What follows belongs to an exercise in optimizing a design on an open flow for small area, a short achievable clock period and few clock cycles; a production flow would make more cautious choices.
RTL that was checked went through simulation tests only; none was proved equivalent to the original.
Not every run is shown, and edits may drop behaviour that the tests do not exercise.
No functional check of the RTL was part of runs 6 to 8.
In runs 7 to 12 the design's own scripts or RTL, not TritonCTS, make the clock network.
No driver is modelled on the clock port, so clock power and skew are understated where the tree is cut down; a real chip needs a root buffer or a tree.
Power is estimated from default activity; no workload was simulated.

[flow/config.mk]
export PLATFORM = sky130hd
export DESIGN_NAME = LZ77_Encoder
export DESIGN_NICKNAME = LZ77_Encoder
export VERILOG_FILES = /design/flow/design.v
export SDC_FILE = /design/flow/constraint.sdc
export NUM_CORES = 8
export LEC_CHECK = 0
export CAP_MARGIN = 20
export CORE_MARGIN = 2
export CORE_UTILIZATION = 50
export PLACE_DENSITY = 0.6
export SLEW_MARGIN = 20
[flow/constraint.sdc]
create_clock -name core_clock -period 10.0 [get_ports {clk}]
set_input_delay 2.0000 -clock core_clock [delete_from_list [all_inputs] [get_ports {clk}]]
set_output_delay 2.0000 -clock core_clock [all_outputs]
set_load 0.01 [all_outputs]
[flow/design.v]
module LZ77_Encoder(clk,reset,chardata,valid,encode,finish,offset,match_len,char_nxt);
input               clk;
input               reset;
input       [7:0]   chardata;
output  reg         valid;
output              encode;
output  reg         finish;
output  reg [3:0]   offset;
output  reg [2:0]   match_len;
output      [7:0]   char_nxt;
reg  [7:0] hist [0:9];
reg  [9:0] hv;
reg  [8:0] mask;
reg  [2:0] k;
integer j;
assign encode   = 1'b1;
assign char_nxt = hist[1];
wire [8:0] eq;
genvar g;
generate
    for (g = 1; g <= 9; g = g + 1) begin : cmp
        assign eq[g-1] = hv[g] & (hist[0] == hist[g]);
    end
endgenerate
wire [8:0] nm   = mask & eq;
wire       emit = hv[0] & ~finish & ((nm == 9'd0) | (k == 3'd7));
reg  [3:0] best;
always @(*) begin
    best = 4'd0;
    for (j = 0; j < 9; j = j + 1)
        if (mask[j]) best = j;
end
always @(posedge clk) begin
    hist[0] <= chardata;
    for (j = 1; j <= 9; j = j + 1)
        hist[j] <= hist[j-1];
    match_len <= k;
    offset    <= (k == 3'd0) ? 4'd0 : best;
end
always @(posedge clk or posedge reset) begin
    if (reset) begin
        hv     <= 10'd0;
        mask   <= 9'h1ff;
        k      <= 3'd0;
        valid  <= 1'b0;
        finish <= 1'b0;
    end else begin
        hv    <= {hv[8:0], 1'b1};
        valid <= emit;
        if (emit) begin
            mask <= 9'h1ff;
            k    <= 3'd0;
            if (hist[0] == 8'h24) finish <= 1'b1;
        end else if (hv[0]) begin
            mask <= nm;
            k    <= k + 3'd1;
        end
    end
end
endmodule
[flow/run.sh]
#!/bin/bash
# synth_recipe.tcl (not shown) runs the flow's synth.tcl, then flattens the netlist and writes it again
# the make line also repeats each setting of config.mk as NAME=value (left out here)
make -C /OpenROAD-flow-scripts/flow DESIGN_CONFIG=/design/flow/config.mk WORK_HOME=/design/flow/orfs CLKGATE_MAP_FILE= SYNTH_SCRIPT=/design/flow/synth_recipe.tcl finish
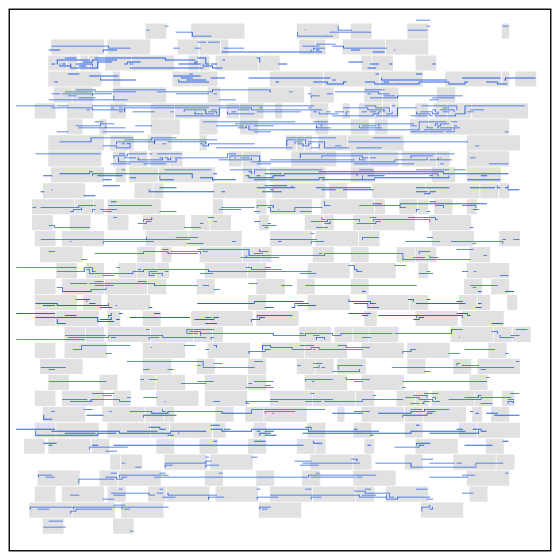
**Above:** run 1 (met1 routing).
The layer carries 2920 um of wire. The wires run mostly horizontal. The layer holds 48% of the routed length. 300 nets have wire on it. The longest straight run is 37.7 um.
vias: 2147
met1 usage: 21.3%
routed wire length: 6150 um

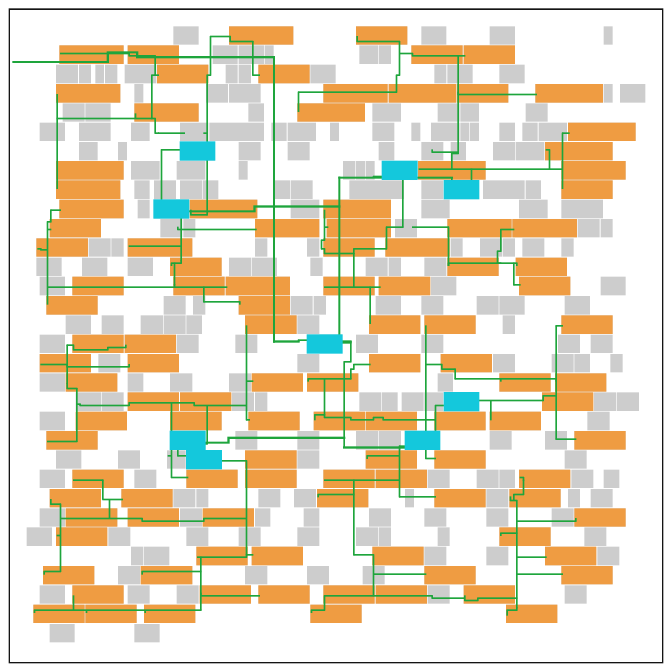
**Above:** run 1 (clock wires, drivers and flops).
flip-flops: drawn in orange, count 111. clock drivers: drawn in cyan, count 9. clock wires: drawn in green, length 1090 um.
There are 10 routed clock nets. Position of the flops: widely spread.
Clock Latency Late Sink: 0.36 ns
clock power share: 30.2%
P_clk: 0.000244 W
Final Skew: 0.0115 ns

==> summary.md, run 1 <==
| Metric | Value |
|---|---|
| Outcome | `no timing/DRC/antenna violations` |
| Synth Flop Type | `dfxtp_1` |
| Global-route wire length before repair | `10700 um` |
| WP depth | `1` |
| Pin count of the biggest net entering global routing | `25` |
| IO buf count | `26` |
| Share of cells above drive strength 1 | `10.9%` |
| Worst vdd ir | `0.0959 mV` |
| Worst Path Max Fanout | `6` |
| Cts bufs inserted | `9` |
| Nets@finish | `337` |
| Slew HR | `38.7%` |
| Final Cycle Share | `33.9%` |
| WP data required | `8.00 ns` |
| Worst R2R Path Depth | `6` |
| TritonCTS Sinks | `111` |
| Achievable Freq | `0.295 GHz` |
| DP Cell Count | `415` |
| Clock-pin slew on the worst setup and hold paths | `0.10 ns` |
| Crit path to | `finish` |
| Final Critical Period | `3.39 ns` |
| Largest family of logic cells by synthesized area | `XOR/XNOR gates` |
| Multiplexer share of the synthesized area | `0.259%` |
| Via density | `4.98` |
| GR peak layer | `met2` |
| Post-synthesis adder-cell area fraction | `0.970%` |
| Reg-to-reg slack, setup | `7.83 ns` |
| Post-synthesis cell count | `298` |
| Width of the die | `92.0 um` |
| Die height | `92.0 um` |
| Arr. time, crit path | `1.39 ns` |
| Final worst slack | `6.61 ns` |
| Final setup violation count | `0` |
| Post-CTS Setup Inserts | `0` |
| PwrDens | `187 mW/mm2` |
| Critical path's slowest cell | `clkdlybuf4s50_1` |
| Die area | `0.00846 mm2` |
| CP bufs+invs | `1` |
| Floorplan core area | `0.00761 mm2` |
| Area contributors post-synth | `dfxtp_1 45%, xnor2_1 16%, dfrtp_1 9.7%` |
| Synth Area in XOR/XNOR | `16.5%` |
| Vias in the first global route | `2262` |
| Design area | `0.00433 mm2` |
| Critical path class | `register to primary output` |
| DP Area | `0.00415 mm2` |
| Most common cell after layout, fill and taps aside | `dfxtp_1` |
| Largest area contributor in the netlist | `dfxtp_1` |
| Yosys warns | `2` |
| Clock buffer depth | `2` |
| P&R area growth vs syn | `11.8%` |
| Post-synth EDFFs | `0` |
| Post-DP HPWL | `4540 um` |
| Slew at the pin with the worst max-slew slack | `0.919 ns` |
| Gr usage total | `16.4%` |
| Max-slew violations | `0` |
| Num ports | `28` |
| Yosys reg bits | `111` |
| Setup TNS | `0 ns` |
| # DRC | `0` |
| Initial core utilization | `50.9%` |
| Worst hold path class | `register to register` |
| Hold Buf Count CTS | `0` |
| Antenna violations before repair | `0` |
| Starting DRT DRC Count | `128` |
| Average size of a mapped cell | `13.0 um2` |
| Post-route insts no fill | `431` |
| TritonCTS clock tree | `built` |
| Critical path's largest stage delay | `0.57 ns` |
| CTS root buf | `clkbuf_8` |
| R2r startpoint | `hist[0][3]$_DFF_P_` |
| Final hold vios | `0` |
| Synth top area share | `45.0%` |
| DP Worst Slack | `6.84 ns` |
| CP top delay family | `buffers and inverters` |
| Htree depth | `3` |
| Most frequent cells in the layout | `87 x dfxtp_1, 71 x xnor2_1, 26 x clkdlybuf4s50_1` |
| GR Overflow Total | `0` |
| Post-route ant nets | `0` |
| Row count | `32` |
| CP Cell Sequence | `clkdlybuf4s50_1` |
| CP Capture Type | `primary output` |
| CP Launch Type | `register` |
| Synth Area in Simple Gates | `10.4%` |
| Leak pwr | `1.58 nW` |
| Mapped cell area | `0.00387 mm2` |
| ANT cells | `0` |
| Final Power | `0.000808 W` |
| Grt met3 use | `4.27%` |
| Reg-to-Reg End | `k[2]$_DFFE_PP0P_` |
| First drt pass iteration count | `4` |
| Placer Congestion | `0.743` |
| Library cells used by synthesis | `36` |
| Post-synth ARST share | `21.6%` |
| Post-CTS Resized | `0` |
| Critical Path Start | `finish$_DFFE_PP0P_` |
| Sequential share of the synthesized area | `60.8%` |
Testbench counts for the RTL of run 1, summed over its fixed seeds: cycles 49,224.
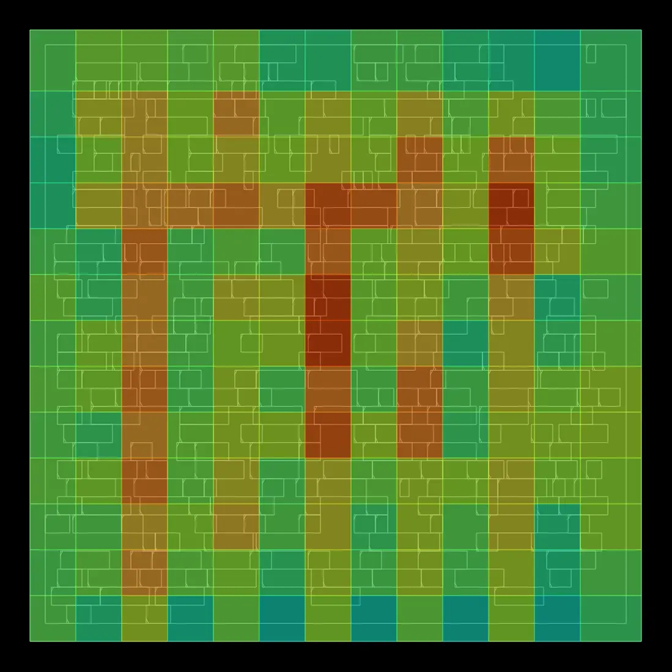
**Above:** run 1 (routing congestion map).
DR WL/cell: 14.3 um
fin util: 56.9%
GR Util met2: 27.2%

==> run 1: per-stage QoR <==
| step | hold WS, ns | utilization (%) |
|---|---|---|
| finish | 0.363 | 56.9 |
| floorplan | 0.350 | - |
| global placement | 0.354 | 54.5 |
| CTS | 0.365 | 56.9 |
| detailed placement | 0.355 | 54.5 |
| global route | 0.371 | 56.9 |
==> run 1: layout make-up <==
class | instances | area, um2
inverters | 5 | 18.8
multi-input cells | 171 | 1390
flip-flops and latches | 111 | 2350
repair buffers | 26 | 260
well taps | 102 | 128
fillers | 634 | 3280
clock buffers | 10 | 128
clock inverters | 6 | 52.6
==> run 1: synth_stat cells (3+ instances only) <==
cell type  number
inv_1           5
dfxtp_1        87
ha_1            3
a31o_1          3
o22a_1          9
nand4_1         9
nor2_1          5
nand3_1        21
dfstp_2         9
xnor2_1        71
dfrtp_1        15
nor3_2          7
o221a_1         9
nand2b_1        9
buf_6           9
nor3_1          3
==> run 1: how the worst min path moves through the flow <==
| stage | start | cells after the start | endpoint | slack (ns) |
|---|---|---|---|---|
| 2_1_floorplan | hist[2][0]$_DFF_P_ | 0 | hist[3][0]$_DFF_P_ | 0.35 |
| 3_3_place_gp | hist[2][5]$_DFF_P_ | 0 | hist[3][5]$_DFF_P_ | 0.35 |
| 3_5_place_dp | hist[5][5]$_DFF_P_ | 0 | hist[6][5]$_DFF_P_ | 0.36 |
| 4_1_cts | hist[7][7]$_DFF_P_ | 0 | hist[8][7]$_DFF_P_ | 0.36 |
| 5_1_grt | hist[3][3]$_DFF_P_ | 0 | hist[4][3]$_DFF_P_ | 0.37 |
| 6_report | hist[6][1]$_DFF_P_ | 0 | hist[7][1]$_DFF_P_ | 0.36 |
==> run 1: report_power, final <==
part | total [W] | switching, W | internal (W) | leakage [nW]
Sequential | 0.000499 | 0.0000263 | 0.000473 | 1.01
Clock | 0.000244 | 0.000149 | 0.0000948 | 0.0854
Combinational | 0.0000649 | 0.0000253 | 0.0000395 | 0.482
Total | 0.000808 | 0.000201 | 0.000607 | 1.58
==> run 1: layer usage <==
layer	vias to the layer above	share of wire (%)
met1	1031	48
li1	1072	-
met2	37	47
met5	-	0
met4	0	1.2
met3	7	3.8
==> run 1: registers in the layout, summed over array words and instances (netlist names) <==
name,flops
match_len,3
mask,9
hv,10
finish,1
offset,4
k,3
valid,1
hist,80
**Run 1: placed standard cells**

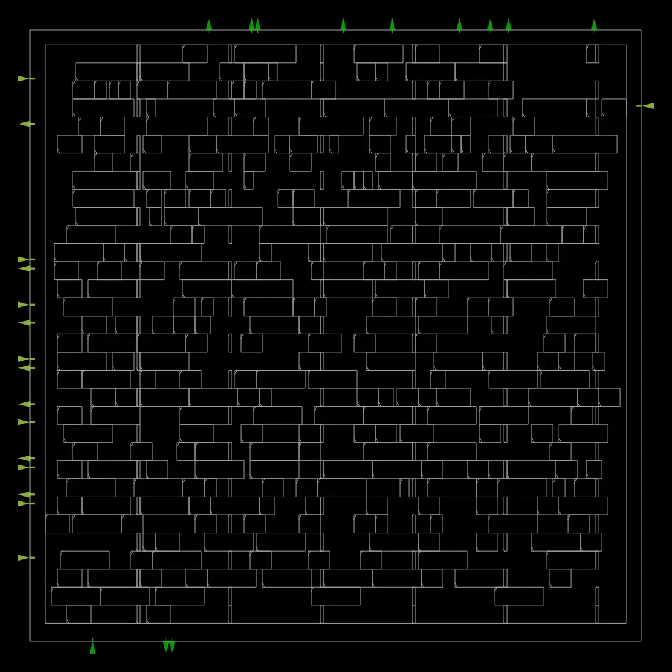

==> run 2: changes to the inputs <==
==> flow/flow/run.sh (new file) <==
#!/bin/bash
# Standard ORFS layout with small, fast port buffers and a tighter setup repair target.
set -euo pipefail
KNOBS=$(cat flow/knobs.txt)
eval bash standard.sh $KNOBS finish > standard_flow.log 2>&1
==> flow/flow/knobs.txt (new file) <==
BUFFER_PORTS_ARGS='-buffer_cell sky130_fd_sc_hd__buf_2' MATCH_CELL_FOOTPRINT=0 SETUP_SLACK_MARGIN=7.2
==> flow/standard.sh (new file) <==
#!/bin/bash
# synth_recipe.tcl (not shown) runs the flow's synth.tcl, then flattens the netlist and writes it again
# the make line also repeats each setting of config.mk as NAME=value (left out here)
make -C /OpenROAD-flow-scripts/flow DESIGN_CONFIG=/design/flow/config.mk WORK_HOME=/design/flow/orfs CLKGATE_MAP_FILE= SYNTH_SCRIPT=/design/flow/synth_recipe.tcl "${@:-finish}"
removed: flow/run.sh
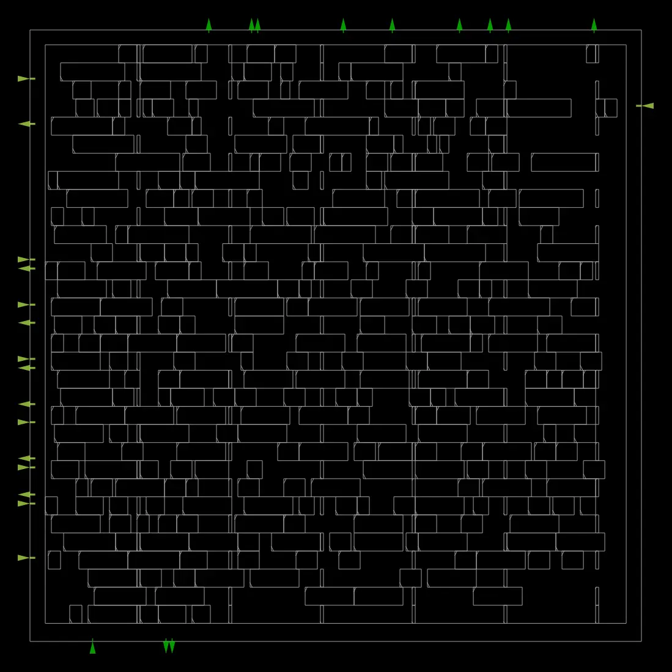
**Above:** run 2 (placed standard cells).
number of fillers in the final layout: 679
fin util: 57.2%
# Taps: 102

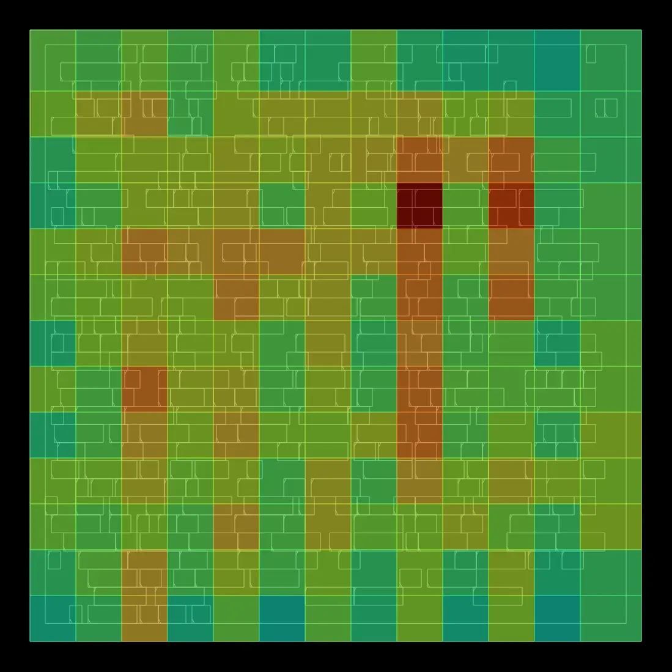
**Above:** run 2 (routing congestion map).
DR WL/cell: 14.4 um
grt met3 use: 3.62%
met1 usage: 21.6%
gr usage total: 16.0%
GR peak layer: met2

==> run 2 against run 1 <==
Largest cell class unchanged. Non-clock buffer count rose by 10. Count of clock-buffer cells in the layout stayed put. Cell area up 0.58%. Worst hold slack got worse by 0.0061 ns. Flip-flop and latch count unchanged. Register-to-register slack better by 0.03 ns. Maximum frequency up 17%. Critical endpoint unchanged.
==> summary.md, run 2 <==
| Metric | Value |
|---|---|
| Outcome | `no timing/DRC/antenna violations` |
| CP Launch Type | `register` |
| GR Overflow Total | `0` |
| Cts bufs inserted | `9` |
| Achievable Freq | `0.345 GHz` |
| Final worst slack | `7.10 ns` |
| CP top delay family | `flip-flops` |
| Pin count of the biggest net entering global routing | `25` |
| Worst vdd ir | `0.113 mV` |
| Final hold vios | `0` |
| Sw frac | `24.4%` |
| Post-route insts no fill | `440` |
| Global-route wire length before repair | `10300 um` |
| CP bufs+invs | `1` |
| Die height | `92.0 um` |
| Most numerous cell in the Yosys netlist | `dfxtp_1` |
| Yosys warns | `2` |
| Nets@finish | `347` |
| Post-route ant nets | `0` |
| Flop pwr share | `61.7%` |
| Post-synth ARST share | `21.6%` |
| ANT cells | `0` |
| Critical path's largest stage delay | `0.42 ns` |
| Hold WS | `0.357 ns` |
| Internal power | `0.000612 W` |
| Floorplan core area | `0.00761 mm2` |
| Post-synth top cells | `87 x dfxtp_1, 71 x xnor2_1, 21 x nand3_1, 15 x dfrtp_1` |
| Share of cells above drive strength 1 | `24.6%` |
| Slew HR | `40.4%` |
| TritonCTS Sinks | `111` |
| Mapped cell area | `0.00387 mm2` |
| Clock Latency Late Sink | `0.36 ns` |
| DP Area | `0.00402 mm2` |
| Final Cycle Share | `29.0%` |
| Die area | `0.00846 mm2` |
| Vias in the first global route | `2082` |
| Largest area contributor in the netlist | `dfxtp_1` |
| CP Capture Type | `primary output` |
| Clock-pin slew on the worst setup and hold paths | `0.10 ns` |
| Starting DRT DRC Count | `92` |
| Logic gate share of total power | `8.2%` |
| First drt pass iteration count | `4` |
| Yosys reg bits | `111` |
| Final Power | `0.000810 W` |
| CP Cell Sequence | `buf_6` |
| Worst hold path class | `register to register` |
| Area occupied by multi-input gates | `0.00139 mm2` |
| Num ports | `28` |
| Leak pwr | `1.67 nW` |
| Arr. time, crit path | `0.90 ns` |
| Initial core utilization | `50.9%` |
| Final setup violation count | `0` |
| Sw Pwr | `0.000198 W` |
| Placer Congestion | `0.718` |
| Most common cell after layout, fill and taps aside | `dfxtp_1` |
| PwrDens | `186 mW/mm2` |
| Htree depth | `3` |
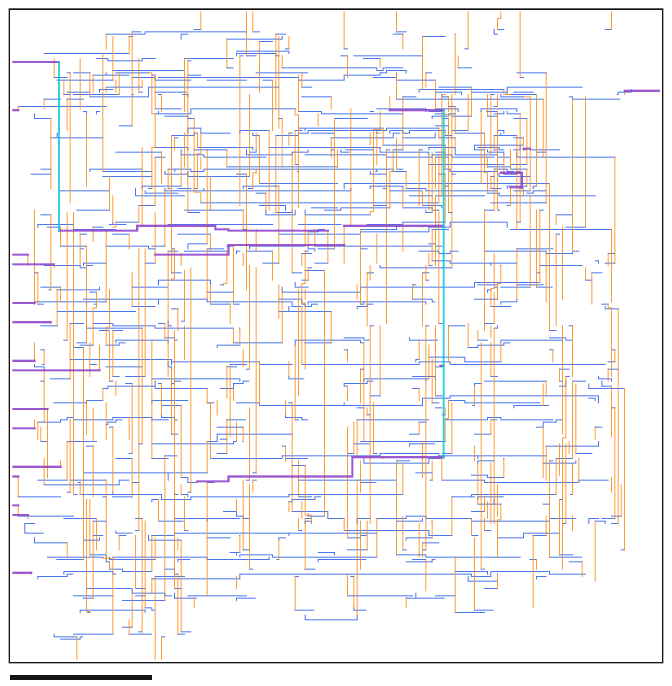
**Above:** run 2 (metal layers overlaid).
The bar under the picture is 20 um long.
metal 3: drawn in purple, wire length 199 um. metal 1: drawn in blue, wire length 3010 um. metal 2: drawn in orange, wire length 3030 um. metal 4: drawn in cyan, wire length 72.8 um.
routed wire length: 6310 um
vias: 2131

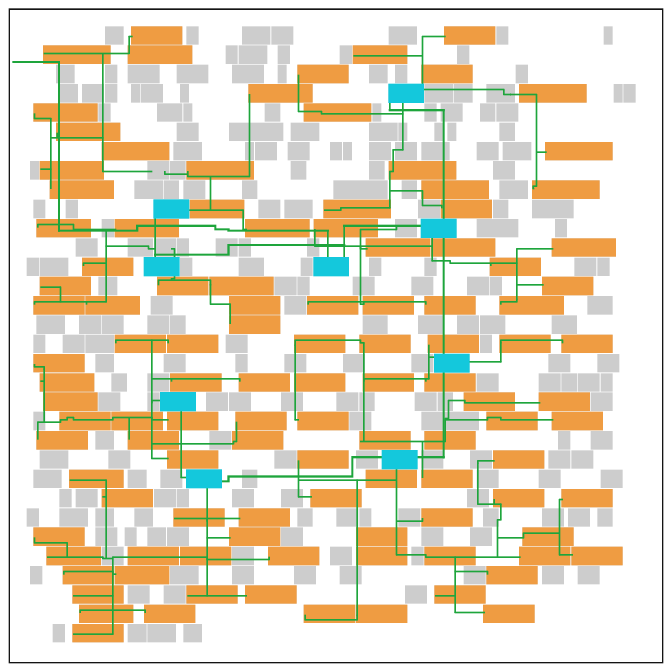
**Above:** run 2 (clock wires, drivers and flops).
clock drivers: drawn in cyan, count 9. clock wires: drawn in green, length 1120 um. flip-flops: drawn in orange, count 111.
Position of the flops: widely spread.
Final Skew: 0.0128 ns
clock power share: 30.1%

run 2: cell counts after synthesis:
No cell type changed its count.
run 2: final cells by class:
| type | instances | share of cell area (%) |
|---|---|---|
| flip-flops and latches | 111 | 54.4 |
| multi-input cells | 171 | 31.9 |
| repair buffers | 36 | 6.30 |
| clock buffers | 10 | 3.16 |
| well taps | 102 | 2.93 |
| clock inverters | 5 | 0.920 |
| inverters | 5 | 0.431 |
run 2: power by group through the flow:
stage | Clock (W) | Sequential, W | Combinational, W
after floorplan | 0 | 0.000498 | 0.0000559
after global placement | 0 | 0.000509 | 0.0000591
after detailed placement | 0 | 0.000510 | 0.0000600
after CTS | 0.000250 | 0.000500 | 0.0000664
after global routing | 0.000268 | 0.000504 | 0.0000738
final | 0.000244 | 0.000500 | 0.0000663
run 2: cells by family after synthesis:
kind of cell	synth area share [%]
AOI/OAI and AO/OA	7.50
xor gates and xnor gates	16.5
adders and majority gates	0.970
buffers and inverters	3.49
DFF	60.8
muxes	0.259
other	0.0969
and+or+nand+nor	10.4
run 2: path summary, 6_finish.rpt:
check / startpoint / end / slack, ns / cells past startpoint
setup / recovery: finish$_DFFE_PP0P_ / finish / 7.10 / 1
hold / removal: hist[4][4]$_DFF_P_ / hist[5][4]$_DFF_P_ / 0.36 / 0
setup reg to reg: hist[0][3]$_DFF_P_ / k[2]$_DFFE_PP0P_ / 7.86 / 6
hold reg to reg: hist[4][4]$_DFF_P_ / hist[5][4]$_DFF_P_ / 0.36 / 0
max in group asynchronous: reset / finish$_DFFE_PP0P_ / 7.58 / 2
min in group asynchronous: reset / hv[9]$_DFF_PP0_ / 1.82 / 2
run 2: per-layer routing:
metal	part of all wire, %	track usage (%)	up-vias	routed length (um)
li1	-	-	1097	-
met1	48	21.6	1000	3010
met2	48	25.1	28	3030
met3	3.1	3.62	6	198
met4	1.1	6.59	0	72
met5	0	0	-	0
run 2: what timing repair did:
item                       in CTS  in global routing
buffers inserted                8                  2
setup endpoints to repair      17                 17
gates cloned                    0                  0
gates resized for setup        20                  2
**Run 2: wiring heat map**

The bar under the picture is 20 um long. 18 x 18 tiles, from dark blue (low) to red (high), scaled to the fullest tile. Values are wire area over tile area, all layers added.
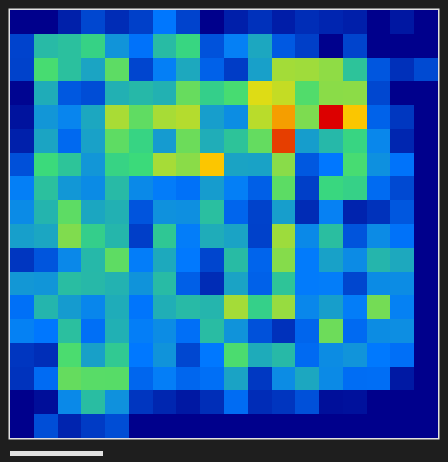

==> run 3: changes to the inputs <==
--- a/flow/config.mk
+++ b/flow/config.mk
@@ -8,5 +8,8 @@
 export CAP_MARGIN = 20
 export CORE_MARGIN = 2
 export CORE_UTILIZATION = 50
+export CTS_BUF_LIST = sky130_fd_sc_hd__clkbuf_16
+export CTS_CLUSTER_DIAMETER = 500
+export CTS_CLUSTER_SIZE = 100
 export PLACE_DENSITY = 0.6
 export SLEW_MARGIN = 20
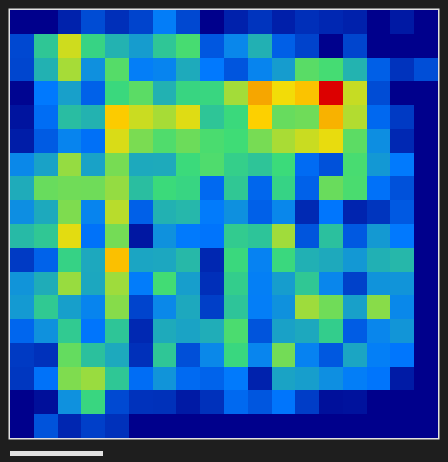
**Above:** run 3 (wiring heat map).
The bar under the picture is 20 um long. 18 x 18 tiles, from dark blue (low) to red (high), scaled to the fullest tile. Values are wire area over tile area, all layers added.
19% of the tiles are over half the peak. 13% of the tiles are nearly empty. The mean over all tiles is 0.12. The fullest tile reaches 0.38.
gr usage total: 16.2%
DR WL/cell: 14.4 um
routed wire length: 6340 um
vias: 2139

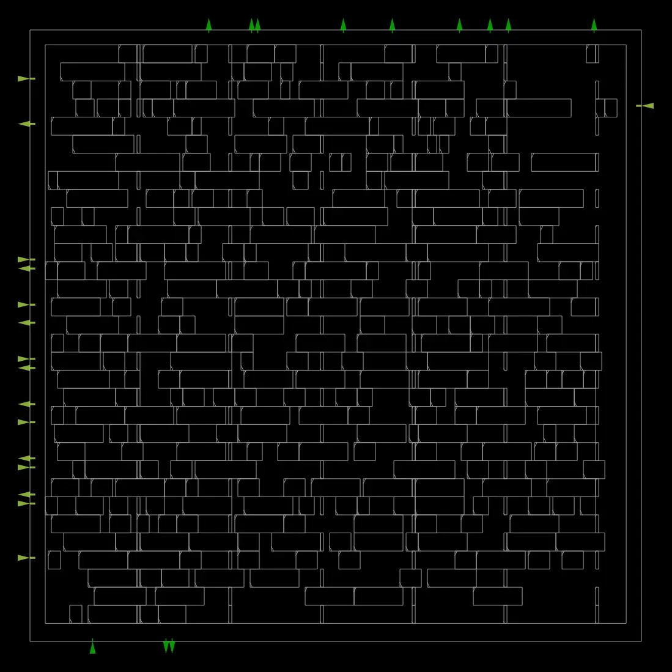
**Above:** run 3 (placed standard cells).
row count: 32
FF+latch count: 111

==> run 3 against run 2 <==
Register-to-register slack lost 0.03 ns. Cell area grew 1.9%. Worst hold slack gained 0.00078 ns. Power grew 9.9%. Synthesized cell count is the same. Utilization grew 1.1 points. Area after synthesis is the same. Critical path type unchanged. Highest routed layer unchanged.
==> summary.md, run 3 <==
| Metric | Value |
|---|---|
| WP data required | `8.00 ns` |
| Arr. time, crit path | `0.87 ns` |
| TritonCTS clock tree | `built` |
| Max reg flops | `80` |
| Final Power | `0.000890 W` |
| IO buf count | `26` |
| Placer Congestion | `0.718` |
| Post-synth EDFFs | `0` |
| ANT cells | `0` |
| GR Overflow Total | `0` |
| Biggest register | `hist` |
| Worst Path Max Fanout | `2` |
| Hold WS | `0.358 ns` |
| Slew HR | `40.2%` |
| Outcome | `no timing/DRC/antenna violations` |
| Yosys reg bits | `111` |
| Antenna violations before repair | `0` |
| Initial core utilization | `50.9%` |
| Synth top area share | `45.0%` |
| Via density | `4.87` |
| Nets@finish | `346` |
| Slew at the pin with the worst max-slew slack | `0.896 ns` |
| Biggest regs | `hist: 80 flops, hv: 10 flops, mask: 9 flops` |
| Most frequent cells in the layout | `77 x dfxtp_1, 71 x xnor2_1, 21 x nand3_1` |
| Floorplan core area | `0.00761 mm2` |
| Largest area contributor in the netlist | `dfxtp_1` |
| Pin count of the biggest net entering global routing | `25` |
| Max-slew violations | `0` |
| Mapped cell area | `0.00387 mm2` |
| PwrDens | `201 mW/mm2` |
| Worst hold path class | `register to register` |
| Post-route ant nets | `0` |
| Critical path's largest stage delay | `0.41 ns` |
| Clock buffer depth | `2` |
| Most common cell after layout, fill and taps aside | `dfxtp_1` |
| Number of fillers in the final layout | `661` |
| CP Launch Type | `register` |
| GR peak layer | `met2` |
| Final setup violation count | `0` |
| Library cells used by synthesis | `36` |
| Cts bufs inserted | `9` |
| Vias in the first global route | `2067` |
| Starting DRT DRC Count | `105` |
| Sequential share of the synthesized area | `60.8%` |
| CP bufs+invs | `1` |
| Critical path's slowest cell | `dfrtp_2` |
| Area contributors post-synth | `dfxtp_1 45%, xnor2_1 16%, dfrtp_1 9.7%` |
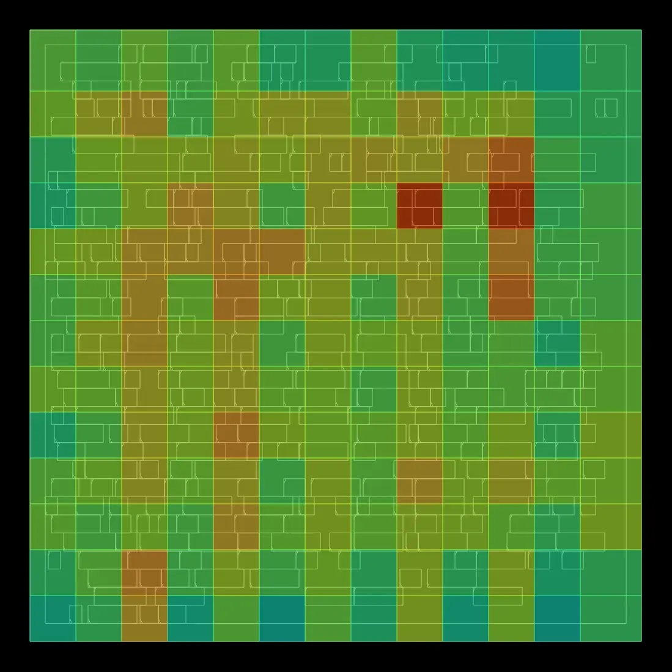
**Above:** run 3 (routing congestion map).
GR Util met2: 25.2%
met1 usage: 21.4%
fin util: 58.3%

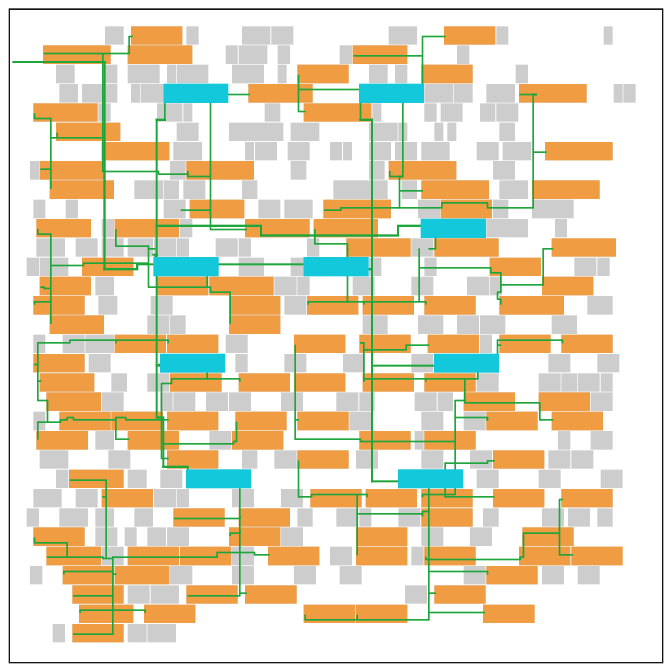
**Above:** run 3 (clock wires, drivers and flops).
clock wires: drawn in green, length 1110 um. flip-flops: drawn in orange, count 111. clock drivers: drawn in cyan, count 9.
There are 10 routed clock nets. Position of the flops: widely spread.
Clock Latency Late Sink: 0.34 ns
P_clk: 0.000324 W
Final Skew: 0.00795 ns

-- run 3: changes by cell type in the layout (fill, tap and decap cells not counted) --
cell	before	now
clkbuf_16	0	9
clkbuf_8	10	0
buf_4	10	9
clkinv_1	0	1
-- run 3: layout make-up --
cell class	count	area, um2	share of cell area [%]
clock buffers	9	225	5.08
clock inverters	6	43.8	0.987
inverters	5	18.8	0.423
multi-input cells	171	1390	31.3
flip-flops and latches	111	2370	53.4
well taps	102	128	2.88
repair buffers	35	267	6.01
-- run 3: where the power goes --
| part | total, W | switching (W) | internal, W |
|---|---|---|---|
| Clock | 0.000324 | 0.000155 | 0.000169 |
| Sequential | 0.000500 | 0.0000262 | 0.000474 |
| Combinational | 0.0000663 | 0.0000265 | 0.0000398 |
| Total | 0.000890 | 0.000207 | 0.000682 |
-- run 3: through the flow --
step	instances	setup WS, ns	instance area [um2]	util, %
floorplan	299	7.55	3870	-
global placement	415	7.15	4020	52.8
detailed placement	415	7.13	4020	52.8
CTS	438	7.11	4390	57.7
global route	439	7.09	4440	58.3
finish	439	7.13	4440	58.3
-- run 3: final timing paths --
path,from,end,slack [ns],depth (start not counted)
max,finish$_DFFE_PP0P_,finish,7.13,1
min,hist[4][1]$_DFF_P_,hist[5][1]$_DFF_P_,0.36,0
max reg2reg,hist[0][3]$_DFF_P_,k[2]$_DFFE_PP0P_,7.83,6
min reg2reg,hist[4][1]$_DFF_P_,hist[5][1]$_DFF_P_,0.36,0
max in group asynchronous,reset,finish$_DFFE_PP0P_,7.54,2
min in group asynchronous,reset,hv[9]$_DFF_PP0_,1.85,2
-- run 3: kinds of logic (layout without fill, tap and decap cells) --
group | Yosys count | count (layout) | share of synthesized area (%)
flops | 111 | 111 | 60.8
xor+xnor | 72 | 72 | 16.5
simple gates | 62 | 62 | 10.4
compound gates | 31 | 31 | 7.50
buf+inv | 17 | 55 | 3.49
fa+ha+maj | 3 | 3 | 0.970
other cells | 1 | 2 | 0.0969
mux | 1 | 1 | 0.259
-- run 3: repair_timing --
item,4_1_cts,5_1_grt
resized for setup,15,7
cloned,0,0
hold endpoints to repair,0,0
pin swaps,0,0
buffers inserted,8,1
endpoints found under the setup margin,11,14
-- run 3: per-layer routing --
layer	share of wire [%]	up-vias
met3	3.4	12
met5	0	-
met1	46	1000
li1	-	1088
met4	2.1	0
met2	48	39
==> run 4: changes to the inputs <==
--- a/flow/config.mk
+++ b/flow/config.mk
@@ -8,8 +8,8 @@
 export CAP_MARGIN = 20
 export CORE_MARGIN = 2
 export CORE_UTILIZATION = 50
-export CTS_BUF_LIST = sky130_fd_sc_hd__clkbuf_16
-export CTS_CLUSTER_DIAMETER = 500
-export CTS_CLUSTER_SIZE = 100
+export CTS_BUF_LIST = sky130_fd_sc_hd__clkbuf_8 sky130_fd_sc_hd__clkbuf_16
+export CTS_CLUSTER_DIAMETER = 200
+export CTS_CLUSTER_SIZE = 60
 export PLACE_DENSITY = 0.6
 export SLEW_MARGIN = 20
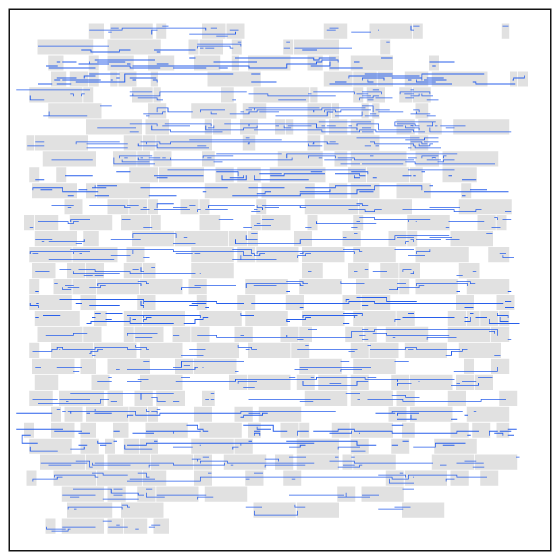
**Above:** run 4 (met1 routing).
The layer holds 48% of the routed length. 304 nets have wire on it. The wires run mostly horizontal.
met1 usage: 21.6%
routed wire length: 6310 um
vias: 2131

==> run 4 against run 3 <==
Register-to-register slack improved by 0.03 ns. Cell count is 0.23% higher. Non-clock buffer count grew 1. Area after synthesis is the same. First-iteration DRC count is 12% lower. Highest routed layer unchanged. Still clean on timing, DRC and antenna. Global-route usage shrank 0.16 points. Worst hold slack got worse by 0.00078 ns.
==> summary.md, run 4 <==
| Metric | Value |
|---|---|
| Outcome | `no timing/DRC/antenna violations` |
| Arr. time, crit path | `0.90 ns` |
| IO buf count | `26` |
| CP bufs+invs | `1` |
| WP data required | `8.00 ns` |
| TritonCTS clock tree | `built` |
| Width of the die | `92.0 um` |
| Pin count of the biggest net entering global routing | `25` |
| DR WL/cell | `14.4 um` |
| Htree depth | `3` |
| First drt pass iteration count | `4` |
| Slew HR | `40.4%` |
| Floorplan core area | `0.00761 mm2` |
| Post-synthesis cell count | `298` |
| Critical Path Start | `finish$_DFFE_PP0P_` |
| Gr usage total | `16.0%` |
| Worst vdd ir | `0.113 mV` |
| Via density | `4.84` |
| Die height | `92.0 um` |
| Placer Congestion | `0.718` |
| PwrDens | `186 mW/mm2` |
| Post-route ant nets | `0` |
| DP Worst Slack | `7.13 ns` |
| Number of fillers in the final layout | `679` |
| CP Cell Sequence | `buf_6` |
| Initial core utilization | `50.9%` |
| Clock buffer depth | `2` |
| Starting DRT DRC Count | `92` |
| Area occupied by multi-input gates | `0.00139 mm2` |
| Average size of a mapped cell | `13.0 um2` |
| Yosys reg bits | `111` |
| Final worst slack | `7.10 ns` |
| Row count | `32` |
| Max-slew violations | `0` |
| Mapped cell area | `0.00387 mm2` |
| Hold WS | `0.357 ns` |
| Largest area contributor in the netlist | `dfxtp_1` |
| Most frequent cells in the layout | `77 x dfxtp_1, 71 x xnor2_1, 21 x nand3_1` |
| Yosys warns | `2` |
| Max reg flops | `80` |
| Final Skew | `0.0128 ns` |
| Critical path's largest stage delay | `0.42 ns` |
| Final Critical Period | `2.90 ns` |
| Leak pwr | `1.67 nW` |
| Synth Flop Type | `dfxtp_1` |
| Post-DP HPWL | `4480 um` |
| Library cells used by synthesis | `36` |
| Final Cycle Share | `29.0%` |
| Achievable Freq | `0.345 GHz` |
| Worst hold path class | `register to register` |
| Biggest register | `hist` |
| Slew at the pin with the worst max-slew slack | `0.894 ns` |
| Antenna violations before repair | `0` |
| Share of cells above drive strength 1 | `24.6%` |
| Post-synth ARST share | `21.6%` |
| R2r startpoint | `hist[0][3]$_DFF_P_` |
| Vias in the first global route | `2082` |
| CTS root buf | `clkbuf_8` |
| HP Start | `hist[4][4]$_DFF_P_` |
-- run 4: metal layers --
| metal | part of all wire [%] | vias up | GRT usage, % |
|---|---|---|---|
| met5 | 0 | - | 0 |
| met4 | 1.1 | 0 | 6.59 |
| met3 | 3.1 | 6 | 3.62 |
| met2 | 48 | 28 | 25.1 |
| met1 | 48 | 1000 | 21.6 |
| li1 | - | 1097 | - |
-- run 4: cell families (layout without fill, tap and decap cells) --
logic type / after synthesis / after routing / synth area share (%)
xor gates and xnor gates: 72 / 72 / 16.5
AOI/OAI and AO/OA: 31 / 31 / 7.50
and+or+nand+nor: 62 / 62 / 10.4
DFF: 111 / 111 / 60.8
adders and majority gates: 3 / 3 / 0.970
other: 1 / 2 / 0.0969
buffers and inverters: 17 / 56 / 3.49
muxes: 1 / 1 / 0.259
-- run 4: final cells by class --
type | instances | area share (%)
repair buffers | 36 | 6.30
clock inverters | 5 | 0.920
clock buffers | 10 | 3.16
flip-flops and latches | 111 | 54.4
multi-input cells | 171 | 31.9
well taps | 102 | 2.93
inverters | 5 | 0.431
-- run 4: power by group --
group | internal [W] | switching [W]
clock network | 0.0000984 | 0.000145
logic | 0.0000400 | 0.0000263
registers | 0.000474 | 0.0000261
-- run 4: stage by stage --
| stage | instances | utilization [%] | area (um2) |
|---|---|---|---|
| 2_1_floorplan | 299 | - | 3870 |
| 3_3_place_gp | 415 | 52.8 | 4020 |
| 3_5_place_dp | 415 | 52.8 | 4020 |
| 4_1_cts | 438 | 56.9 | 4330 |
| 5_1_grt | 440 | 57.2 | 4350 |
| 6_report | 440 | 57.2 | 4350 |
-- run 4: repair_timing --
item / in CTS / in global routing
buffers inserted: 8 / 2
setup endpoints to repair: 17 / 17
hold buffers: 0 / 0
pin swaps: 0 / 0
resized for setup: 20 / 2
-- run 4: path summary, 6_finish.rpt --
path | to | slack (ns) | cells after the start
setup / recovery | finish | 7.10 | 1
hold / removal | hist[5][4]$_DFF_P_ | 0.36 | 0
setup reg to reg | k[2]$_DFFE_PP0P_ | 7.86 | 6
hold reg to reg | hist[5][4]$_DFF_P_ | 0.36 | 0
max in group asynchronous | finish$_DFFE_PP0P_ | 7.58 | 2
min in group asynchronous | hv[9]$_DFF_PP0_ | 1.82 | 2
==> run 5: changes to the inputs <==
==> flow/flow/knobs.txt (replaced) <==
BUFFER_PORTS_ARGS='-buffer_cell sky130_fd_sc_hd__buf_2' MATCH_CELL_FOOTPRINT=0 SETUP_SLACK_MARGIN=7.2 CTS_ARGS='-sink_clustering_enable -repair_clock_nets -buf_list sky130_fd_sc_hd__clkbuf_16 -root_buf sky130_fd_sc_hd__clkbuf_16 -sink_clustering_size 150 -sink_clustering_max_diameter 500 -sink_clustering_levels 0'
--- a/flow/config.mk
+++ b/flow/config.mk
@@ -8,8 +8,5 @@
 export CAP_MARGIN = 20
 export CORE_MARGIN = 2
 export CORE_UTILIZATION = 50
-export CTS_BUF_LIST = sky130_fd_sc_hd__clkbuf_8 sky130_fd_sc_hd__clkbuf_16
-export CTS_CLUSTER_DIAMETER = 200
-export CTS_CLUSTER_SIZE = 60
 export PLACE_DENSITY = 0.6
 export SLEW_MARGIN = 20
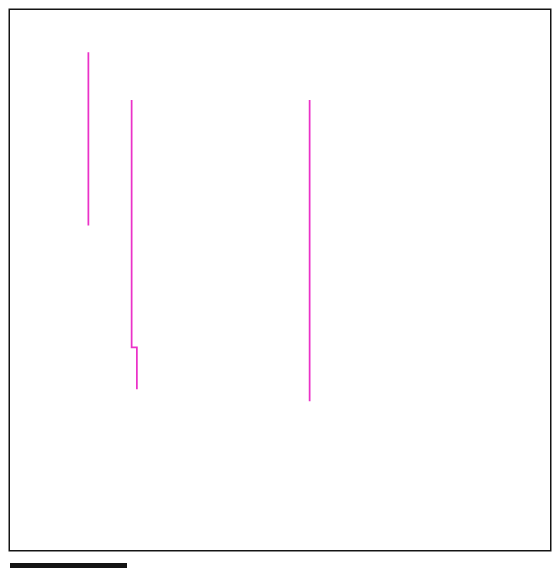
**Above:** run 5 (M4 wires).
The bar under the picture is 20 um long.
The layer holds 2.1% of the routed length. The layer carries 130 um of wire. The wires run mostly vertical. The longest straight run is 51.0 um.
routed wire length: 6340 um
vias: 2139

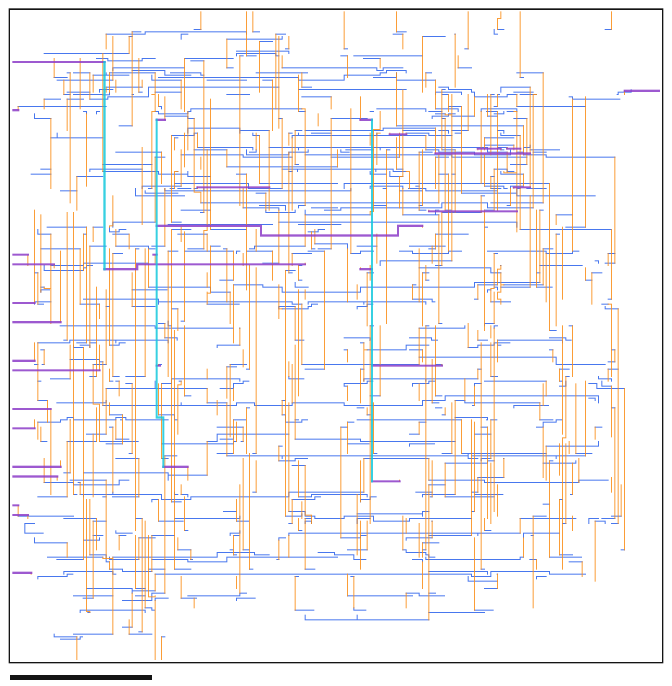
**Above:** run 5 (metal layers overlaid).
The bar under the picture is 20 um long.
metal 4: drawn in cyan, wire length 130 um. metal 1: drawn in blue, wire length 2920 um. metal 3: drawn in purple, wire length 214 um. metal 2: drawn in orange, wire length 3070 um.

==> run 5 against run 4 <==
Die area unchanged. Critical path type unchanged. Worst hold slack improved by 0.00078 ns. Largest cell class unchanged. Global-route usage up 0.16 points. Synthesized cell count is the same.
==> summary.md, run 5 <==
| Metric | Value |
|---|---|
| ANT cells | `0` |
| Post-synthesis cell count | `298` |
| Clock-pin slew on the worst setup and hold paths | `0.07 ns` |
| Final hold vios | `0` |
| Critical path's largest stage delay | `0.41 ns` |
| Sw frac | `23.3%` |
| Largest area contributor in the netlist | `dfxtp_1` |
| CP Capture Type | `primary output` |
| Worst vdd ir | `0.120 mV` |
| DR WL/cell | `14.4 um` |
| WP depth | `1` |
| Outcome | `no timing/DRC/antenna violations` |
| Share of cells above drive strength 1 | `24.0%` |
| GR Overflow Total | `0` |
| Biggest register | `hist` |
| WP data required | `8.00 ns` |
| Mapped cell area | `0.00387 mm2` |
| Met2 wire length | `3070 um` |
| Die area | `0.00846 mm2` |
| Internal power | `0.000682 W` |
| Flop pwr share | `56.2%` |
| Hold Buf Count CTS | `0` |
| Global-route wire length before repair | `10300 um` |
| CP bufs+invs | `1` |
| Yosys warns | `2` |
| Starting DRT DRC Count | `105` |
| Achievable Freq | `0.348 GHz` |
| P&R area growth vs syn | `14.6%` |
| Average size of a mapped cell | `13.0 um2` |
| Floorplan core area | `0.00761 mm2` |
| Worst Path Max Fanout | `2` |
| Sw Pwr | `0.000207 W` |
| Placer Congestion | `0.718` |
| Htree depth | `3` |
| CP top delay family | `flip-flops` |
| Hold depth | `0` |
| Most common cell after layout, fill and taps aside | `dfxtp_1` |
| Vias in the first global route | `2067` |
| Antenna violations before repair | `0` |
| Pin count of the biggest net entering global routing | `25` |
| Width of the die | `92.0 um` |
| Fin util | `58.3%` |
| Final Cycle Share | `28.7%` |
| Top sig layer | `met4` |
run 5: cell counts after synthesis:
No cell type changed its count.
run 5: cell families after synthesis:
group                      share of synthesized area [%]
xor gates and xnor gates                            16.5
DFF                                                 60.8
buffers and inverters                               3.49
adders and majority gates                          0.970
muxes                                              0.259
and+or+nand+nor                                     10.4
AOI/OAI and AO/OA                                   7.50
other                                             0.0969
run 5: area by class of cell:
type	count	share of cell area, %
flip-flops and latches	111	53.4
repair buffers	35	6.01
inverters	5	0.423
clock inverters	6	0.987
well taps	102	2.88
multi-input cells	171	31.3
clock buffers	9	5.08
run 5: metrics by stage:
step                instances  setup WS [ns]  total power [W]  area (um2)
CTS                       438           7.11         0.000896        4390
global route              439           7.09         0.000928        4440
finish                    439           7.13         0.000890        4440
detailed placement        415           7.13         0.000570        4020
global placement          415           7.15         0.000568        4020
floorplan                 299           7.55         0.000554        3870
run 5: metal layers:
metal,GRT usage (%),up-vias
met5,0,-
met1,21.4,1000
met2,25.2,39
li1,-,1088
met4,7.71,0
met3,3.62,12
run 5: repair_timing:
item | 4_1_cts | 5_1_grt
setup endpoints to repair | 11 | 14
buffers inserted | 8 | 1
gates resized for setup | 15 | 7
run 5: final timing paths:
kind / start / endpoint / slack [ns]
hold / removal: hist[4][1]$_DFF_P_ / hist[5][1]$_DFF_P_ / 0.36
max in group asynchronous: reset / finish$_DFFE_PP0P_ / 7.54
min in group asynchronous: reset / hv[9]$_DFF_PP0_ / 1.85
setup reg to reg: hist[0][3]$_DFF_P_ / k[2]$_DFFE_PP0P_ / 7.83
setup / recovery: finish$_DFFE_PP0P_ / finish / 7.13
hold reg to reg: hist[4][1]$_DFF_P_ / hist[5][1]$_DFF_P_ / 0.36
run 5: power by group through the flow:
stage	clock network, W	logic (W)	registers (W)
after floorplan	0	0.0000559	0.000498
after global placement	0	0.0000591	0.000509
after detailed placement	0	0.0000600	0.000510
after CTS	0.000331	0.0000652	0.000500
after global routing	0.000350	0.0000736	0.000504
final	0.000324	0.0000663	0.000500
==> run 6: changes to the inputs <==
==> flow/design.v (replaced) <==
module LZ77_Encoder(clk,reset,chardata,valid,encode,finish,offset,match_len,char_nxt);
input               clk;
input               reset;
input       [7:0]   chardata;
output  reg         valid;
output              encode;
output  reg         finish;
output  reg [3:0]   offset;
output  reg [2:0]   match_len;
output      [7:0]   char_nxt;
reg  [7:0] hist [0:9];
reg  [3:0] age;
reg  [8:0] mask;
reg  [2:0] k;
integer j;
assign encode   = 1'b1;
assign char_nxt = hist[1];
wire [8:0] eq;
genvar g;
generate
    for (g = 1; g <= 9; g = g + 1) begin : cmp
        assign eq[g-1] = (age > g) & (hist[0] == hist[g]);
    end
endgenerate
wire [8:0] nm   = mask & eq;
wire       emit = (nm == 9'd0) | (k == 3'd7);
wire       live = (age != 4'd0);
wire       last = live & (hist[0] == 8'h24);
reg  [3:0] best;
always @(*) begin
    best = 4'd0;
    for (j = 0; j < 9; j = j + 1)
        if (mask[j]) best = j;
end
always @(posedge clk) begin
    hist[0] <= chardata;
    for (j = 1; j <= 9; j = j + 1)
        hist[j] <= hist[j-1];
    match_len <= k;
    offset    <= (k == 3'd0) ? 4'd0 : best;
    valid     <= ~reset & live & emit & ~finish;
    finish    <= ~reset & (finish | last);
end
always @(posedge clk or posedge reset) begin
    if (reset) begin
        age  <= 4'd0;
        mask <= 9'h1ff;
        k    <= 3'd0;
    end else begin
        if (age != 4'd10) age <= age + 4'd1;
        if (emit) begin
            mask <= 9'h1ff;
            k    <= 3'd0;
        end else begin
            mask <= nm;
            k    <= k + 3'd1;
        end
    end
end
endmodule
==> flow/flow/run.sh (replaced) <==
#!/bin/bash
# Standard ORFS layout, except: small fast port buffers, a tighter setup repair
# target, and a hand-built one-level clock tree (flow/manual_cts.tcl) in place of TritonCTS.
set -euo pipefail
KNOBS=$(cat flow/knobs.txt)
eval bash standard.sh $KNOBS PRE_CTS_TCL=$PWD/flow/manual_cts.tcl finish > standard_flow.log 2>&1
==> flow/flow/knobs.txt (replaced) <==
BUFFER_PORTS_ARGS='-buffer_cell sky130_fd_sc_hd__buf_2' MATCH_CELL_FOOTPRINT=0 SETUP_SLACK_MARGIN=7.6 MCTS_NBUF=4 MCTS_BUF=sky130_fd_sc_hd__clkbuf_16
==> flow/flow/manual_cts.tcl (new file) <==
set nbuf $::env(MCTS_NBUF)
set bufm $::env(MCTS_BUF)
set block [ord::get_db_block]
set db [ord::get_db]
set master [$db findMaster $bufm]
set clknet [$block findNet clk]
set sinks [$clknet getITerms]
puts "manual_cts: [llength $sinks] clock sinks, $nbuf x $bufm"

set pts {}
foreach it $sinks {
  set bb [[$it getInst] getBBox]
  lappend pts [list [expr {([$bb xMin] + [$bb xMax]) / 2}] [expr {([$bb yMin] + [$bb yMax]) / 2}]]
}

proc mcts_cmp {axis a b} {
  global mcts_pts
  return [expr {[lindex $mcts_pts $a $axis] - [lindex $mcts_pts $b $axis]}]
}

proc mcts_bisect {ids levels} {
  global mcts_pts
  if {$levels == 0} { return [list $ids] }
  set xs [lsort -integer [lmap i $ids {lindex $mcts_pts $i 0}]]
  set ys [lsort -integer [lmap i $ids {lindex $mcts_pts $i 1}]]
  set axis [expr {([lindex $xs end] - [lindex $xs 0]) >= ([lindex $ys end] - [lindex $ys 0]) ? 0 : 1}]
  set sorted [lsort -command [list mcts_cmp $axis] $ids]
  set h [expr {[llength $sorted] / 2}]
  return [concat [mcts_bisect [lrange $sorted 0 [expr {$h - 1}]] [expr {$levels - 1}]] \
                 [mcts_bisect [lrange $sorted $h end] [expr {$levels - 1}]]]
}

set mcts_pts $pts
set ids {}
for {set i 0} {$i < [llength $pts]} {incr i} { lappend ids $i }
set levels [expr {int(round(log($nbuf) / log(2)))}]
set groups [mcts_bisect $ids $levels]

set c 0
foreach grp $groups {
  set inst [odb::dbInst_create $block $master "mcts_buf_$c"]
  set net [odb::dbNet_create $block "mcts_clk_$c"]
  $net setSigType CLOCK
  [$inst findITerm A] connect $clknet
  [$inst findITerm X] connect $net
  set sx 0; set sy 0
  foreach i $grp {
    set it [lindex $sinks $i]
    $it disconnect
    $it connect $net
    incr sx [lindex $pts $i 0]; incr sy [lindex $pts $i 1]
  }
  set k [llength $grp]
  set x [expr {$sx / $k - [$master getWidth] / 2}]
  set y [expr {$sy / $k - [$master getHeight] / 2}]
  $inst setLocation $x $y
  $inst setPlacementStatus PLACED
  puts "manual_cts: buffer $c at ($x, $y) drives $k sinks"
  incr c
}
$clknet setSigType CLOCK

# TritonCTS is not run.
rename clock_tree_synthesis orig_clock_tree_synthesis
proc clock_tree_synthesis {args} { puts "manual_cts: TritonCTS skipped" }
==> run 6 against run 5 <==
The run now fails in clock tree synthesis. Synthesized cell count down 3.7%. Area after synthesis down 7.6%.
==> summary.md, run 6 <==
| Metric | Value |
|---|---|
| Stop err | `Error: cts.tcl, 6 can't read "mcts_pts": no such variable` |
| Num ports | `28` |
| Library cells used by synthesis | `39` |
| Initial core utilization | `52.1%` |
| Post-DP HPWL | `4430 um` |
| Die height | `88.6 um` |
| Row count | `30` |
| Mapped cell area | `0.00358 mm2` |
| Post-synth top cells | `89 x dfxtp_1, 59 x xnor2_1, 15 x xor2_1, 11 x nand4_1, 10 x nand2_1` |
| Width of the die | `88.6 um` |
| IO buf count | `26` |
| Synth Flop Type | `dfxtp_1` |
| Sequential share of the synthesized area | `61.3%` |
| Post-synth EDFFs | `0` |
| Post-synthesis cell count | `287` |
| Yosys warns | `2` |
| Area contributors post-synth | `dfxtp_1 50%, xnor2_1 14%, dfstp_2 6.6%` |
| Average size of a mapped cell | `12.5 um2` |
| Placer Congestion | `0.773` |
| Failed at | `clock tree synthesis` |
| Largest area contributor in the netlist | `dfxtp_1` |
| Yosys reg bits | `105` |
| Outcome | `aborted with a tool error` |
| Post-synth ARST share | `15.2%` |
| Synth top area share | `49.8%` |
| Most numerous cell in the Yosys netlist | `dfxtp_1` |
-- run 6: worst min-delay path by stage --
stage	from	endpoint	slack [ns]	cells after the start
floorplan	hist[0][7]$_DFF_P_	hist[1][7]$_DFF_P_	0.33	0
detailed placement	hist[3][6]$_DFF_P_	hist[4][6]$_DFF_P_	0.35	0
global placement	hist[8][3]$_DFF_P_	hist[9][3]$_DFF_P_	0.35	0
-- run 6: logic make-up after synthesis --
group,share of synthesized area [%]
flip-flops,61.3
XOR/XNOR,18.1
AO/OA/AOI/OAI,2.94
other,0.105
multiplexers,0.594
AND/OR/NAND/NOR,10.1
buffers and inverters,4.06
adder cells (fa/ha/maj),2.80
-- run 6: power groups by stage --
stage	clock [W]	sequential (W)	combinational [W]
after detailed placement	0	0.000470	0.0000431
after global placement	0	0.000469	0.0000425
after floorplan	0	0.000462	0.0000407
-- run 6: metrics by stage --
step | instance area [um2] | instances | total power (W) | worst slack (ns)
after detailed placement | 3710 | 397 | 0.000513 | 7.34
after floorplan | 3580 | 287 | 0.000503 | 7.63
after global placement | 3710 | 397 | 0.000512 | 7.49
==> run 7: changes to the inputs <==
--- a/flow/flow/manual_cts.tcl
+++ b/flow/flow/manual_cts.tcl
@@ -30,7 +30,7 @@
                  [mcts_bisect [lrange $sorted $h end] [expr {$levels - 1}]]]
 }
 
-set mcts_pts $pts
+set ::mcts_pts $pts
 set ids {}
 for {set i 0} {$i < [llength $pts]} {incr i} { lappend ids $i }
 set levels [expr {int(round(log($nbuf) / log(2)))}]
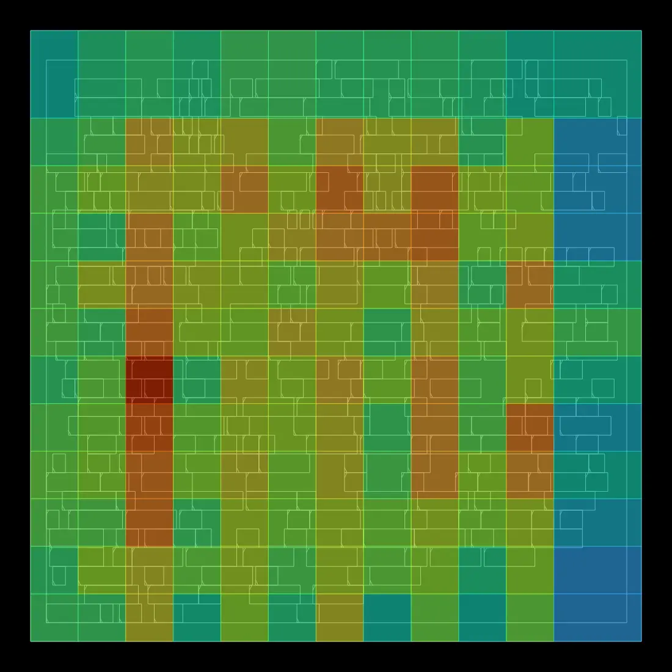
**Above:** run 7 (routing congestion map).
DR WL/cell: 14.5 um
GR Util met2: 30.3%
met1 usage: 21.3%
fin util: 59.1%
grt met3 use: 1.49%

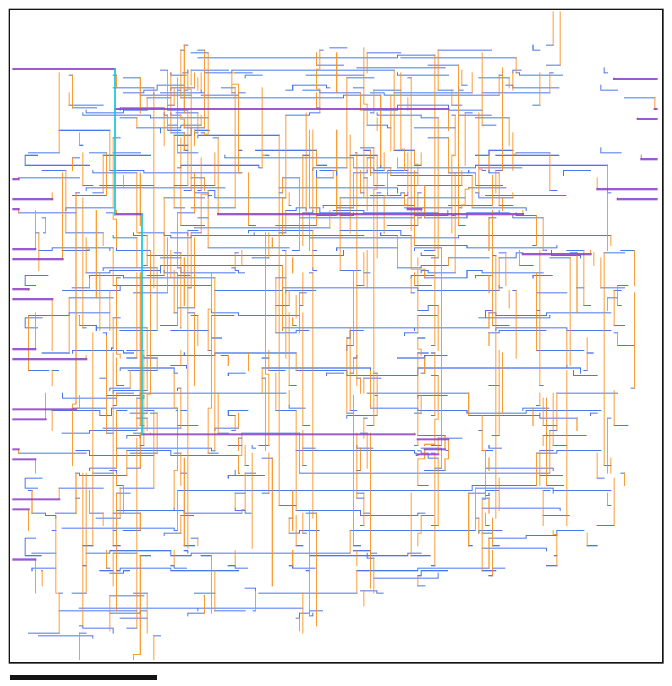
**Above:** run 7 (metal layers overlaid).
The bar under the picture is 20 um long.
metal 1: drawn in blue, wire length 2780 um. metal 3: drawn in purple, wire length 250 um. metal 4: drawn in cyan, wire length 49.6 um. metal 2: drawn in orange, wire length 2920 um.
routed wire length: 5990 um
gr usage total: 16.2%
vias: 2000

==> run 7 against run 6 <==
The run now finishes clean. Area after synthesis stayed put. Synthesized cell count stayed put.
==> summary.md, run 7 <==
| Metric | Value |
|---|---|
| Yosys reg bits | `105` |
| Global-route wire length before repair | `9950 um` |
| # DRC | `0` |
| Initial core utilization | `52.1%` |
| Hold Buf Count CTS | `0` |
| Clock-pin slew on the worst setup and hold paths | `0.10 ns` |
| Critical path's slowest cell | `dfxtp_2` |
| CP Cell Sequence | `buf_6` |
| Antenna violations before repair | `0` |
| Via density | `4.83` |
| Number of fillers in the final layout | `613` |
| MaxCap Viol Count | `0` |
| Area contributors post-synth | `dfxtp_1 50%, xnor2_1 14%, dfstp_2 6.6%` |
| Most frequent cells in the layout | `71 x dfxtp_1, 59 x xnor2_1, 17 x dfxtp_2` |
| Critical path's largest stage delay | `0.36 ns` |
| Floorplan core area | `0.00687 mm2` |
| CP top delay family | `flip-flops` |
| First drt pass iteration count | `5` |
| Library cells used by synthesis | `39` |
| Critical path class | `register to primary output` |
| ANT cells | `0` |
| Post-synth top cells | `89 x dfxtp_1, 59 x xnor2_1, 15 x xor2_1, 11 x nand4_1, 10 x nand2_1` |
| Outcome | `no timing/DRC/antenna violations` |
| Worst hold path class | `register to register` |
| Synth top area share | `49.8%` |
| Yosys warns | `2` |
| Post-synth EDFFs | `0` |
| Most common cell after layout, fill and taps aside | `dfxtp_1` |
| Average size of a mapped cell | `12.5 um2` |
| Largest area contributor in the netlist | `dfxtp_1` |
| Final setup violation count | `0` |
| Post-synthesis cell count | `287` |
| Unrepaired setup endpoints after global routing | `true` |
| WP depth | `1` |
| Arr. time, crit path | `0.63 ns` |
| Vias in the first global route | `2065` |
| Post-route ant nets | `0` |
| Die area | `0.00785 mm2` |
| Register Area | `0.00222 mm2` |
| Setup TNS | `0 ns` |
| Worst vdd ir | `0.143 mV` |
| Width of the die | `88.6 um` |
| Synth Flop Type | `dfxtp_1` |
| Post-synth ARST share | `15.2%` |
| WP data required | `8.00 ns` |
| P&R area growth vs syn | `13.5%` |
| Hold depth | `0` |
| Sequential share of the synthesized area | `61.3%` |
| Row count | `30` |
| Most numerous cell in the Yosys netlist | `dfxtp_1` |
| Final Critical Period | `2.63 ns` |
| IO buf count | `26` |
| GR Overflow Total | `0` |
| Num ports | `28` |
| Nets@finish | `338` |
| CP Capture Type | `primary output` |
| Area occupied by multi-input gates | `0.00128 mm2` |
| CP Launch Type | `register` |
| Worst Path Max Fanout | `3` |
| Worst R2R Path Depth | `9` |
| Max reg flops | `80` |
| Final hold vios | `0` |
| Max-slew violations | `0` |
| Post-DP HPWL | `4430 um` |
| Biggest register | `hist` |
| Final Power | `0.000684 W` |
| Die height | `88.6 um` |
| Starting DRT DRC Count | `54` |
| Achievable Freq | `0.381 GHz` |
| Mapped cell area | `0.00358 mm2` |
| Final Cycle Share | `26.3%` |
| Placer Congestion | `0.773` |
| Clock Latency Late Sink | `0.16 ns` |
| Final Skew | `0.00880 ns` |
| Leak pwr | `1.60 nW` |
| Pin count of the biggest net entering global routing | `28` |
| PwrDens | `168 mW/mm2` |
| Biggest regs | `hist: 80 flops, mask: 9 flops` |
| Share of cells above drive strength 1 | `26.1%` |
| CP bufs+invs | `1` |
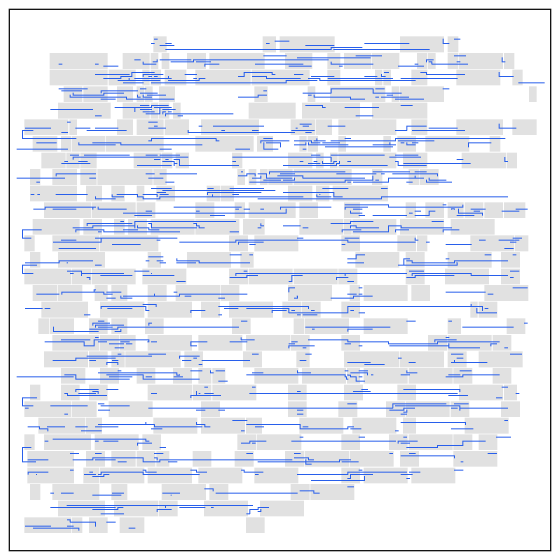
**Above:** run 7 (met1 routing).
The longest straight run is 40.0 um. 297 nets have wire on it.

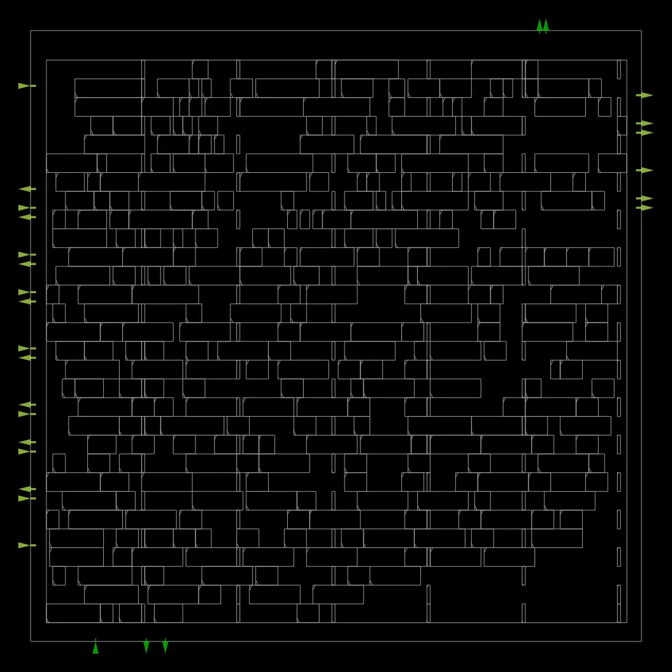
**Above:** run 7 (placed standard cells).
post-route insts no fill: 414
Seq/total area: 54.7%
FF+latch count: 105

-- run 7: cell counts after synthesis --
No cell type changed its count.
-- run 7: final cells by class --
class	instances	area share (%)
inverters	8	0.832
repair buffers	39	7.49
flip-flops and latches	105	54.7
plain buffers	4	2.46
multi-input cells	162	31.6
well taps	96	2.96
-- run 7: cell families (layout without fill, tap and decap cells) --
logic type               Yosys count  count (layout)  share of synthesized area, %
flip-flops                       105             105                          61.3
AO/OA/AOI/OAI                     14              14                          2.94
multiplexers                       2               2                         0.594
other                              1               1                         0.105
AND/OR/NAND/NOR                   63              63                          10.1
buffers and inverters             20              51                          4.06
adder cells (fa/ha/maj)            8               8                          2.80
XOR/XNOR                          74              74                          18.1
-- run 7: power breakdown --
group	switching, W	leakage (nW)	total [W]	internal (W)
Combinational	0.0000199	0.623	0.0000497	0.0000298
Sequential	0.0000191	0.929	0.000461	0.000442
Clock	0.0000998	0.0493	0.000173	0.0000736
-- run 7: timing repair --
item	CTS	global route
resized for setup	25	20
endpoints found under the hold margin	0	0
setup endpoints to repair	40	29
pin swaps	2	1
cloned	0	0
setup buffers	9	4
-- run 7: path summary, 6_finish.rpt --
check                                          end  slack, ns                from
worst max-delay path                   char_nxt[7]       7.37  hist[1][7]$_DFF_P_
worst min-delay path            hist[5][2]$_DFF_P_       0.36  hist[4][2]$_DFF_P_
worst max register to register       valid$_DFF_P_       7.71  age[1]$_DFFE_PP0P_
worst min register to register  hist[5][2]$_DFF_P_       0.36  hist[4][2]$_DFF_P_
max in group asynchronous        mask[2]$_DFF_PP1_       7.92               reset
min in group asynchronous           k[1]$_DFF_PP0_       1.79               reset
-- run 7: per-stage QoR --
stage	area, um2	hold slack (ns)	std cells	setup slack (ns)	util (%)
final	4060	0.360	414	7.37	59.1
after global routing	4060	0.372	414	7.35	59.1
after CTS	3980	0.354	410	7.56	57.9
after detailed placement	3710	0.354	397	7.34	54.1
after global placement	3710	0.352	397	7.49	54.1
after floorplan	3580	0.332	287	7.63	-
-- run 7: per-layer routing --
metal	part of all wire [%]	global-route usage [%]	vias up
li1	-	-	1002
met1	46	21.3	955
met2	49	30.3	38
met3	4.2	1.49	5
met4	0.82	0.964	0
met5	0	0	-
**Run 7: wiring heat map**

The bar under the picture is 20 um long. 18 x 18 tiles, from dark blue (low) to red (high), scaled to the fullest tile. Values are wire area over tile area, all layers added.
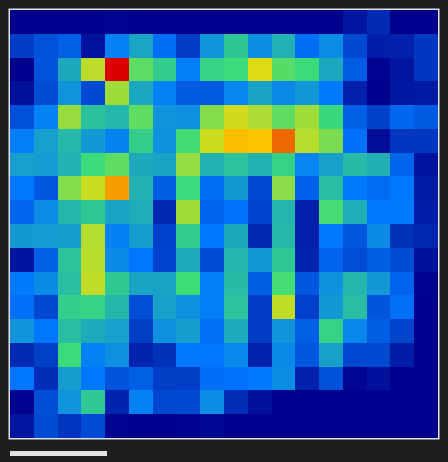

==> run 8: changes to the inputs <==
==> flow/flow/knobs.txt (replaced) <==
BUFFER_PORTS_ARGS='-buffer_cell sky130_fd_sc_hd__buf_2' MATCH_CELL_FOOTPRINT=0 SETUP_SLACK_MARGIN=7.3 MCTS_NBUF=4 MCTS_BUF=sky130_fd_sc_hd__clkbuf_16
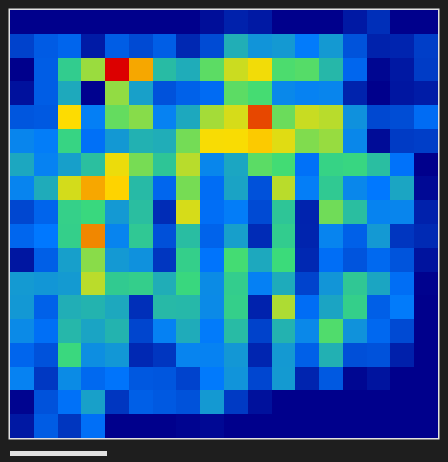
**Above:** run 8 (wiring heat map).
The bar under the picture is 20 um long. 18 x 18 tiles, from dark blue (low) to red (high), scaled to the fullest tile. Values are wire area over tile area, all layers added.
The fullest tile reaches 0.41. The emptiest ninth of the die: lower right. The mean over all tiles is 0.11. 14% of the tiles are over half the peak. 15% of the tiles are nearly empty.
vias: 1933
routed wire length: 5750 um

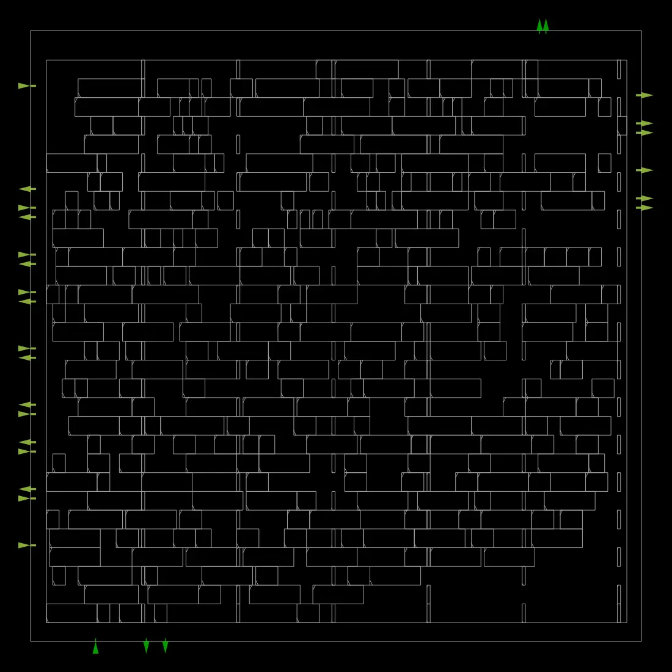
**Above:** run 8 (placed standard cells).
fin util: 56.1%
floorplan core area: 0.00687 mm2
post-route insts no fill: 402
# Taps: 96

==> run 8 against run 7 <==
Global-route usage decreased by 0.49 points. Via count is 3.4% lower. Maximum frequency down 1.2%. Die area unchanged. Critical path depth unchanged. Cell area fell by 5.1%. Utilization is 3.0 points lower. Synthesized cell count unchanged. Clock power hardly changed. Combinational power fell by 12%. Flip-flop and latch count did not move. Setup slack got worse by 0.031 ns. Critical path type unchanged. Highest routed layer unchanged.
==> summary.md, run 8 <==
| Metric | Value |
|---|---|
| Yosys reg bits | `105` |
| Final Cycle Share | `26.6%` |
| Share of cells above drive strength 1 | `17.6%` |
| Synth Flop Type | `dfxtp_1` |
| Final setup violation count | `0` |
| Area contributors post-synth | `dfxtp_1 50%, xnor2_1 14%, dfstp_2 6.6%` |
| Biggest register | `hist` |
| Slew at the pin with the worst max-slew slack | `0.605 ns` |
| Arr. time, crit path | `0.66 ns` |
| GR Overflow Total | `0` |
| Logic gate share of total power | `6.4%` |
| Final worst slack | `7.34 ns` |
| Starting DRT DRC Count | `84` |
| Worst Path Max Fanout | `3` |
| R2r startpoint | `age[0]$_DFFE_PP0P_` |
| Post-route ant nets | `0` |
| Sw Pwr | `0.000137 W` |
| Largest family of logic cells by synthesized area | `XOR/XNOR gates` |
| Multiplexer share of the synthesized area | `0.594%` |
| IO buf count | `26` |
| PwrDens | `176 mW/mm2` |
| Outcome | `no timing/DRC/antenna violations` |
| Die area | `0.00785 mm2` |
| Post-synth EDFFs | `0` |
| Hold Buf Count CTS | `0` |
| CP Capture Type | `primary output` |
| Yosys warns | `2` |
| Max-slew violations | `0` |
| Internal power | `0.000540 W` |
| Library cells used by synthesis | `39` |
| Gr usage total | `15.7%` |
| Max reg flops | `80` |
| First drt pass iteration count | `4` |
| Flop pwr share | `68.0%` |
| Initial core utilization | `52.1%` |
| Nets@finish | `326` |
| Unrepaired setup endpoints after global routing | `false` |
| Die height | `88.6 um` |
| Critical path's slowest cell | `dfxtp_2` |
| Biggest regs | `hist: 80 flops, mask: 9 flops` |
| CP Cell Sequence | `buf_2` |
| Mapped cell area | `0.00358 mm2` |
| Synth top area share | `49.8%` |
| Achievable Freq | `0.377 GHz` |
| Slew HR | `59.6%` |
| Via density | `4.81` |
| Vias in the first global route | `1998` |
| Post-synth ARST share | `15.2%` |
| Critical path class | `register to primary output` |
| Global-route wire length before repair | `9630 um` |
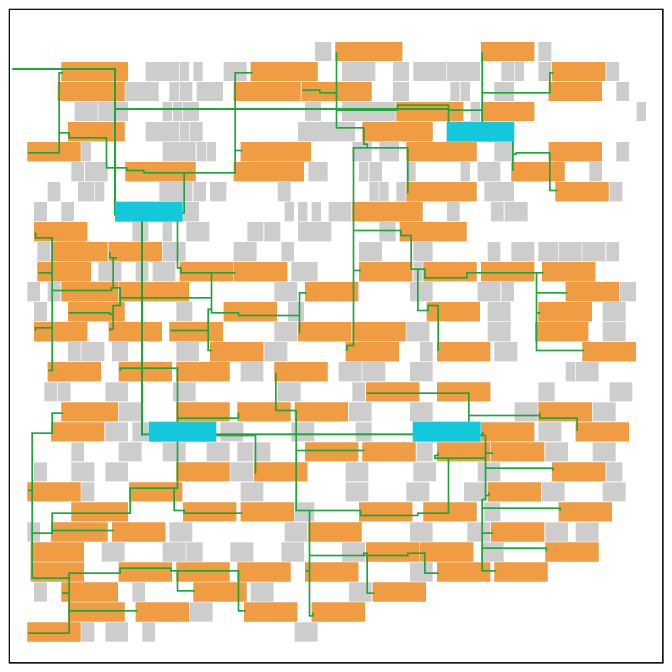
**Above:** run 8 (clock wires, drivers and flops).
flip-flops: drawn in orange, count 105. clock wires: drawn in green, length 924 um. clock drivers: drawn in cyan, count 4.
Position of the flops: widely spread. There are 5 routed clock nets.
clock power share: 25.5%
Final Skew: 0.00860 ns
P_clk: 0.000173 W

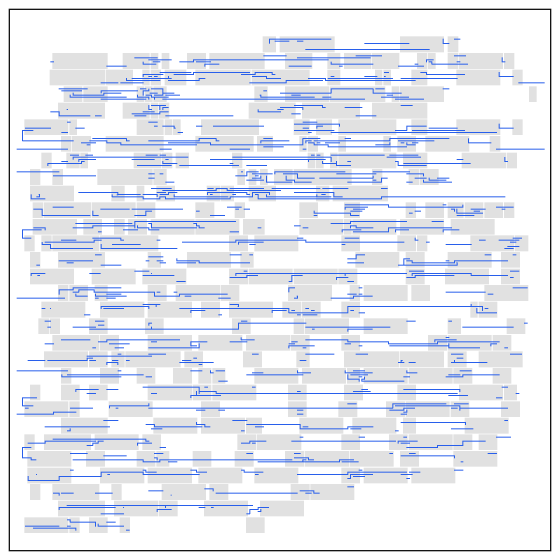
**Above:** run 8 (met1 routing).
The layer holds 47% of the routed length. 287 nets have wire on it.
met1 usage: 21.3%

==> run 8: cell type report <==
type	count	area, um2
Fill cell	633	3020
Sequential cell	105	2200
Multi-Input combinational cell	162	1250
Timing Repair Buffer	27	150
Tap cell	96	120
Buffer	4	100
Inverter	8	30.0
==> run 8: path summary, 6_finish.rpt <==
kind / endpoint / slack (ns) / depth (start not counted)
max: char_nxt[5] / 7.34 / 1
min: hist[5][2]$_DFF_P_ / 0.36 / 0
max reg2reg: k[1]$_DFF_PP0_ / 7.44 / 9
min reg2reg: hist[5][2]$_DFF_P_ / 0.36 / 0
max in group asynchronous: age[2]$_DFFE_PP0P_ / 7.70 / 2
min in group asynchronous: k[1]$_DFF_PP0_ / 1.91 / 2
==> run 8: worst reg2reg max path: stages (launching register included) <==
cell and delay [ns]:
dfrtp_1 0.50, inv_1 0.13, ha_1 0.22, nor2_1 0.22, a21oi_1 0.10, or4_1 0.56, and4_1 0.27, a31oi_4 0.23
buf_12 0.15, and2_1 0.14
==> run 8: kinds of logic after synthesis <==
kind of cell,after synthesis
compound gates,14
xor+xnor,74
fa+ha+maj,8
buf+inv,20
flops,105
mux,2
other cells,1
simple gates,63
==> run 8: metrics by stage <==
step / instance area (um2) / utilization, % / power, W / hold slack [ns] / std cells
finish: 3850 / 56.1 / 0.000677 / 0.362 / 402
CTS: 3810 / 55.5 / 0.000649 / 0.354 / 401
global placement: 3710 / 54.1 / 0.000512 / 0.352 / 397
detailed placement: 3710 / 54.1 / 0.000513 / 0.354 / 397
global route: 3850 / 56.1 / 0.000705 / 0.372 / 402
floorplan: 3580 / - / 0.000503 / 0.332 / 287
==> run 8: power groups by stage <==
stage | registers (W) | clock network (W) | logic, W
floorplan | 0.000462 | 0 | 0.0000407
global placement | 0.000469 | 0 | 0.0000425
CTS | 0.000470 | 0.000136 | 0.0000433
global route | 0.000465 | 0.000192 | 0.0000488
finish | 0.000461 | 0.000173 | 0.0000435
detailed placement | 0.000470 | 0 | 0.0000431
==> run 8: metal layers <==
layer  wire (um)  part of all wire [%]  GRT usage, %  vias up
li1            -                     -             -      979
met1        2700                    47          21.3      914
met2        2760                    48          28.7       35
met3         236                   4.1          1.31        5
met4          49                  0.85         0.964        0
met5           0                     0             0        -
==> run 8: repair_timing <==
action	4_1_cts	5_1_grt
setup endpoints to repair	0	21
resized for setup	0	10
setup buffers	0	1
**Run 8: metal layers overlaid**

The bar under the picture is 20 um long.
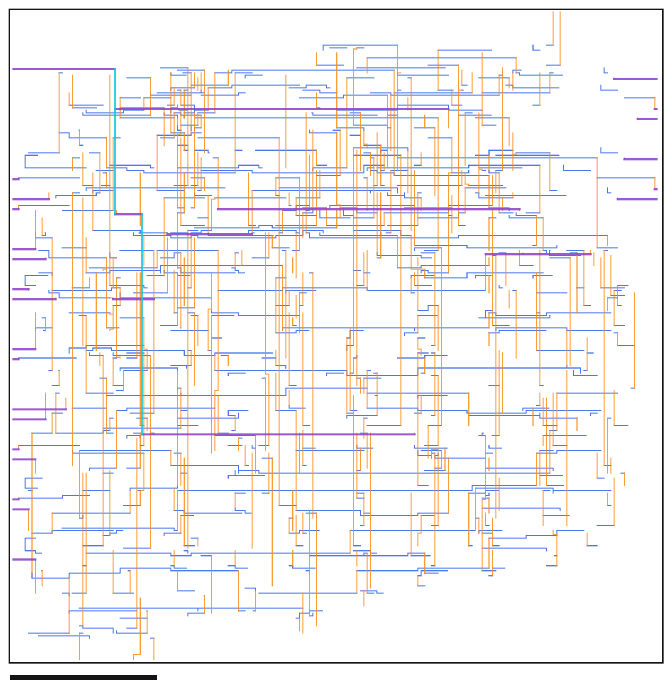

==> run 9: changes to the inputs <==
--- a/flow/design.v
+++ b/flow/design.v
@@ -10,19 +10,34 @@
 output      [7:0]   char_nxt;
 reg  [7:0] hist [0:9];
 reg  [3:0] age;
-reg  [8:0] mask;
+reg  [8:0] dead;
 reg  [2:0] k;
 integer j;
 assign encode   = 1'b1;
 assign char_nxt = hist[1];
+reg  [8:0] hv;
+always @(*) begin
+    case (age)
+        4'd0, 4'd1: hv = 9'b000000000;
+        4'd2:       hv = 9'b000000001;
+        4'd3:       hv = 9'b000000011;
+        4'd4:       hv = 9'b000000111;
+        4'd5:       hv = 9'b000001111;
+        4'd6:       hv = 9'b000011111;
+        4'd7:       hv = 9'b000111111;
+        4'd8:       hv = 9'b001111111;
+        4'd9:       hv = 9'b011111111;
+        default:    hv = 9'b111111111;
+    endcase
+end
 wire [8:0] eq;
 genvar g;
 generate
     for (g = 1; g <= 9; g = g + 1) begin : cmp
-        assign eq[g-1] = (age > g) & (hist[0] == hist[g]);
+        assign eq[g-1] = hv[g-1] & (hist[0] == hist[g]);
     end
 endgenerate
-wire [8:0] nm   = mask & eq;
+wire [8:0] nm   = ~dead & eq;
 wire       emit = (nm == 9'd0) | (k == 3'd7);
 wire       live = (age != 4'd0);
 wire       last = live & (hist[0] == 8'h24);
@@ -30,8 +45,12 @@
 always @(*) begin
     best = 4'd0;
     for (j = 0; j < 9; j = j + 1)
-        if (mask[j]) best = j;
+        if (!dead[j]) best = j;
 end
+wire [2:0] k_inc = {k[2] ^ (k[1] & k[0]), k[1] ^ k[0], ~k[0]};
+wire [3:0] age_inc = (age == 4'd10) ? age :
+                     {age[3] ^ (age[2] & age[1] & age[0]), age[2] ^ (age[1] & age[0]),
+                      age[1] ^ age[0], ~age[0]};
 always @(posedge clk) begin
     hist[0] <= chardata;
     for (j = 1; j <= 9; j = j + 1)
@@ -44,16 +63,16 @@
 always @(posedge clk or posedge reset) begin
     if (reset) begin
         age  <= 4'd0;
-        mask <= 9'h1ff;
+        dead <= 9'd0;
         k    <= 3'd0;
     end else begin
-        if (age != 4'd10) age <= age + 4'd1;
+        age <= age_inc;
         if (emit) begin
-            mask <= 9'h1ff;
+            dead <= 9'd0;
             k    <= 3'd0;
         end else begin
-            mask <= nm;
-            k    <= k + 3'd1;
+            dead <= ~nm;
+            k    <= k_inc;
         end
     end
 end
==> flow/flow/knobs.txt (replaced) <==
BUFFER_PORTS_ARGS='-buffer_cell sky130_fd_sc_hd__buf_2' MATCH_CELL_FOOTPRINT=0 SETUP_SLACK_MARGIN=7.6 MCTS_NBUF=4 MCTS_BUF=sky130_fd_sc_hd__clkbuf_16
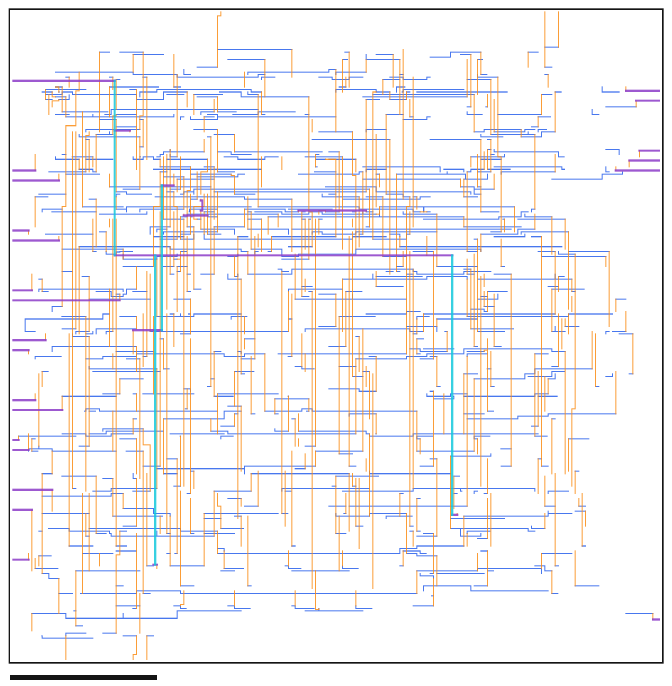
**Above:** run 9 (metal layers overlaid).
The bar under the picture is 20 um long.
metal 3: drawn in purple, wire length 167 um. metal 2: drawn in orange, wire length 2960 um. metal 4: drawn in cyan, wire length 121 um. metal 1: drawn in blue, wire length 2890 um.
DR WL/cell: 14.5 um
gr usage total: 15.9%
routed wire length: 6140 um

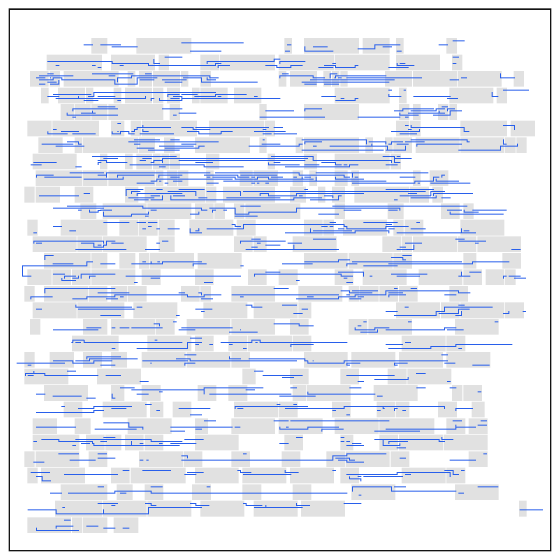
**Above:** run 9 (met1 routing).
The wires run mostly horizontal. The layer holds 47% of the routed length. The longest straight run is 32.2 um. 305 nets have wire on it. The layer carries 2890 um of wire.
vias: 2035
met1 usage: 21.2%

==> run 9 against run 8 <==
Critical path type unchanged. Largest cell class unchanged. Global-route usage up 0.18 points. Largest power group unchanged. Utilization rose by 2.6 points. Via count rose by 5.3%. Setup slack improved by 0.037 ns. First-iteration DRC count down 30%. Synthesized cell count up 2.8%. Cell area is 4.7% higher. Sequential share of layout area shrank 2.8 points. Flip-flop and latch count unchanged.
==> summary.md, run 9 <==
| Metric | Value |
|---|---|
| Final setup violation count | `0` |
| Pin count of the biggest net entering global routing | `28` |
| Synth Flop Type | `dfxtp_1` |
| Sequential share of the synthesized area | `60.6%` |
| Hold Buf Count CTS | `0` |
| Width of the die | `88.9 um` |
| Yosys warns | `2` |
| Critical path class | `register to primary output` |
| DP Area | `0.00375 mm2` |
| Antenna violations before repair | `0` |
| Critical path's largest stage delay | `0.36 ns` |
| Num ports | `28` |
| Floorplan core area | `0.00687 mm2` |
| MaxCap Viol Count | `0` |
| Clock Latency Late Sink | `0.16 ns` |
| Most numerous cell in the Yosys netlist | `dfxtp_1` |
| Mapped cell area | `0.00360 mm2` |
| WP depth | `1` |
| Worst Path Max Fanout | `2` |
| Clock-pin slew on the worst setup and hold paths | `0.10 ns` |
| Share of cells above drive strength 1 | `17.7%` |
| CP Capture Type | `primary output` |
| Post-synth EDFFs | `0` |
| Area occupied by multi-input gates | `0.00126 mm2` |
| Final worst slack | `7.38 ns` |
| CP top delay family | `flip-flops` |
| Starting DRT DRC Count | `59` |
| First drt pass iteration count | `4` |
| Post-synth top cells | `89 x dfxtp_1, 44 x xor2_1, 30 x xnor2_1, 16 x dfrtp_1, 15 x inv_1` |
| DP Worst Slack | `7.44 ns` |
| Post-DP HPWL | `4510 um` |
| Vias in the first global route | `1972` |
| Via density | `4.80` |
| Worst vdd ir | `0.138 mV` |
| Synth top area share | `49.5%` |
| GR Overflow Total | `0` |
| Average size of a mapped cell | `12.2 um2` |
| Final hold vios | `0` |
| Slew at the pin with the worst max-slew slack | `0.635 ns` |
| Most common cell after layout, fill and taps aside | `dfxtp_1` |
| # DRC | `0` |
| Hold depth | `0` |
| Initial core utilization | `52.4%` |
| Die area | `0.00790 mm2` |
| Register Area | `0.00219 mm2` |
| Nets@finish | `348` |
| Post-synth ARST share | `15.2%` |
| ANT cells | `0` |
| Final Cycle Share | `26.2%` |
| Biggest register | `hist` |
| Design area | `0.00404 mm2` |
| Post-synthesis cell count | `295` |
| Biggest regs | `hist: 80 flops, dead: 9 flops` |
| CP bufs+invs | `1` |
| Yosys reg bits | `105` |
| Critical path's slowest cell | `dfxtp_2` |
| Largest area contributor in the netlist | `dfxtp_1` |
| Outcome | `no timing/DRC/antenna violations` |
| Library cells used by synthesis | `33` |
| Global-route wire length before repair | `9690 um` |
| Most frequent cells in the layout | `79 x dfxtp_1, 44 x xor2_1, 30 x xnor2_1` |
| Max reg flops | `80` |
| Hold WS | `0.356 ns` |
| Die height | `88.9 um` |
| Worst R2R Path Depth | `7` |
| Arr. time, crit path | `0.62 ns` |
| Max-slew violations | `0` |
| Unrepaired setup endpoints after global routing | `true` |
| P&R area growth vs syn | `12.1%` |
| Worst hold path class | `register to register` |
| Area contributors post-synth | `dfxtp_1 49%, dfrtp_1 11%, xor2_1 11%` |
| PwrDens | `169 mW/mm2` |
| CP Cell Sequence | `buf_6` |
| Setup TNS | `0 ns` |
| Placer Congestion | `0.801` |
| CP Launch Type | `register` |
| Slew HR | `57.6%` |
| Post-route ant nets | `0` |
| Final Critical Period | `2.62 ns` |
| WP data required | `8.00 ns` |
| IO buf count | `26` |
| Final Skew | `0.0126 ns` |
| Achievable Freq | `0.382 GHz` |
| Leak pwr | `1.71 nW` |
Testbench counts for the RTL of run 9, summed over its fixed seeds: cycles 49,224.
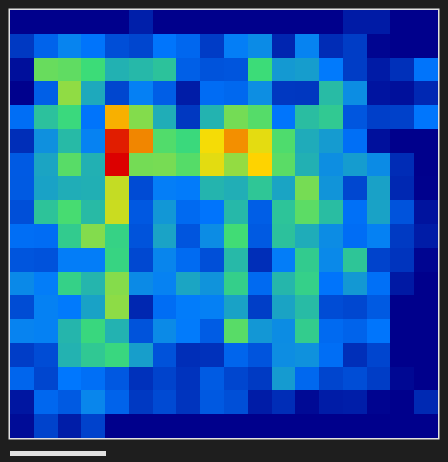
**Above:** run 9 (wiring heat map).
The bar under the picture is 20 um long. 18 x 18 tiles, from dark blue (low) to red (high), scaled to the fullest tile. Values are wire area over tile area, all layers added.
15% of the tiles are nearly empty. The mean over all tiles is 0.12. The fullest tile reaches 0.48.

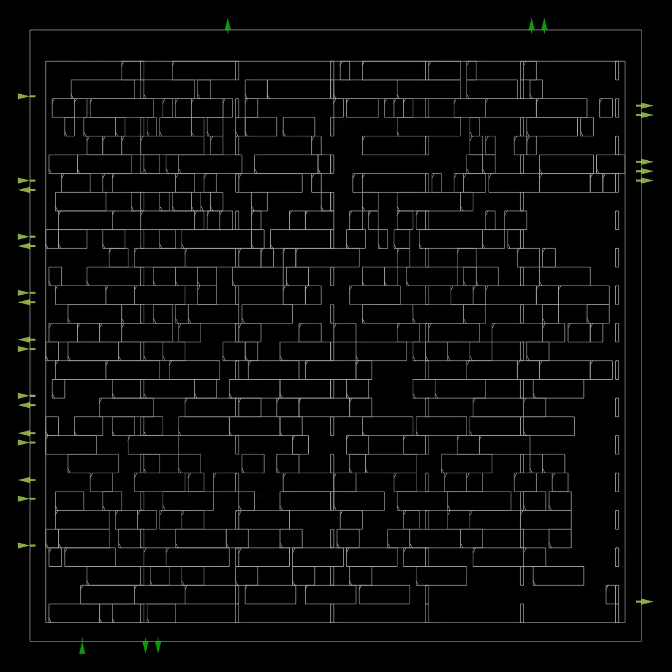
**Above:** run 9 (placed standard cells).
Seq/total area: 54.4%
row count: 30
post-route insts no fill: 424
fin util: 58.7%
number of fillers in the final layout: 582

## run 9: cell count changes in the layout (fill, tap and decap cells not counted), sizes merged, moves of 9 or more
cell	delta
buf	+12
dfrtp	+9
xnor2	-29
xor2	+29
dfstp	-9
## run 9: layout make-up
class / count / share of cell area, %
Sequential cell: 105 / 54.4
Multi-Input combinational cell: 165 / 31.3
Timing Repair Buffer: 39 / 7.35
Tap cell: 96 / 2.98
Buffer: 4 / 2.48
Inverter: 15 / 1.49
## run 9: final timing paths
check                              startpoint                 end  slack [ns]
max                        hist[1][1]$_DFF_P_         char_nxt[1]        7.38
min                        hist[4][0]$_DFF_P_  hist[5][0]$_DFF_P_        0.36
max reg2reg                hist[0][3]$_DFF_P_       valid$_DFF_P_        7.74
min reg2reg                hist[4][0]$_DFF_P_  hist[5][0]$_DFF_P_        0.36
max in group asynchronous               reset  age[3]$_DFFE_PP0P_        7.97
min in group asynchronous               reset   dead[3]$_DFF_PP0_        1.79
## run 9: timing repair
item / 4_1_cts / 5_1_grt
setup buffers: 9 / 4
endpoints found under the setup margin: 28 / 27
pin swaps: 2 / 1
resized for setup: 21 / 2
## run 9: logic make-up (layout without fill, tap and decap cells)
group	after synthesis	count (layout)	synth area share, %
buf+inv	25	58	4.31
flops	105	105	60.6
other cells	1	1	0.104
compound gates	16	16	3.41
xor+xnor	74	74	18.0
simple gates	66	66	10.8
fa+ha+maj	8	8	2.78
## run 9: report_power, final
group | internal, W | switching, W | leakage, nW
Sequential | 0.000440 | 0.0000195 | 0.961
Clock | 0.0000737 | 0.000102 | 0.0493
Combinational | 0.0000272 | 0.0000208 | 0.698
## run 9: metal layers
| layer | track usage (%) | up-vias | part of all wire (%) |
|---|---|---|---|
| met1 | 21.2 | 970 | 47 |
| met2 | 29.0 | 33 | 48 |
| met5 | 0 | - | 0 |
| li1 | - | 1023 | - |
| met3 | 1.03 | 9 | 2.7 |
| met4 | 2.20 | 0 | 2.0 |
## run 9: stage by stage
stage	std cells	total power [W]
detailed placement	407	0.000512
global route	424	0.000710
finish	424	0.000683
CTS	420	0.000653
floorplan	295	0.000500
global placement	407	0.000511
**Run 9: clock wires, drivers and flops**

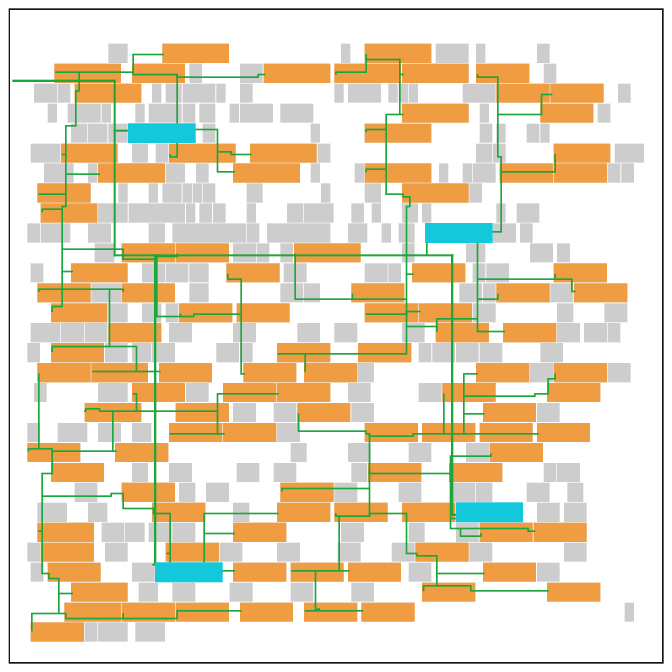

==> run 10: changes to the inputs <==
==> flow/flow/knobs.txt (replaced) <==
BUFFER_PORTS_ARGS='-buffer_cell sky130_fd_sc_hd__buf_2' MATCH_CELL_FOOTPRINT=0 SETUP_SLACK_MARGIN=0 MCTS_NBUF=4 MCTS_BUF=sky130_fd_sc_hd__clkbuf_16
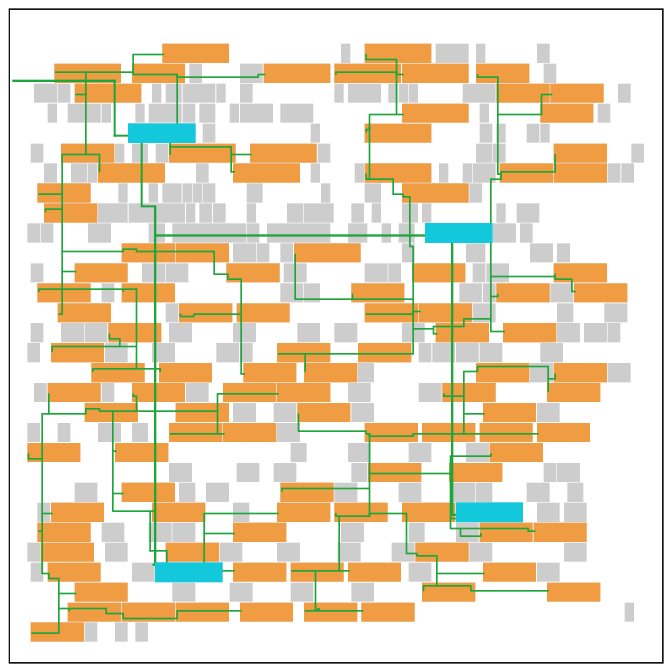
**Above:** run 10 (clock wires, drivers and flops).
clock drivers: drawn in cyan, count 4. flip-flops: drawn in orange, count 105. clock wires: drawn in green, length 988 um.
There are 5 routed clock nets. Position of the flops: widely spread.
clock power share: 25.9%
Clock Latency Late Sink: 0.16 ns
P_clk: 0.000175 W

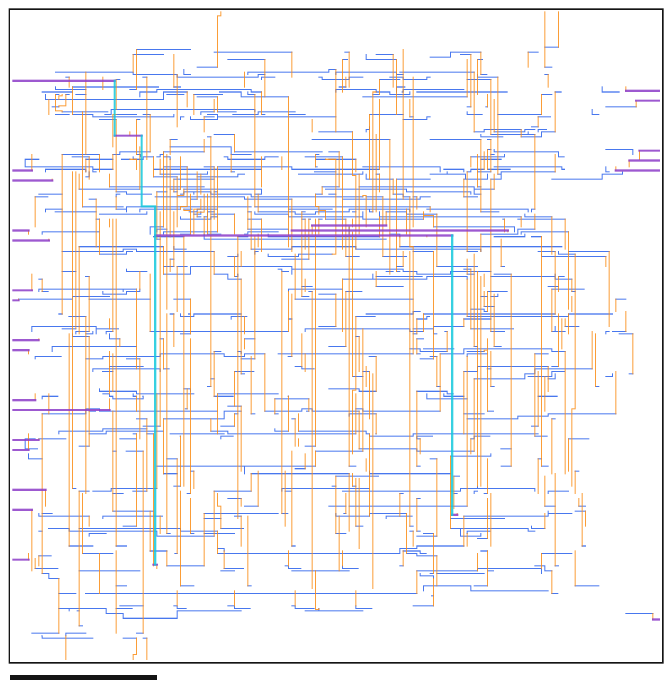
**Above:** run 10 (metal layers overlaid).
The bar under the picture is 20 um long.
metal 3: drawn in purple, wire length 174 um. metal 2: drawn in orange, wire length 2790 um. metal 1: drawn in blue, wire length 2810 um. metal 4: drawn in cyan, wire length 106 um.
vias: 1943
routed wire length: 5880 um
DR WL/cell: 14.3 um
gr usage total: 15.5%

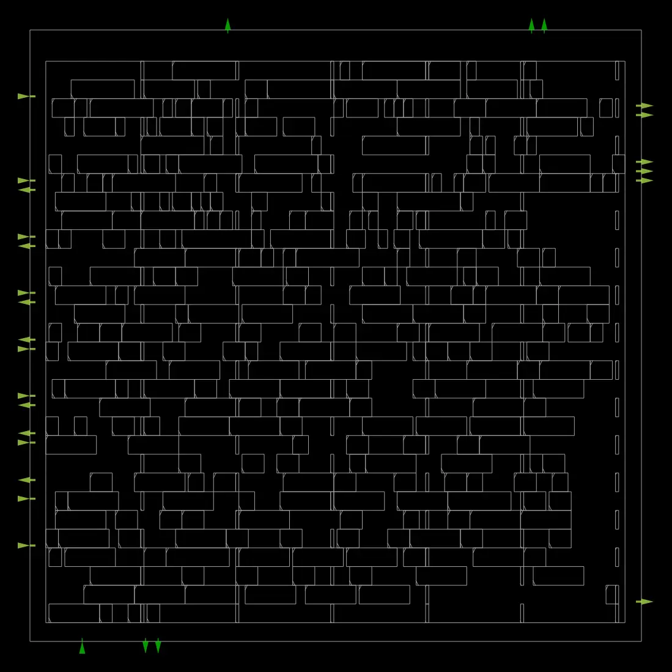
**Above:** run 10 (placed standard cells).
fin util: 56.1%
Seq/total area: 56.6%

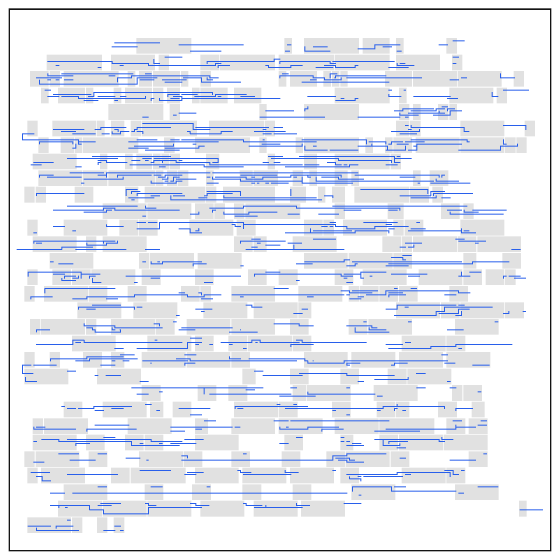
**Above:** run 10 (met1 routing).
The layer carries 2810 um of wire. The wires run mostly horizontal. The longest straight run is 45.1 um. The layer holds 48% of the routed length.
met1 usage: 21.1%

==> run 10 against run 9 <==
Sequential power hardly changed. Global-route usage down 0.37 points. Largest power group unchanged. Area after synthesis did not move. Routed wire length is 4.2% lower. Critical path depth stayed put. Critical path type unchanged.
==> summary.md, run 10 <==
| Metric | Value |
|---|---|
| Design area | `0.00385 mm2` |
| CP top delay family | `flip-flops` |
| CP Capture Type | `primary output` |
| Library cells used by synthesis | `33` |
| Reg-to-reg slack, setup | `7.62 ns` |
| Width of the die | `88.9 um` |
| Worst R2R Path Depth | `8` |
| Post-CTS Resized | `0` |
| Initial core utilization | `52.4%` |
| DP Area | `0.00375 mm2` |
| Achievable Freq | `0.373 GHz` |
| Met1 WL | `2810 um` |
| HP Start | `hist[4][0]$_DFF_P_` |
| Outcome | `no timing/DRC/antenna violations` |
| Critical path's largest stage delay | `0.38 ns` |
| ANT cells | `0` |
| Final hold vios | `0` |
| Antenna violations before repair | `0` |
| Post-CTS Setup Inserts | `0` |
| Row count | `30` |
| Die area | `0.00790 mm2` |
| Met3 Wirelength | `173 um` |
| Max-slew violations | `0` |
| Hold WS | `0.354 ns` |
| Synth top area share | `49.5%` |
| First drt pass iteration count | `4` |
| PwrDens | `175 mW/mm2` |
| Floorplan core area | `0.00687 mm2` |
| Post-synth ARST share | `15.2%` |
| Synth Flop Type | `dfxtp_1` |
| Leak pwr | `1.63 nW` |
| Worst hold path class | `register to register` |
| Number of fillers in the final layout | `598` |
| Most frequent cells in the layout | `89 x dfxtp_1, 44 x xor2_1, 30 x xnor2_1` |
| Met2 wire length | `2790 um` |
| Starting DRT DRC Count | `60` |
| Critical path class | `register to primary output` |
| Post-route ant nets | `0` |
| Average size of a mapped cell | `12.2 um2` |
| CP Launch Type | `register` |
| R2r startpoint | `age[1]$_DFFE_PP0P_` |
| Yosys warns | `2` |
| Mapped cell area | `0.00360 mm2` |
| Arr. time, crit path | `0.68 ns` |
| Final Cycle Share | `26.8%` |
| MaxCap Viol Count | `0` |
| CP Cell Sequence | `buf_2` |
| Vias in the first global route | `1897` |
| Via density | `4.73` |
| Die height | `88.9 um` |
| Post-DP HPWL | `4510 um` |
| Most numerous cell in the Yosys netlist | `dfxtp_1` |
| Nets@finish | `335` |
| Top sig layer | `met4` |
| Final Critical Period | `2.68 ns` |
| Yosys reg bits | `105` |
| Unrepaired setup endpoints after global routing | `false` |
| WP data required | `8.00 ns` |
| Reg-to-Reg End | `valid$_DFF_P_` |
| Post-synth top cells | `89 x dfxtp_1, 44 x xor2_1, 30 x xnor2_1, 16 x dfrtp_1, 15 x inv_1` |
| Biggest register | `hist` |
| Most common cell after layout, fill and taps aside | `dfxtp_1` |
| Setup TNS | `0 ns` |
| Num ports | `28` |
| WHS Endpoint | `hist[5][0]$_DFF_P_` |
| GR Overflow Total | `0` |
| Hold depth | `0` |
| Clock-pin slew on the worst setup and hold paths | `0.10 ns` |
| IO buf count | `26` |
| Pin count of the biggest net entering global routing | `28` |
| Global-route wire length before repair | `9440 um` |
| Hold Buf Count CTS | `0` |
| Post-synth EDFFs | `0` |
| Final Skew | `0.0124 ns` |
| Largest area contributor in the netlist | `dfxtp_1` |
| Slew HR | `57.1%` |
==> run 10: cell counts after synthesis <==
No cell type changed its count.
==> run 10: where the power goes <==
| part | switching (W) | internal [W] |
|---|---|---|
| logic | 0.0000191 | 0.0000223 |
| registers | 0.0000196 | 0.000439 |
| clock network | 0.000102 | 0.0000737 |
| total | 0.000140 | 0.000535 |
==> run 10: how the worst max path moves through the flow <==
stage | from | to | cells after the start
6_report | hist[1][5]$_DFF_P_ | char_nxt[5] | 1
3_3_place_gp | reset | dead[6]$_DFF_PP0_ | 2
3_5_place_dp | reset | k[0]$_DFF_PP0_ | 2
2_1_floorplan | hist[1][0]$_DFF_P_ | char_nxt[0] | 0
5_1_grt | hist[1][5]$_DFF_P_ | char_nxt[5] | 1
4_1_cts | reset | k[0]$_DFF_PP0_ | 2
==> run 10: per-layer routing <==
metal	up-vias	global-route usage, %
met2	29	28.0
li1	1001	-
met5	-	0
met4	0	2.20
met1	906	21.1
met3	7	0.840
==> run 10: final cells by class <==
type | count | area [um2] | area share, %
inverter | 15 | 56.3 | 1.46
tap | 96 | 120 | 3.12
multi-input combinational | 165 | 1260 | 32.8
sequential | 105 | 2180 | 56.6
buffer | 4 | 100 | 2.60
timing repair buffer | 26 | 130 | 3.38
==> run 10: kinds of logic (layout without fill, tap and decap cells) <==
family / after synthesis / count (layout) / share of synthesized area [%]
AND/OR/NAND/NOR: 66 / 66 / 10.8
XOR/XNOR: 74 / 74 / 18.0
adder cells (fa/ha/maj): 8 / 8 / 2.78
buffers and inverters: 25 / 45 / 4.31
flip-flops: 105 / 105 / 60.6
AO/OA/AOI/OAI: 16 / 16 / 3.41
other: 1 / 1 / 0.104
==> run 10: metrics by stage <==
stage / worst slack [ns] / util, % / instances / power (W)
2_1_floorplan: 7.63 / - / 295 / 0.000500
3_3_place_gp: 7.50 / 54.6 / 407 / 0.000511
3_5_place_dp: 7.44 / 54.6 / 407 / 0.000512
4_1_cts: 7.44 / 56.1 / 411 / 0.000648
5_1_grt: 7.27 / 56.1 / 411 / 0.000702
6_report: 7.32 / 56.1 / 411 / 0.000676
==> run 11: changes to the inputs <==
==> flow/flow/knobs.txt (replaced) <==
BUFFER_PORTS_ARGS='-buffer_cell sky130_fd_sc_hd__buf_2' MATCH_CELL_FOOTPRINT=0 SETUP_SLACK_MARGIN=7.0 MCTS_NBUF=4 MCTS_BUF=sky130_fd_sc_hd__clkbuf_16
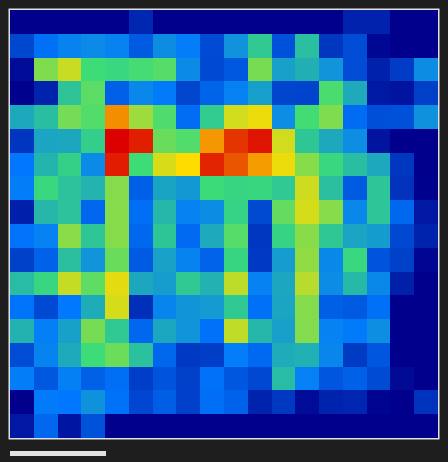
**Above:** run 11 (wiring heat map).
The bar under the picture is 20 um long. 18 x 18 tiles, from dark blue (low) to red (high), scaled to the fullest tile. Values are wire area over tile area, all layers added.
The emptiest ninth of the die: lower right. The densest ninth of the die: centre. The fullest tile reaches 0.39.

==> run 11 against run 10 <==
Maximum frequency stayed put. Cell count did not move. Sequential share of layout area stayed put. Routed wire length unchanged. Power did not move. Area after synthesis is the same. Clock power hardly changed. Cell area unchanged. Synthesized cell count unchanged.
==> summary.md, run 11 <==
| Metric | Value |
|---|---|
| Post-route ant nets | `0` |
| Die area | `0.00790 mm2` |
| Num ports | `28` |
| MaxCap Viol Count | `0` |
| Slew HR | `57.1%` |
| Library cells used by synthesis | `33` |
| Slew at the pin with the worst max-slew slack | `0.642 ns` |
| Critical path's largest stage delay | `0.38 ns` |
| Clock power share | `25.9%` |
| Synth top area share | `49.5%` |
| Sw Pwr | `0.000140 W` |
| DP Area | `0.00375 mm2` |
| PwrDens | `175 mW/mm2` |
| Most numerous cell in the Yosys netlist | `dfxtp_1` |
| Biggest regs | `hist: 80 flops, dead: 9 flops` |
| Internal power | `0.000535 W` |
| Number of fillers in the final layout | `598` |
| Largest area contributor in the netlist | `dfxtp_1` |
| CP top delay family | `flip-flops` |
| Initial core utilization | `52.4%` |
| Leak pwr | `1.63 nW` |
| Final Critical Period | `2.68 ns` |
| Starting DRT DRC Count | `60` |
| Worst vdd ir | `0.137 mV` |
| Post-synth EDFFs | `0` |
| Clock Latency Late Sink | `0.16 ns` |
| Post-CTS Resized | `0` |
| ANT cells | `0` |
| Outcome | `no timing/DRC/antenna violations` |
| Most common cell after layout, fill and taps aside | `dfxtp_1` |
| Area contributors post-synth | `dfxtp_1 49%, dfrtp_1 11%, xor2_1 11%` |
| CP Launch Type | `register` |
| Design area | `0.00385 mm2` |
| Yosys reg bits | `105` |
| Sw frac | `20.8%` |
| Post-DP HPWL | `4510 um` |
| Placer Congestion | `0.801` |
| Unrepaired setup endpoints after global routing | `false` |
| DR WL/cell | `14.3 um` |
| Fin util | `56.1%` |
| Max-slew violations | `0` |
| Share of cells above drive strength 1 | `10.8%` |
| Clock-pin slew on the worst setup and hold paths | `0.10 ns` |
| Antenna violations before repair | `0` |
| Synth Flop Type | `dfxtp_1` |
| Final hold vios | `0` |
| Row count | `30` |
| Post-synthesis cell count | `295` |
| Most frequent cells in the layout | `89 x dfxtp_1, 44 x xor2_1, 30 x xnor2_1` |
| Logic gate share of total power | `6.1%` |
| # DRC | `0` |
| P&R area growth vs syn | `6.98%` |
| Pin count of the biggest net entering global routing | `28` |
| Biggest register | `hist` |
| Setup TNS | `0 ns` |
| Post-synth ARST share | `15.2%` |
| Register Area | `0.00218 mm2` |
| Achievable Freq | `0.373 GHz` |
| Arr. time, crit path | `0.68 ns` |
| Post-synth top cells | `89 x dfxtp_1, 44 x xor2_1, 30 x xnor2_1, 16 x dfrtp_1, 15 x inv_1` |
| Gr usage total | `15.5%` |
| CP Cell Sequence | `buf_2` |
| CP bufs+invs | `1` |
| Nets@finish | `335` |
| Worst hold path class | `register to register` |
| Worst Path Max Fanout | `3` |
| Die height | `88.9 um` |
| WP data required | `8.00 ns` |
| Mapped cell area | `0.00360 mm2` |
| Routed wire length | `5880 um` |
| Critical path class | `register to primary output` |
| Global-route wire length before repair | `9440 um` |
| IO buf count | `26` |
| Floorplan core area | `0.00687 mm2` |
| Area occupied by multi-input gates | `0.00126 mm2` |
| Critical path's slowest cell | `dfxtp_1` |
| First drt pass iteration count | `4` |
| Vias | `1943` |
| Yosys warns | `2` |
| Final setup violation count | `0` |
| Final Cycle Share | `26.8%` |
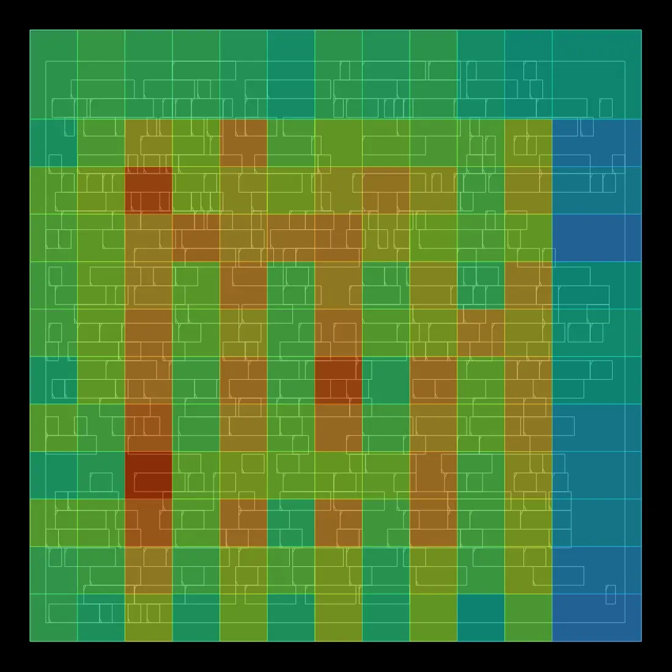
**Above:** run 11 (routing congestion map).
grt met3 use: 0.840%
GR Util met2: 28.0%

==> run 11: cell counts in the layout (fill, tap and decap cells not counted) <==
Identical to the previous run, type by type.
==> run 11: cell type report <==
type	count	share of cell area (%)
flip-flops and latches	105	56.6
multi-input cells	165	32.8
repair buffers	26	3.38
well taps	96	3.12
plain buffers	4	2.60
inverters	15	1.46
==> run 11: per-stage QoR <==
stage                     hold WS (ns)  total power (W)  std cells  setup WS, ns
after floorplan                  0.332         0.000500        295          7.63
after CTS                        0.353         0.000648        411          7.44
after detailed placement         0.353         0.000512        407          7.44
after global placement           0.352         0.000511        407          7.50
final                            0.354         0.000676        411          7.32
after global routing             0.370         0.000702        411          7.27
==> run 11: power by group through the flow <==
| stage | sequential, W | combinational [W] | clock [W] |
|---|---|---|---|
| global placement | 0.000468 | 0.0000420 | 0 |
| global route | 0.000462 | 0.0000465 | 0.000194 |
| finish | 0.000459 | 0.0000414 | 0.000175 |
| detailed placement | 0.000469 | 0.0000425 | 0 |
| CTS | 0.000469 | 0.0000427 | 0.000136 |
| floorplan | 0.000460 | 0.0000394 | 0 |
==> run 11: kinds of logic after synthesis <==
family,share of synthesized area (%)
buffers and inverters,4.31
DFF,60.6
adders and majority gates,2.78
and+or+nand+nor,10.8
other,0.104
xor gates and xnor gates,18.0
AOI/OAI and AO/OA,3.41
==> run 11: path summary, 6_finish.rpt <==
check / cells after the start / slack, ns / end / startpoint
setup reg to reg: 8 / 7.62 / valid$_DFF_P_ / age[1]$_DFFE_PP0P_
setup / recovery: 1 / 7.32 / char_nxt[5] / hist[1][5]$_DFF_P_
min in group asynchronous: 2 / 1.93 / dead[3]$_DFF_PP0_ / reset
hold / removal: 0 / 0.35 / hist[5][0]$_DFF_P_ / hist[4][0]$_DFF_P_
max in group asynchronous: 2 / 7.66 / age[3]$_DFFE_PP0P_ / reset
hold reg to reg: 0 / 0.35 / hist[5][0]$_DFF_P_ / hist[4][0]$_DFF_P_
==> run 11: metal layers <==
metal	global-route usage, %	wire length (um)	vias up
met2	28.0	2790	29
met3	0.840	173	7
li1	-	-	1001
met4	2.20	105	0
met5	0	0	-
met1	21.1	2810	906
==> run 12: changes to the inputs <==
==> flow/flow/knobs.txt (replaced) <==
BUFFER_PORTS_ARGS='-buffer_cell sky130_fd_sc_hd__buf_1' MATCH_CELL_FOOTPRINT=0 SETUP_SLACK_MARGIN=7.3 MCTS_NBUF=4 MCTS_BUF=sky130_fd_sc_hd__clkbuf_16
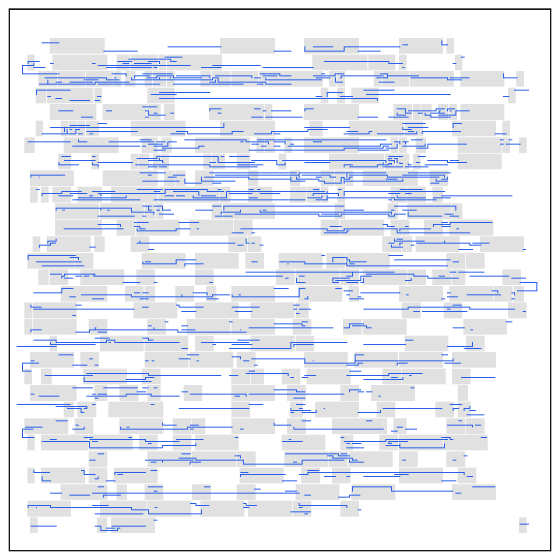
**Above:** run 12 (met1 routing).
The layer holds 48% of the routed length. The layer carries 2830 um of wire. The wires run mostly horizontal.
routed wire length: 5930 um
met1 usage: 20.8%

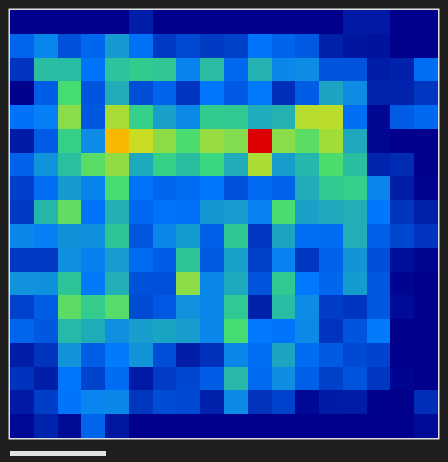
**Above:** run 12 (wiring heat map).
The bar under the picture is 20 um long. 18 x 18 tiles, from dark blue (low) to red (high), scaled to the fullest tile. Values are wire area over tile area, all layers added.
15% of the tiles are nearly empty. The emptiest ninth of the die: lower right. The fullest tile reaches 0.50. The mean over all tiles is 0.12.
gr usage total: 15.5%
vias: 1982

==> run 12 against run 11 <==
Still clean on timing, DRC and antenna. Maximum frequency increased by 0.59%. Clock skew decreased by 0.0029 ns. Power about the same. Worst hold slack improved by 0.011 ns. Global-route usage about the same. Clock power hardly changed. Area after synthesis unchanged. Largest power group unchanged.
==> summary.md, run 12 <==
| Metric | Value |
|---|---|
| Outcome | `no timing/DRC/antenna violations` |
| ANT cells | `0` |
| Post-DP HPWL | `4450 um` |
| Width of the die | `88.9 um` |
| Pin count of the biggest net entering global routing | `28` |
| # DRC | `0` |
| Biggest regs | `hist: 80 flops, dead: 9 flops` |
| Synth Flop Type | `dfxtp_1` |
| GR Overflow Total | `0` |
| Fin util | `55.9%` |
| Final worst slack | `7.33 ns` |
| Clock power share | `25.9%` |
| CP Capture Type | `primary output` |
| CP top delay family | `flip-flops` |
| Share of cells above drive strength 1 | `7.62%` |
| Average size of a mapped cell | `12.2 um2` |
| Worst vdd ir | `0.137 mV` |
| Yosys warns | `2` |
| Final Critical Period | `2.67 ns` |
| Post-synthesis cell count | `295` |
| Final Cycle Share | `26.7%` |
| Post-CTS Resized | `0` |
| Most numerous cell in the Yosys netlist | `dfxtp_1` |
| Achievable Freq | `0.375 GHz` |
| Hold Buf Count CTS | `0` |
| Max-slew violations | `0` |
| Critical path's largest stage delay | `0.36 ns` |
| Slew HR | `55.5%` |
| Post-synth top cells | `89 x dfxtp_1, 44 x xor2_1, 30 x xnor2_1, 16 x dfrtp_1, 15 x inv_1` |
| Largest family of logic cells by synthesized area | `XOR/XNOR gates` |
| Clock Latency Late Sink | `0.16 ns` |
| Largest area contributor in the netlist | `dfxtp_1` |
| MaxCap Viol Count | `0` |
| CP Cell Sequence | `buf_1` |
| Hold WS | `0.366 ns` |
| Sw Pwr | `0.000140 W` |
| Arr. time, crit path | `0.67 ns` |
| Worst hold path class | `register to register` |
| Post-synthesis compound-gate area fraction | `3.41%` |
| Yosys reg bits | `105` |
| Leak pwr | `1.57 nW` |
| Final hold vios | `0` |
| Nets@finish | `335` |
| IO buf count | `26` |
| Flop pwr share | `68.1%` |
| Row count | `30` |
| Placer Congestion | `0.745` |
| Sequential share of the synthesized area | `60.6%` |
| Unrepaired setup endpoints after global routing | `true` |
| Final Power | `0.000675 W` |
| Logic gate share of total power | `6.0%` |
| DP Worst Slack | `7.47 ns` |
| First drt pass iteration count | `4` |
| Post-synthesis adder-cell area fraction | `2.78%` |
| Clock-pin slew on the worst setup and hold paths | `0.09 ns` |
| Floorplan core area | `0.00687 mm2` |
| Starting DRT DRC Count | `50` |
| Post-synth ARST share | `15.2%` |
| Antenna violations before repair | `0` |
| Library cells used by synthesis | `33` |
| Slew at the pin with the worst max-slew slack | `0.666 ns` |
| CP Launch Type | `register` |
| Max reg flops | `80` |
| Setup TNS | `0 ns` |
| Critical path class | `register to primary output` |
| Post-route ant nets | `0` |
| Die area | `0.00790 mm2` |
| Internal power | `0.000535 W` |
| Num ports | `28` |
| Final setup violation count | `0` |
| Critical path's slowest cell | `dfxtp_2` |
| Global-route wire length before repair | `9390 um` |
| Via density | `4.82` |
| Post-synth EDFFs | `0` |
| PwrDens | `176 mW/mm2` |
| CP bufs+invs | `1` |
| Synth top area share | `49.5%` |
| Die height | `88.9 um` |
| Biggest register | `hist` |
| Most common cell after layout, fill and taps aside | `dfxtp_1` |
| Most frequent cells in the layout | `80 x dfxtp_1, 44 x xor2_1, 30 x xnor2_1` |
| Area contributors post-synth | `dfxtp_1 49%, dfrtp_1 11%, xor2_1 11%` |
| Worst Path Max Fanout | `3` |
| Multiplexer share of the synthesized area | `0%` |
| Synth Area in Simple Gates | `10.8%` |
| Final Skew | `0.00953 ns` |
| WP data required | `8.00 ns` |
| Sw frac | `20.8%` |
| Synth Area in XOR/XNOR | `18.0%` |
| Post-CTS Setup Inserts | `0` |
| Initial core utilization | `52.4%` |
| Vias in the first global route | `1897` |
| Mapped cell area | `0.00360 mm2` |
| P&R area growth vs syn | `6.64%` |
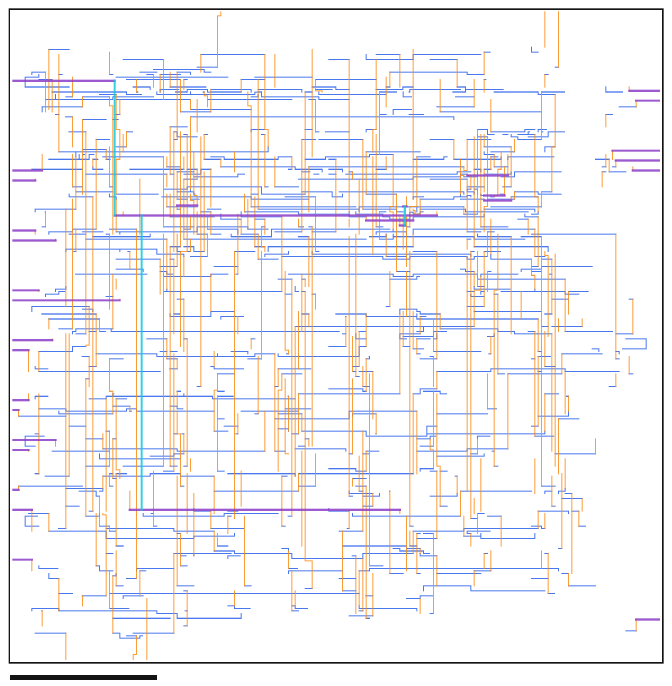
**Above:** run 12 (metal layers overlaid).
The bar under the picture is 20 um long.
metal 3: drawn in purple, wire length 200 um. metal 2: drawn in orange, wire length 2840 um. metal 4: drawn in cyan, wire length 61.1 um. metal 1: drawn in blue, wire length 2830 um.
DR WL/cell: 14.4 um

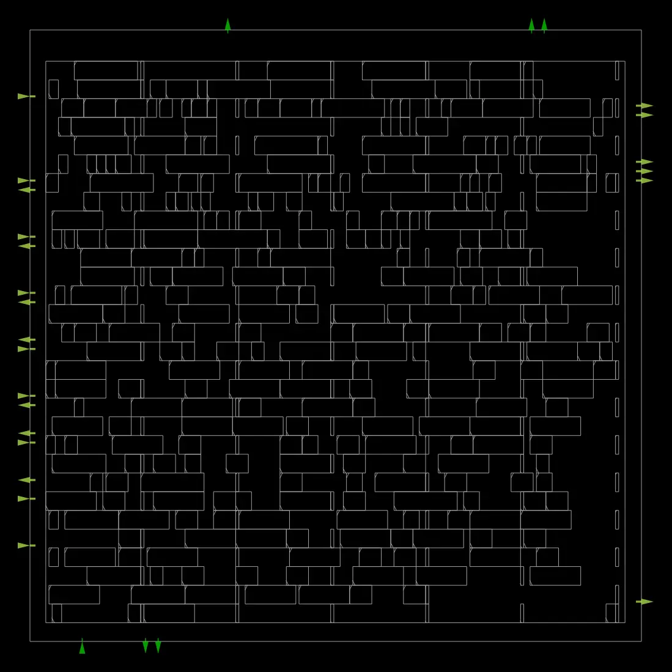
**Above:** run 12 (placed standard cells).
post-route insts no fill: 411
number of fillers in the final layout: 627
Seq/total area: 57.1%

run 12: cell count changes in the layout (fill, tap and decap cells not counted):
cell,delta
dfxtp_2,+9
buf_2,-26
clkbuf_2,+7
buf_1,+19
dfxtp_1,-9
run 12: power by group through the flow:
stage	Clock [W]	Combinational (W)	Sequential, W
2_1_floorplan	0	0.0000394	0.000460
3_3_place_gp	0	0.0000409	0.000469
3_5_place_dp	0	0.0000412	0.000469
4_1_cts	0.000136	0.0000416	0.000470
5_1_grt	0.000191	0.0000462	0.000463
6_report	0.000175	0.0000408	0.000459
run 12: area by class of cell:
cell class / instances / area, um2 / share of cell area [%]
plain buffers: 4 / 100 / 2.61
inverters: 15 / 56.3 / 1.47
multi-input cells: 165 / 1260 / 32.9
flip-flops and latches: 105 / 2190 / 57.1
well taps: 96 / 120 / 3.13
repair buffers: 26 / 106 / 2.77
run 12: final timing paths:
| check | cells past startpoint | to | slack [ns] | from |
|---|---|---|---|---|
| max | 1 | char_nxt[5] | 7.33 | hist[1][5]$_DFF_P_ |
| min | 0 | hist[6][2]$_DFF_P_ | 0.37 | hist[5][2]$_DFF_P_ |
| max reg2reg | 8 | valid$_DFF_P_ | 7.53 | age[1]$_DFFE_PP0P_ |
| min reg2reg | 0 | hist[6][2]$_DFF_P_ | 0.37 | hist[5][2]$_DFF_P_ |
| max in group asynchronous | 2 | age[2]$_DFFE_PP0P_ | 7.70 | reset |
| min in group asynchronous | 2 | k[0]$_DFF_PP0_ | 1.90 | reset |
run 12: routing by layer:
layer | track usage, % | wire length (um)
met5 | 0 | 0
met4 | 1.24 | 61
met3 | 1.40 | 200
met2 | 28.3 | 2840
met1 | 20.8 | 2830
run 12: stage by stage:
| stage | area [um2] | std cells |
|---|---|---|
| 2_1_floorplan | 3600 | 295 |
| 3_3_place_gp | 3720 | 407 |
| 3_5_place_dp | 3720 | 407 |
| 4_1_cts | 3820 | 411 |
| 5_1_grt | 3840 | 411 |
| 6_report | 3840 | 411 |
run 12: logic make-up after synthesis:
kind of cell | after synthesis
flops | 105
fa+ha+maj | 8
other cells | 1
compound gates | 16
xor+xnor | 74
buf+inv | 25
simple gates | 66

## static timing again, ports no longer ideal
The flow's constraints put no driver on any port. The routed layouts listed below were extracted and timed again, unchanged, in two steps.
Step 1 assumes that a clkbuf_16 drives the clock port and a buf_2 every other input.
Step 2 also shifts input and output timing later by t, the mid clock arrival at the registers, as if the neighbouring blocks saw the same clock.
Slacks: no drivers / after step 1 / after step 2; pairs: no drivers / after step 1.
run	t, ns	setup WS [ns]	hold WS [ns]	pins driven straight from the clock port
run 1	0.385	6.614 / 6.583 / 6.912	0.363 / 0.363 / 0.363	1
run 2	0.387	7.099 / 7.069 / 7.201	0.357 / 0.357 / 0.357	1
run 3	0.369	7.130 / 7.097 / 7.189	0.358 / 0.358 / 0.358	1
run 4	0.387	7.099 / 7.069 / 7.201	0.357 / 0.357 / 0.357	1
run 5	0.369	7.130 / 7.097 / 7.189	0.358 / 0.358 / 0.358	1
run 7	0.230	7.375 / 7.300 / 7.530	0.360 / 0.360 / 0.360	4
run 8	0.230	7.344 / 7.269 / 7.444	0.362 / 0.362 / 0.362	4
run 9	0.235	7.381 / 7.301 / 7.537	0.356 / 0.356 / 0.356	4
run 10	0.235	7.316 / 7.236 / 7.471	0.354 / 0.354 / 0.354	4
run 11	0.235	7.316 / 7.236 / 7.471	0.354 / 0.354 / 0.354	4
run 12	0.234	7.332 / 7.256 / 7.490	0.366 / 0.366 / 0.366	4
After both steps setup and hold are still met in every run listed. The worst setup slack also covers recovery checks on asynchronous resets.
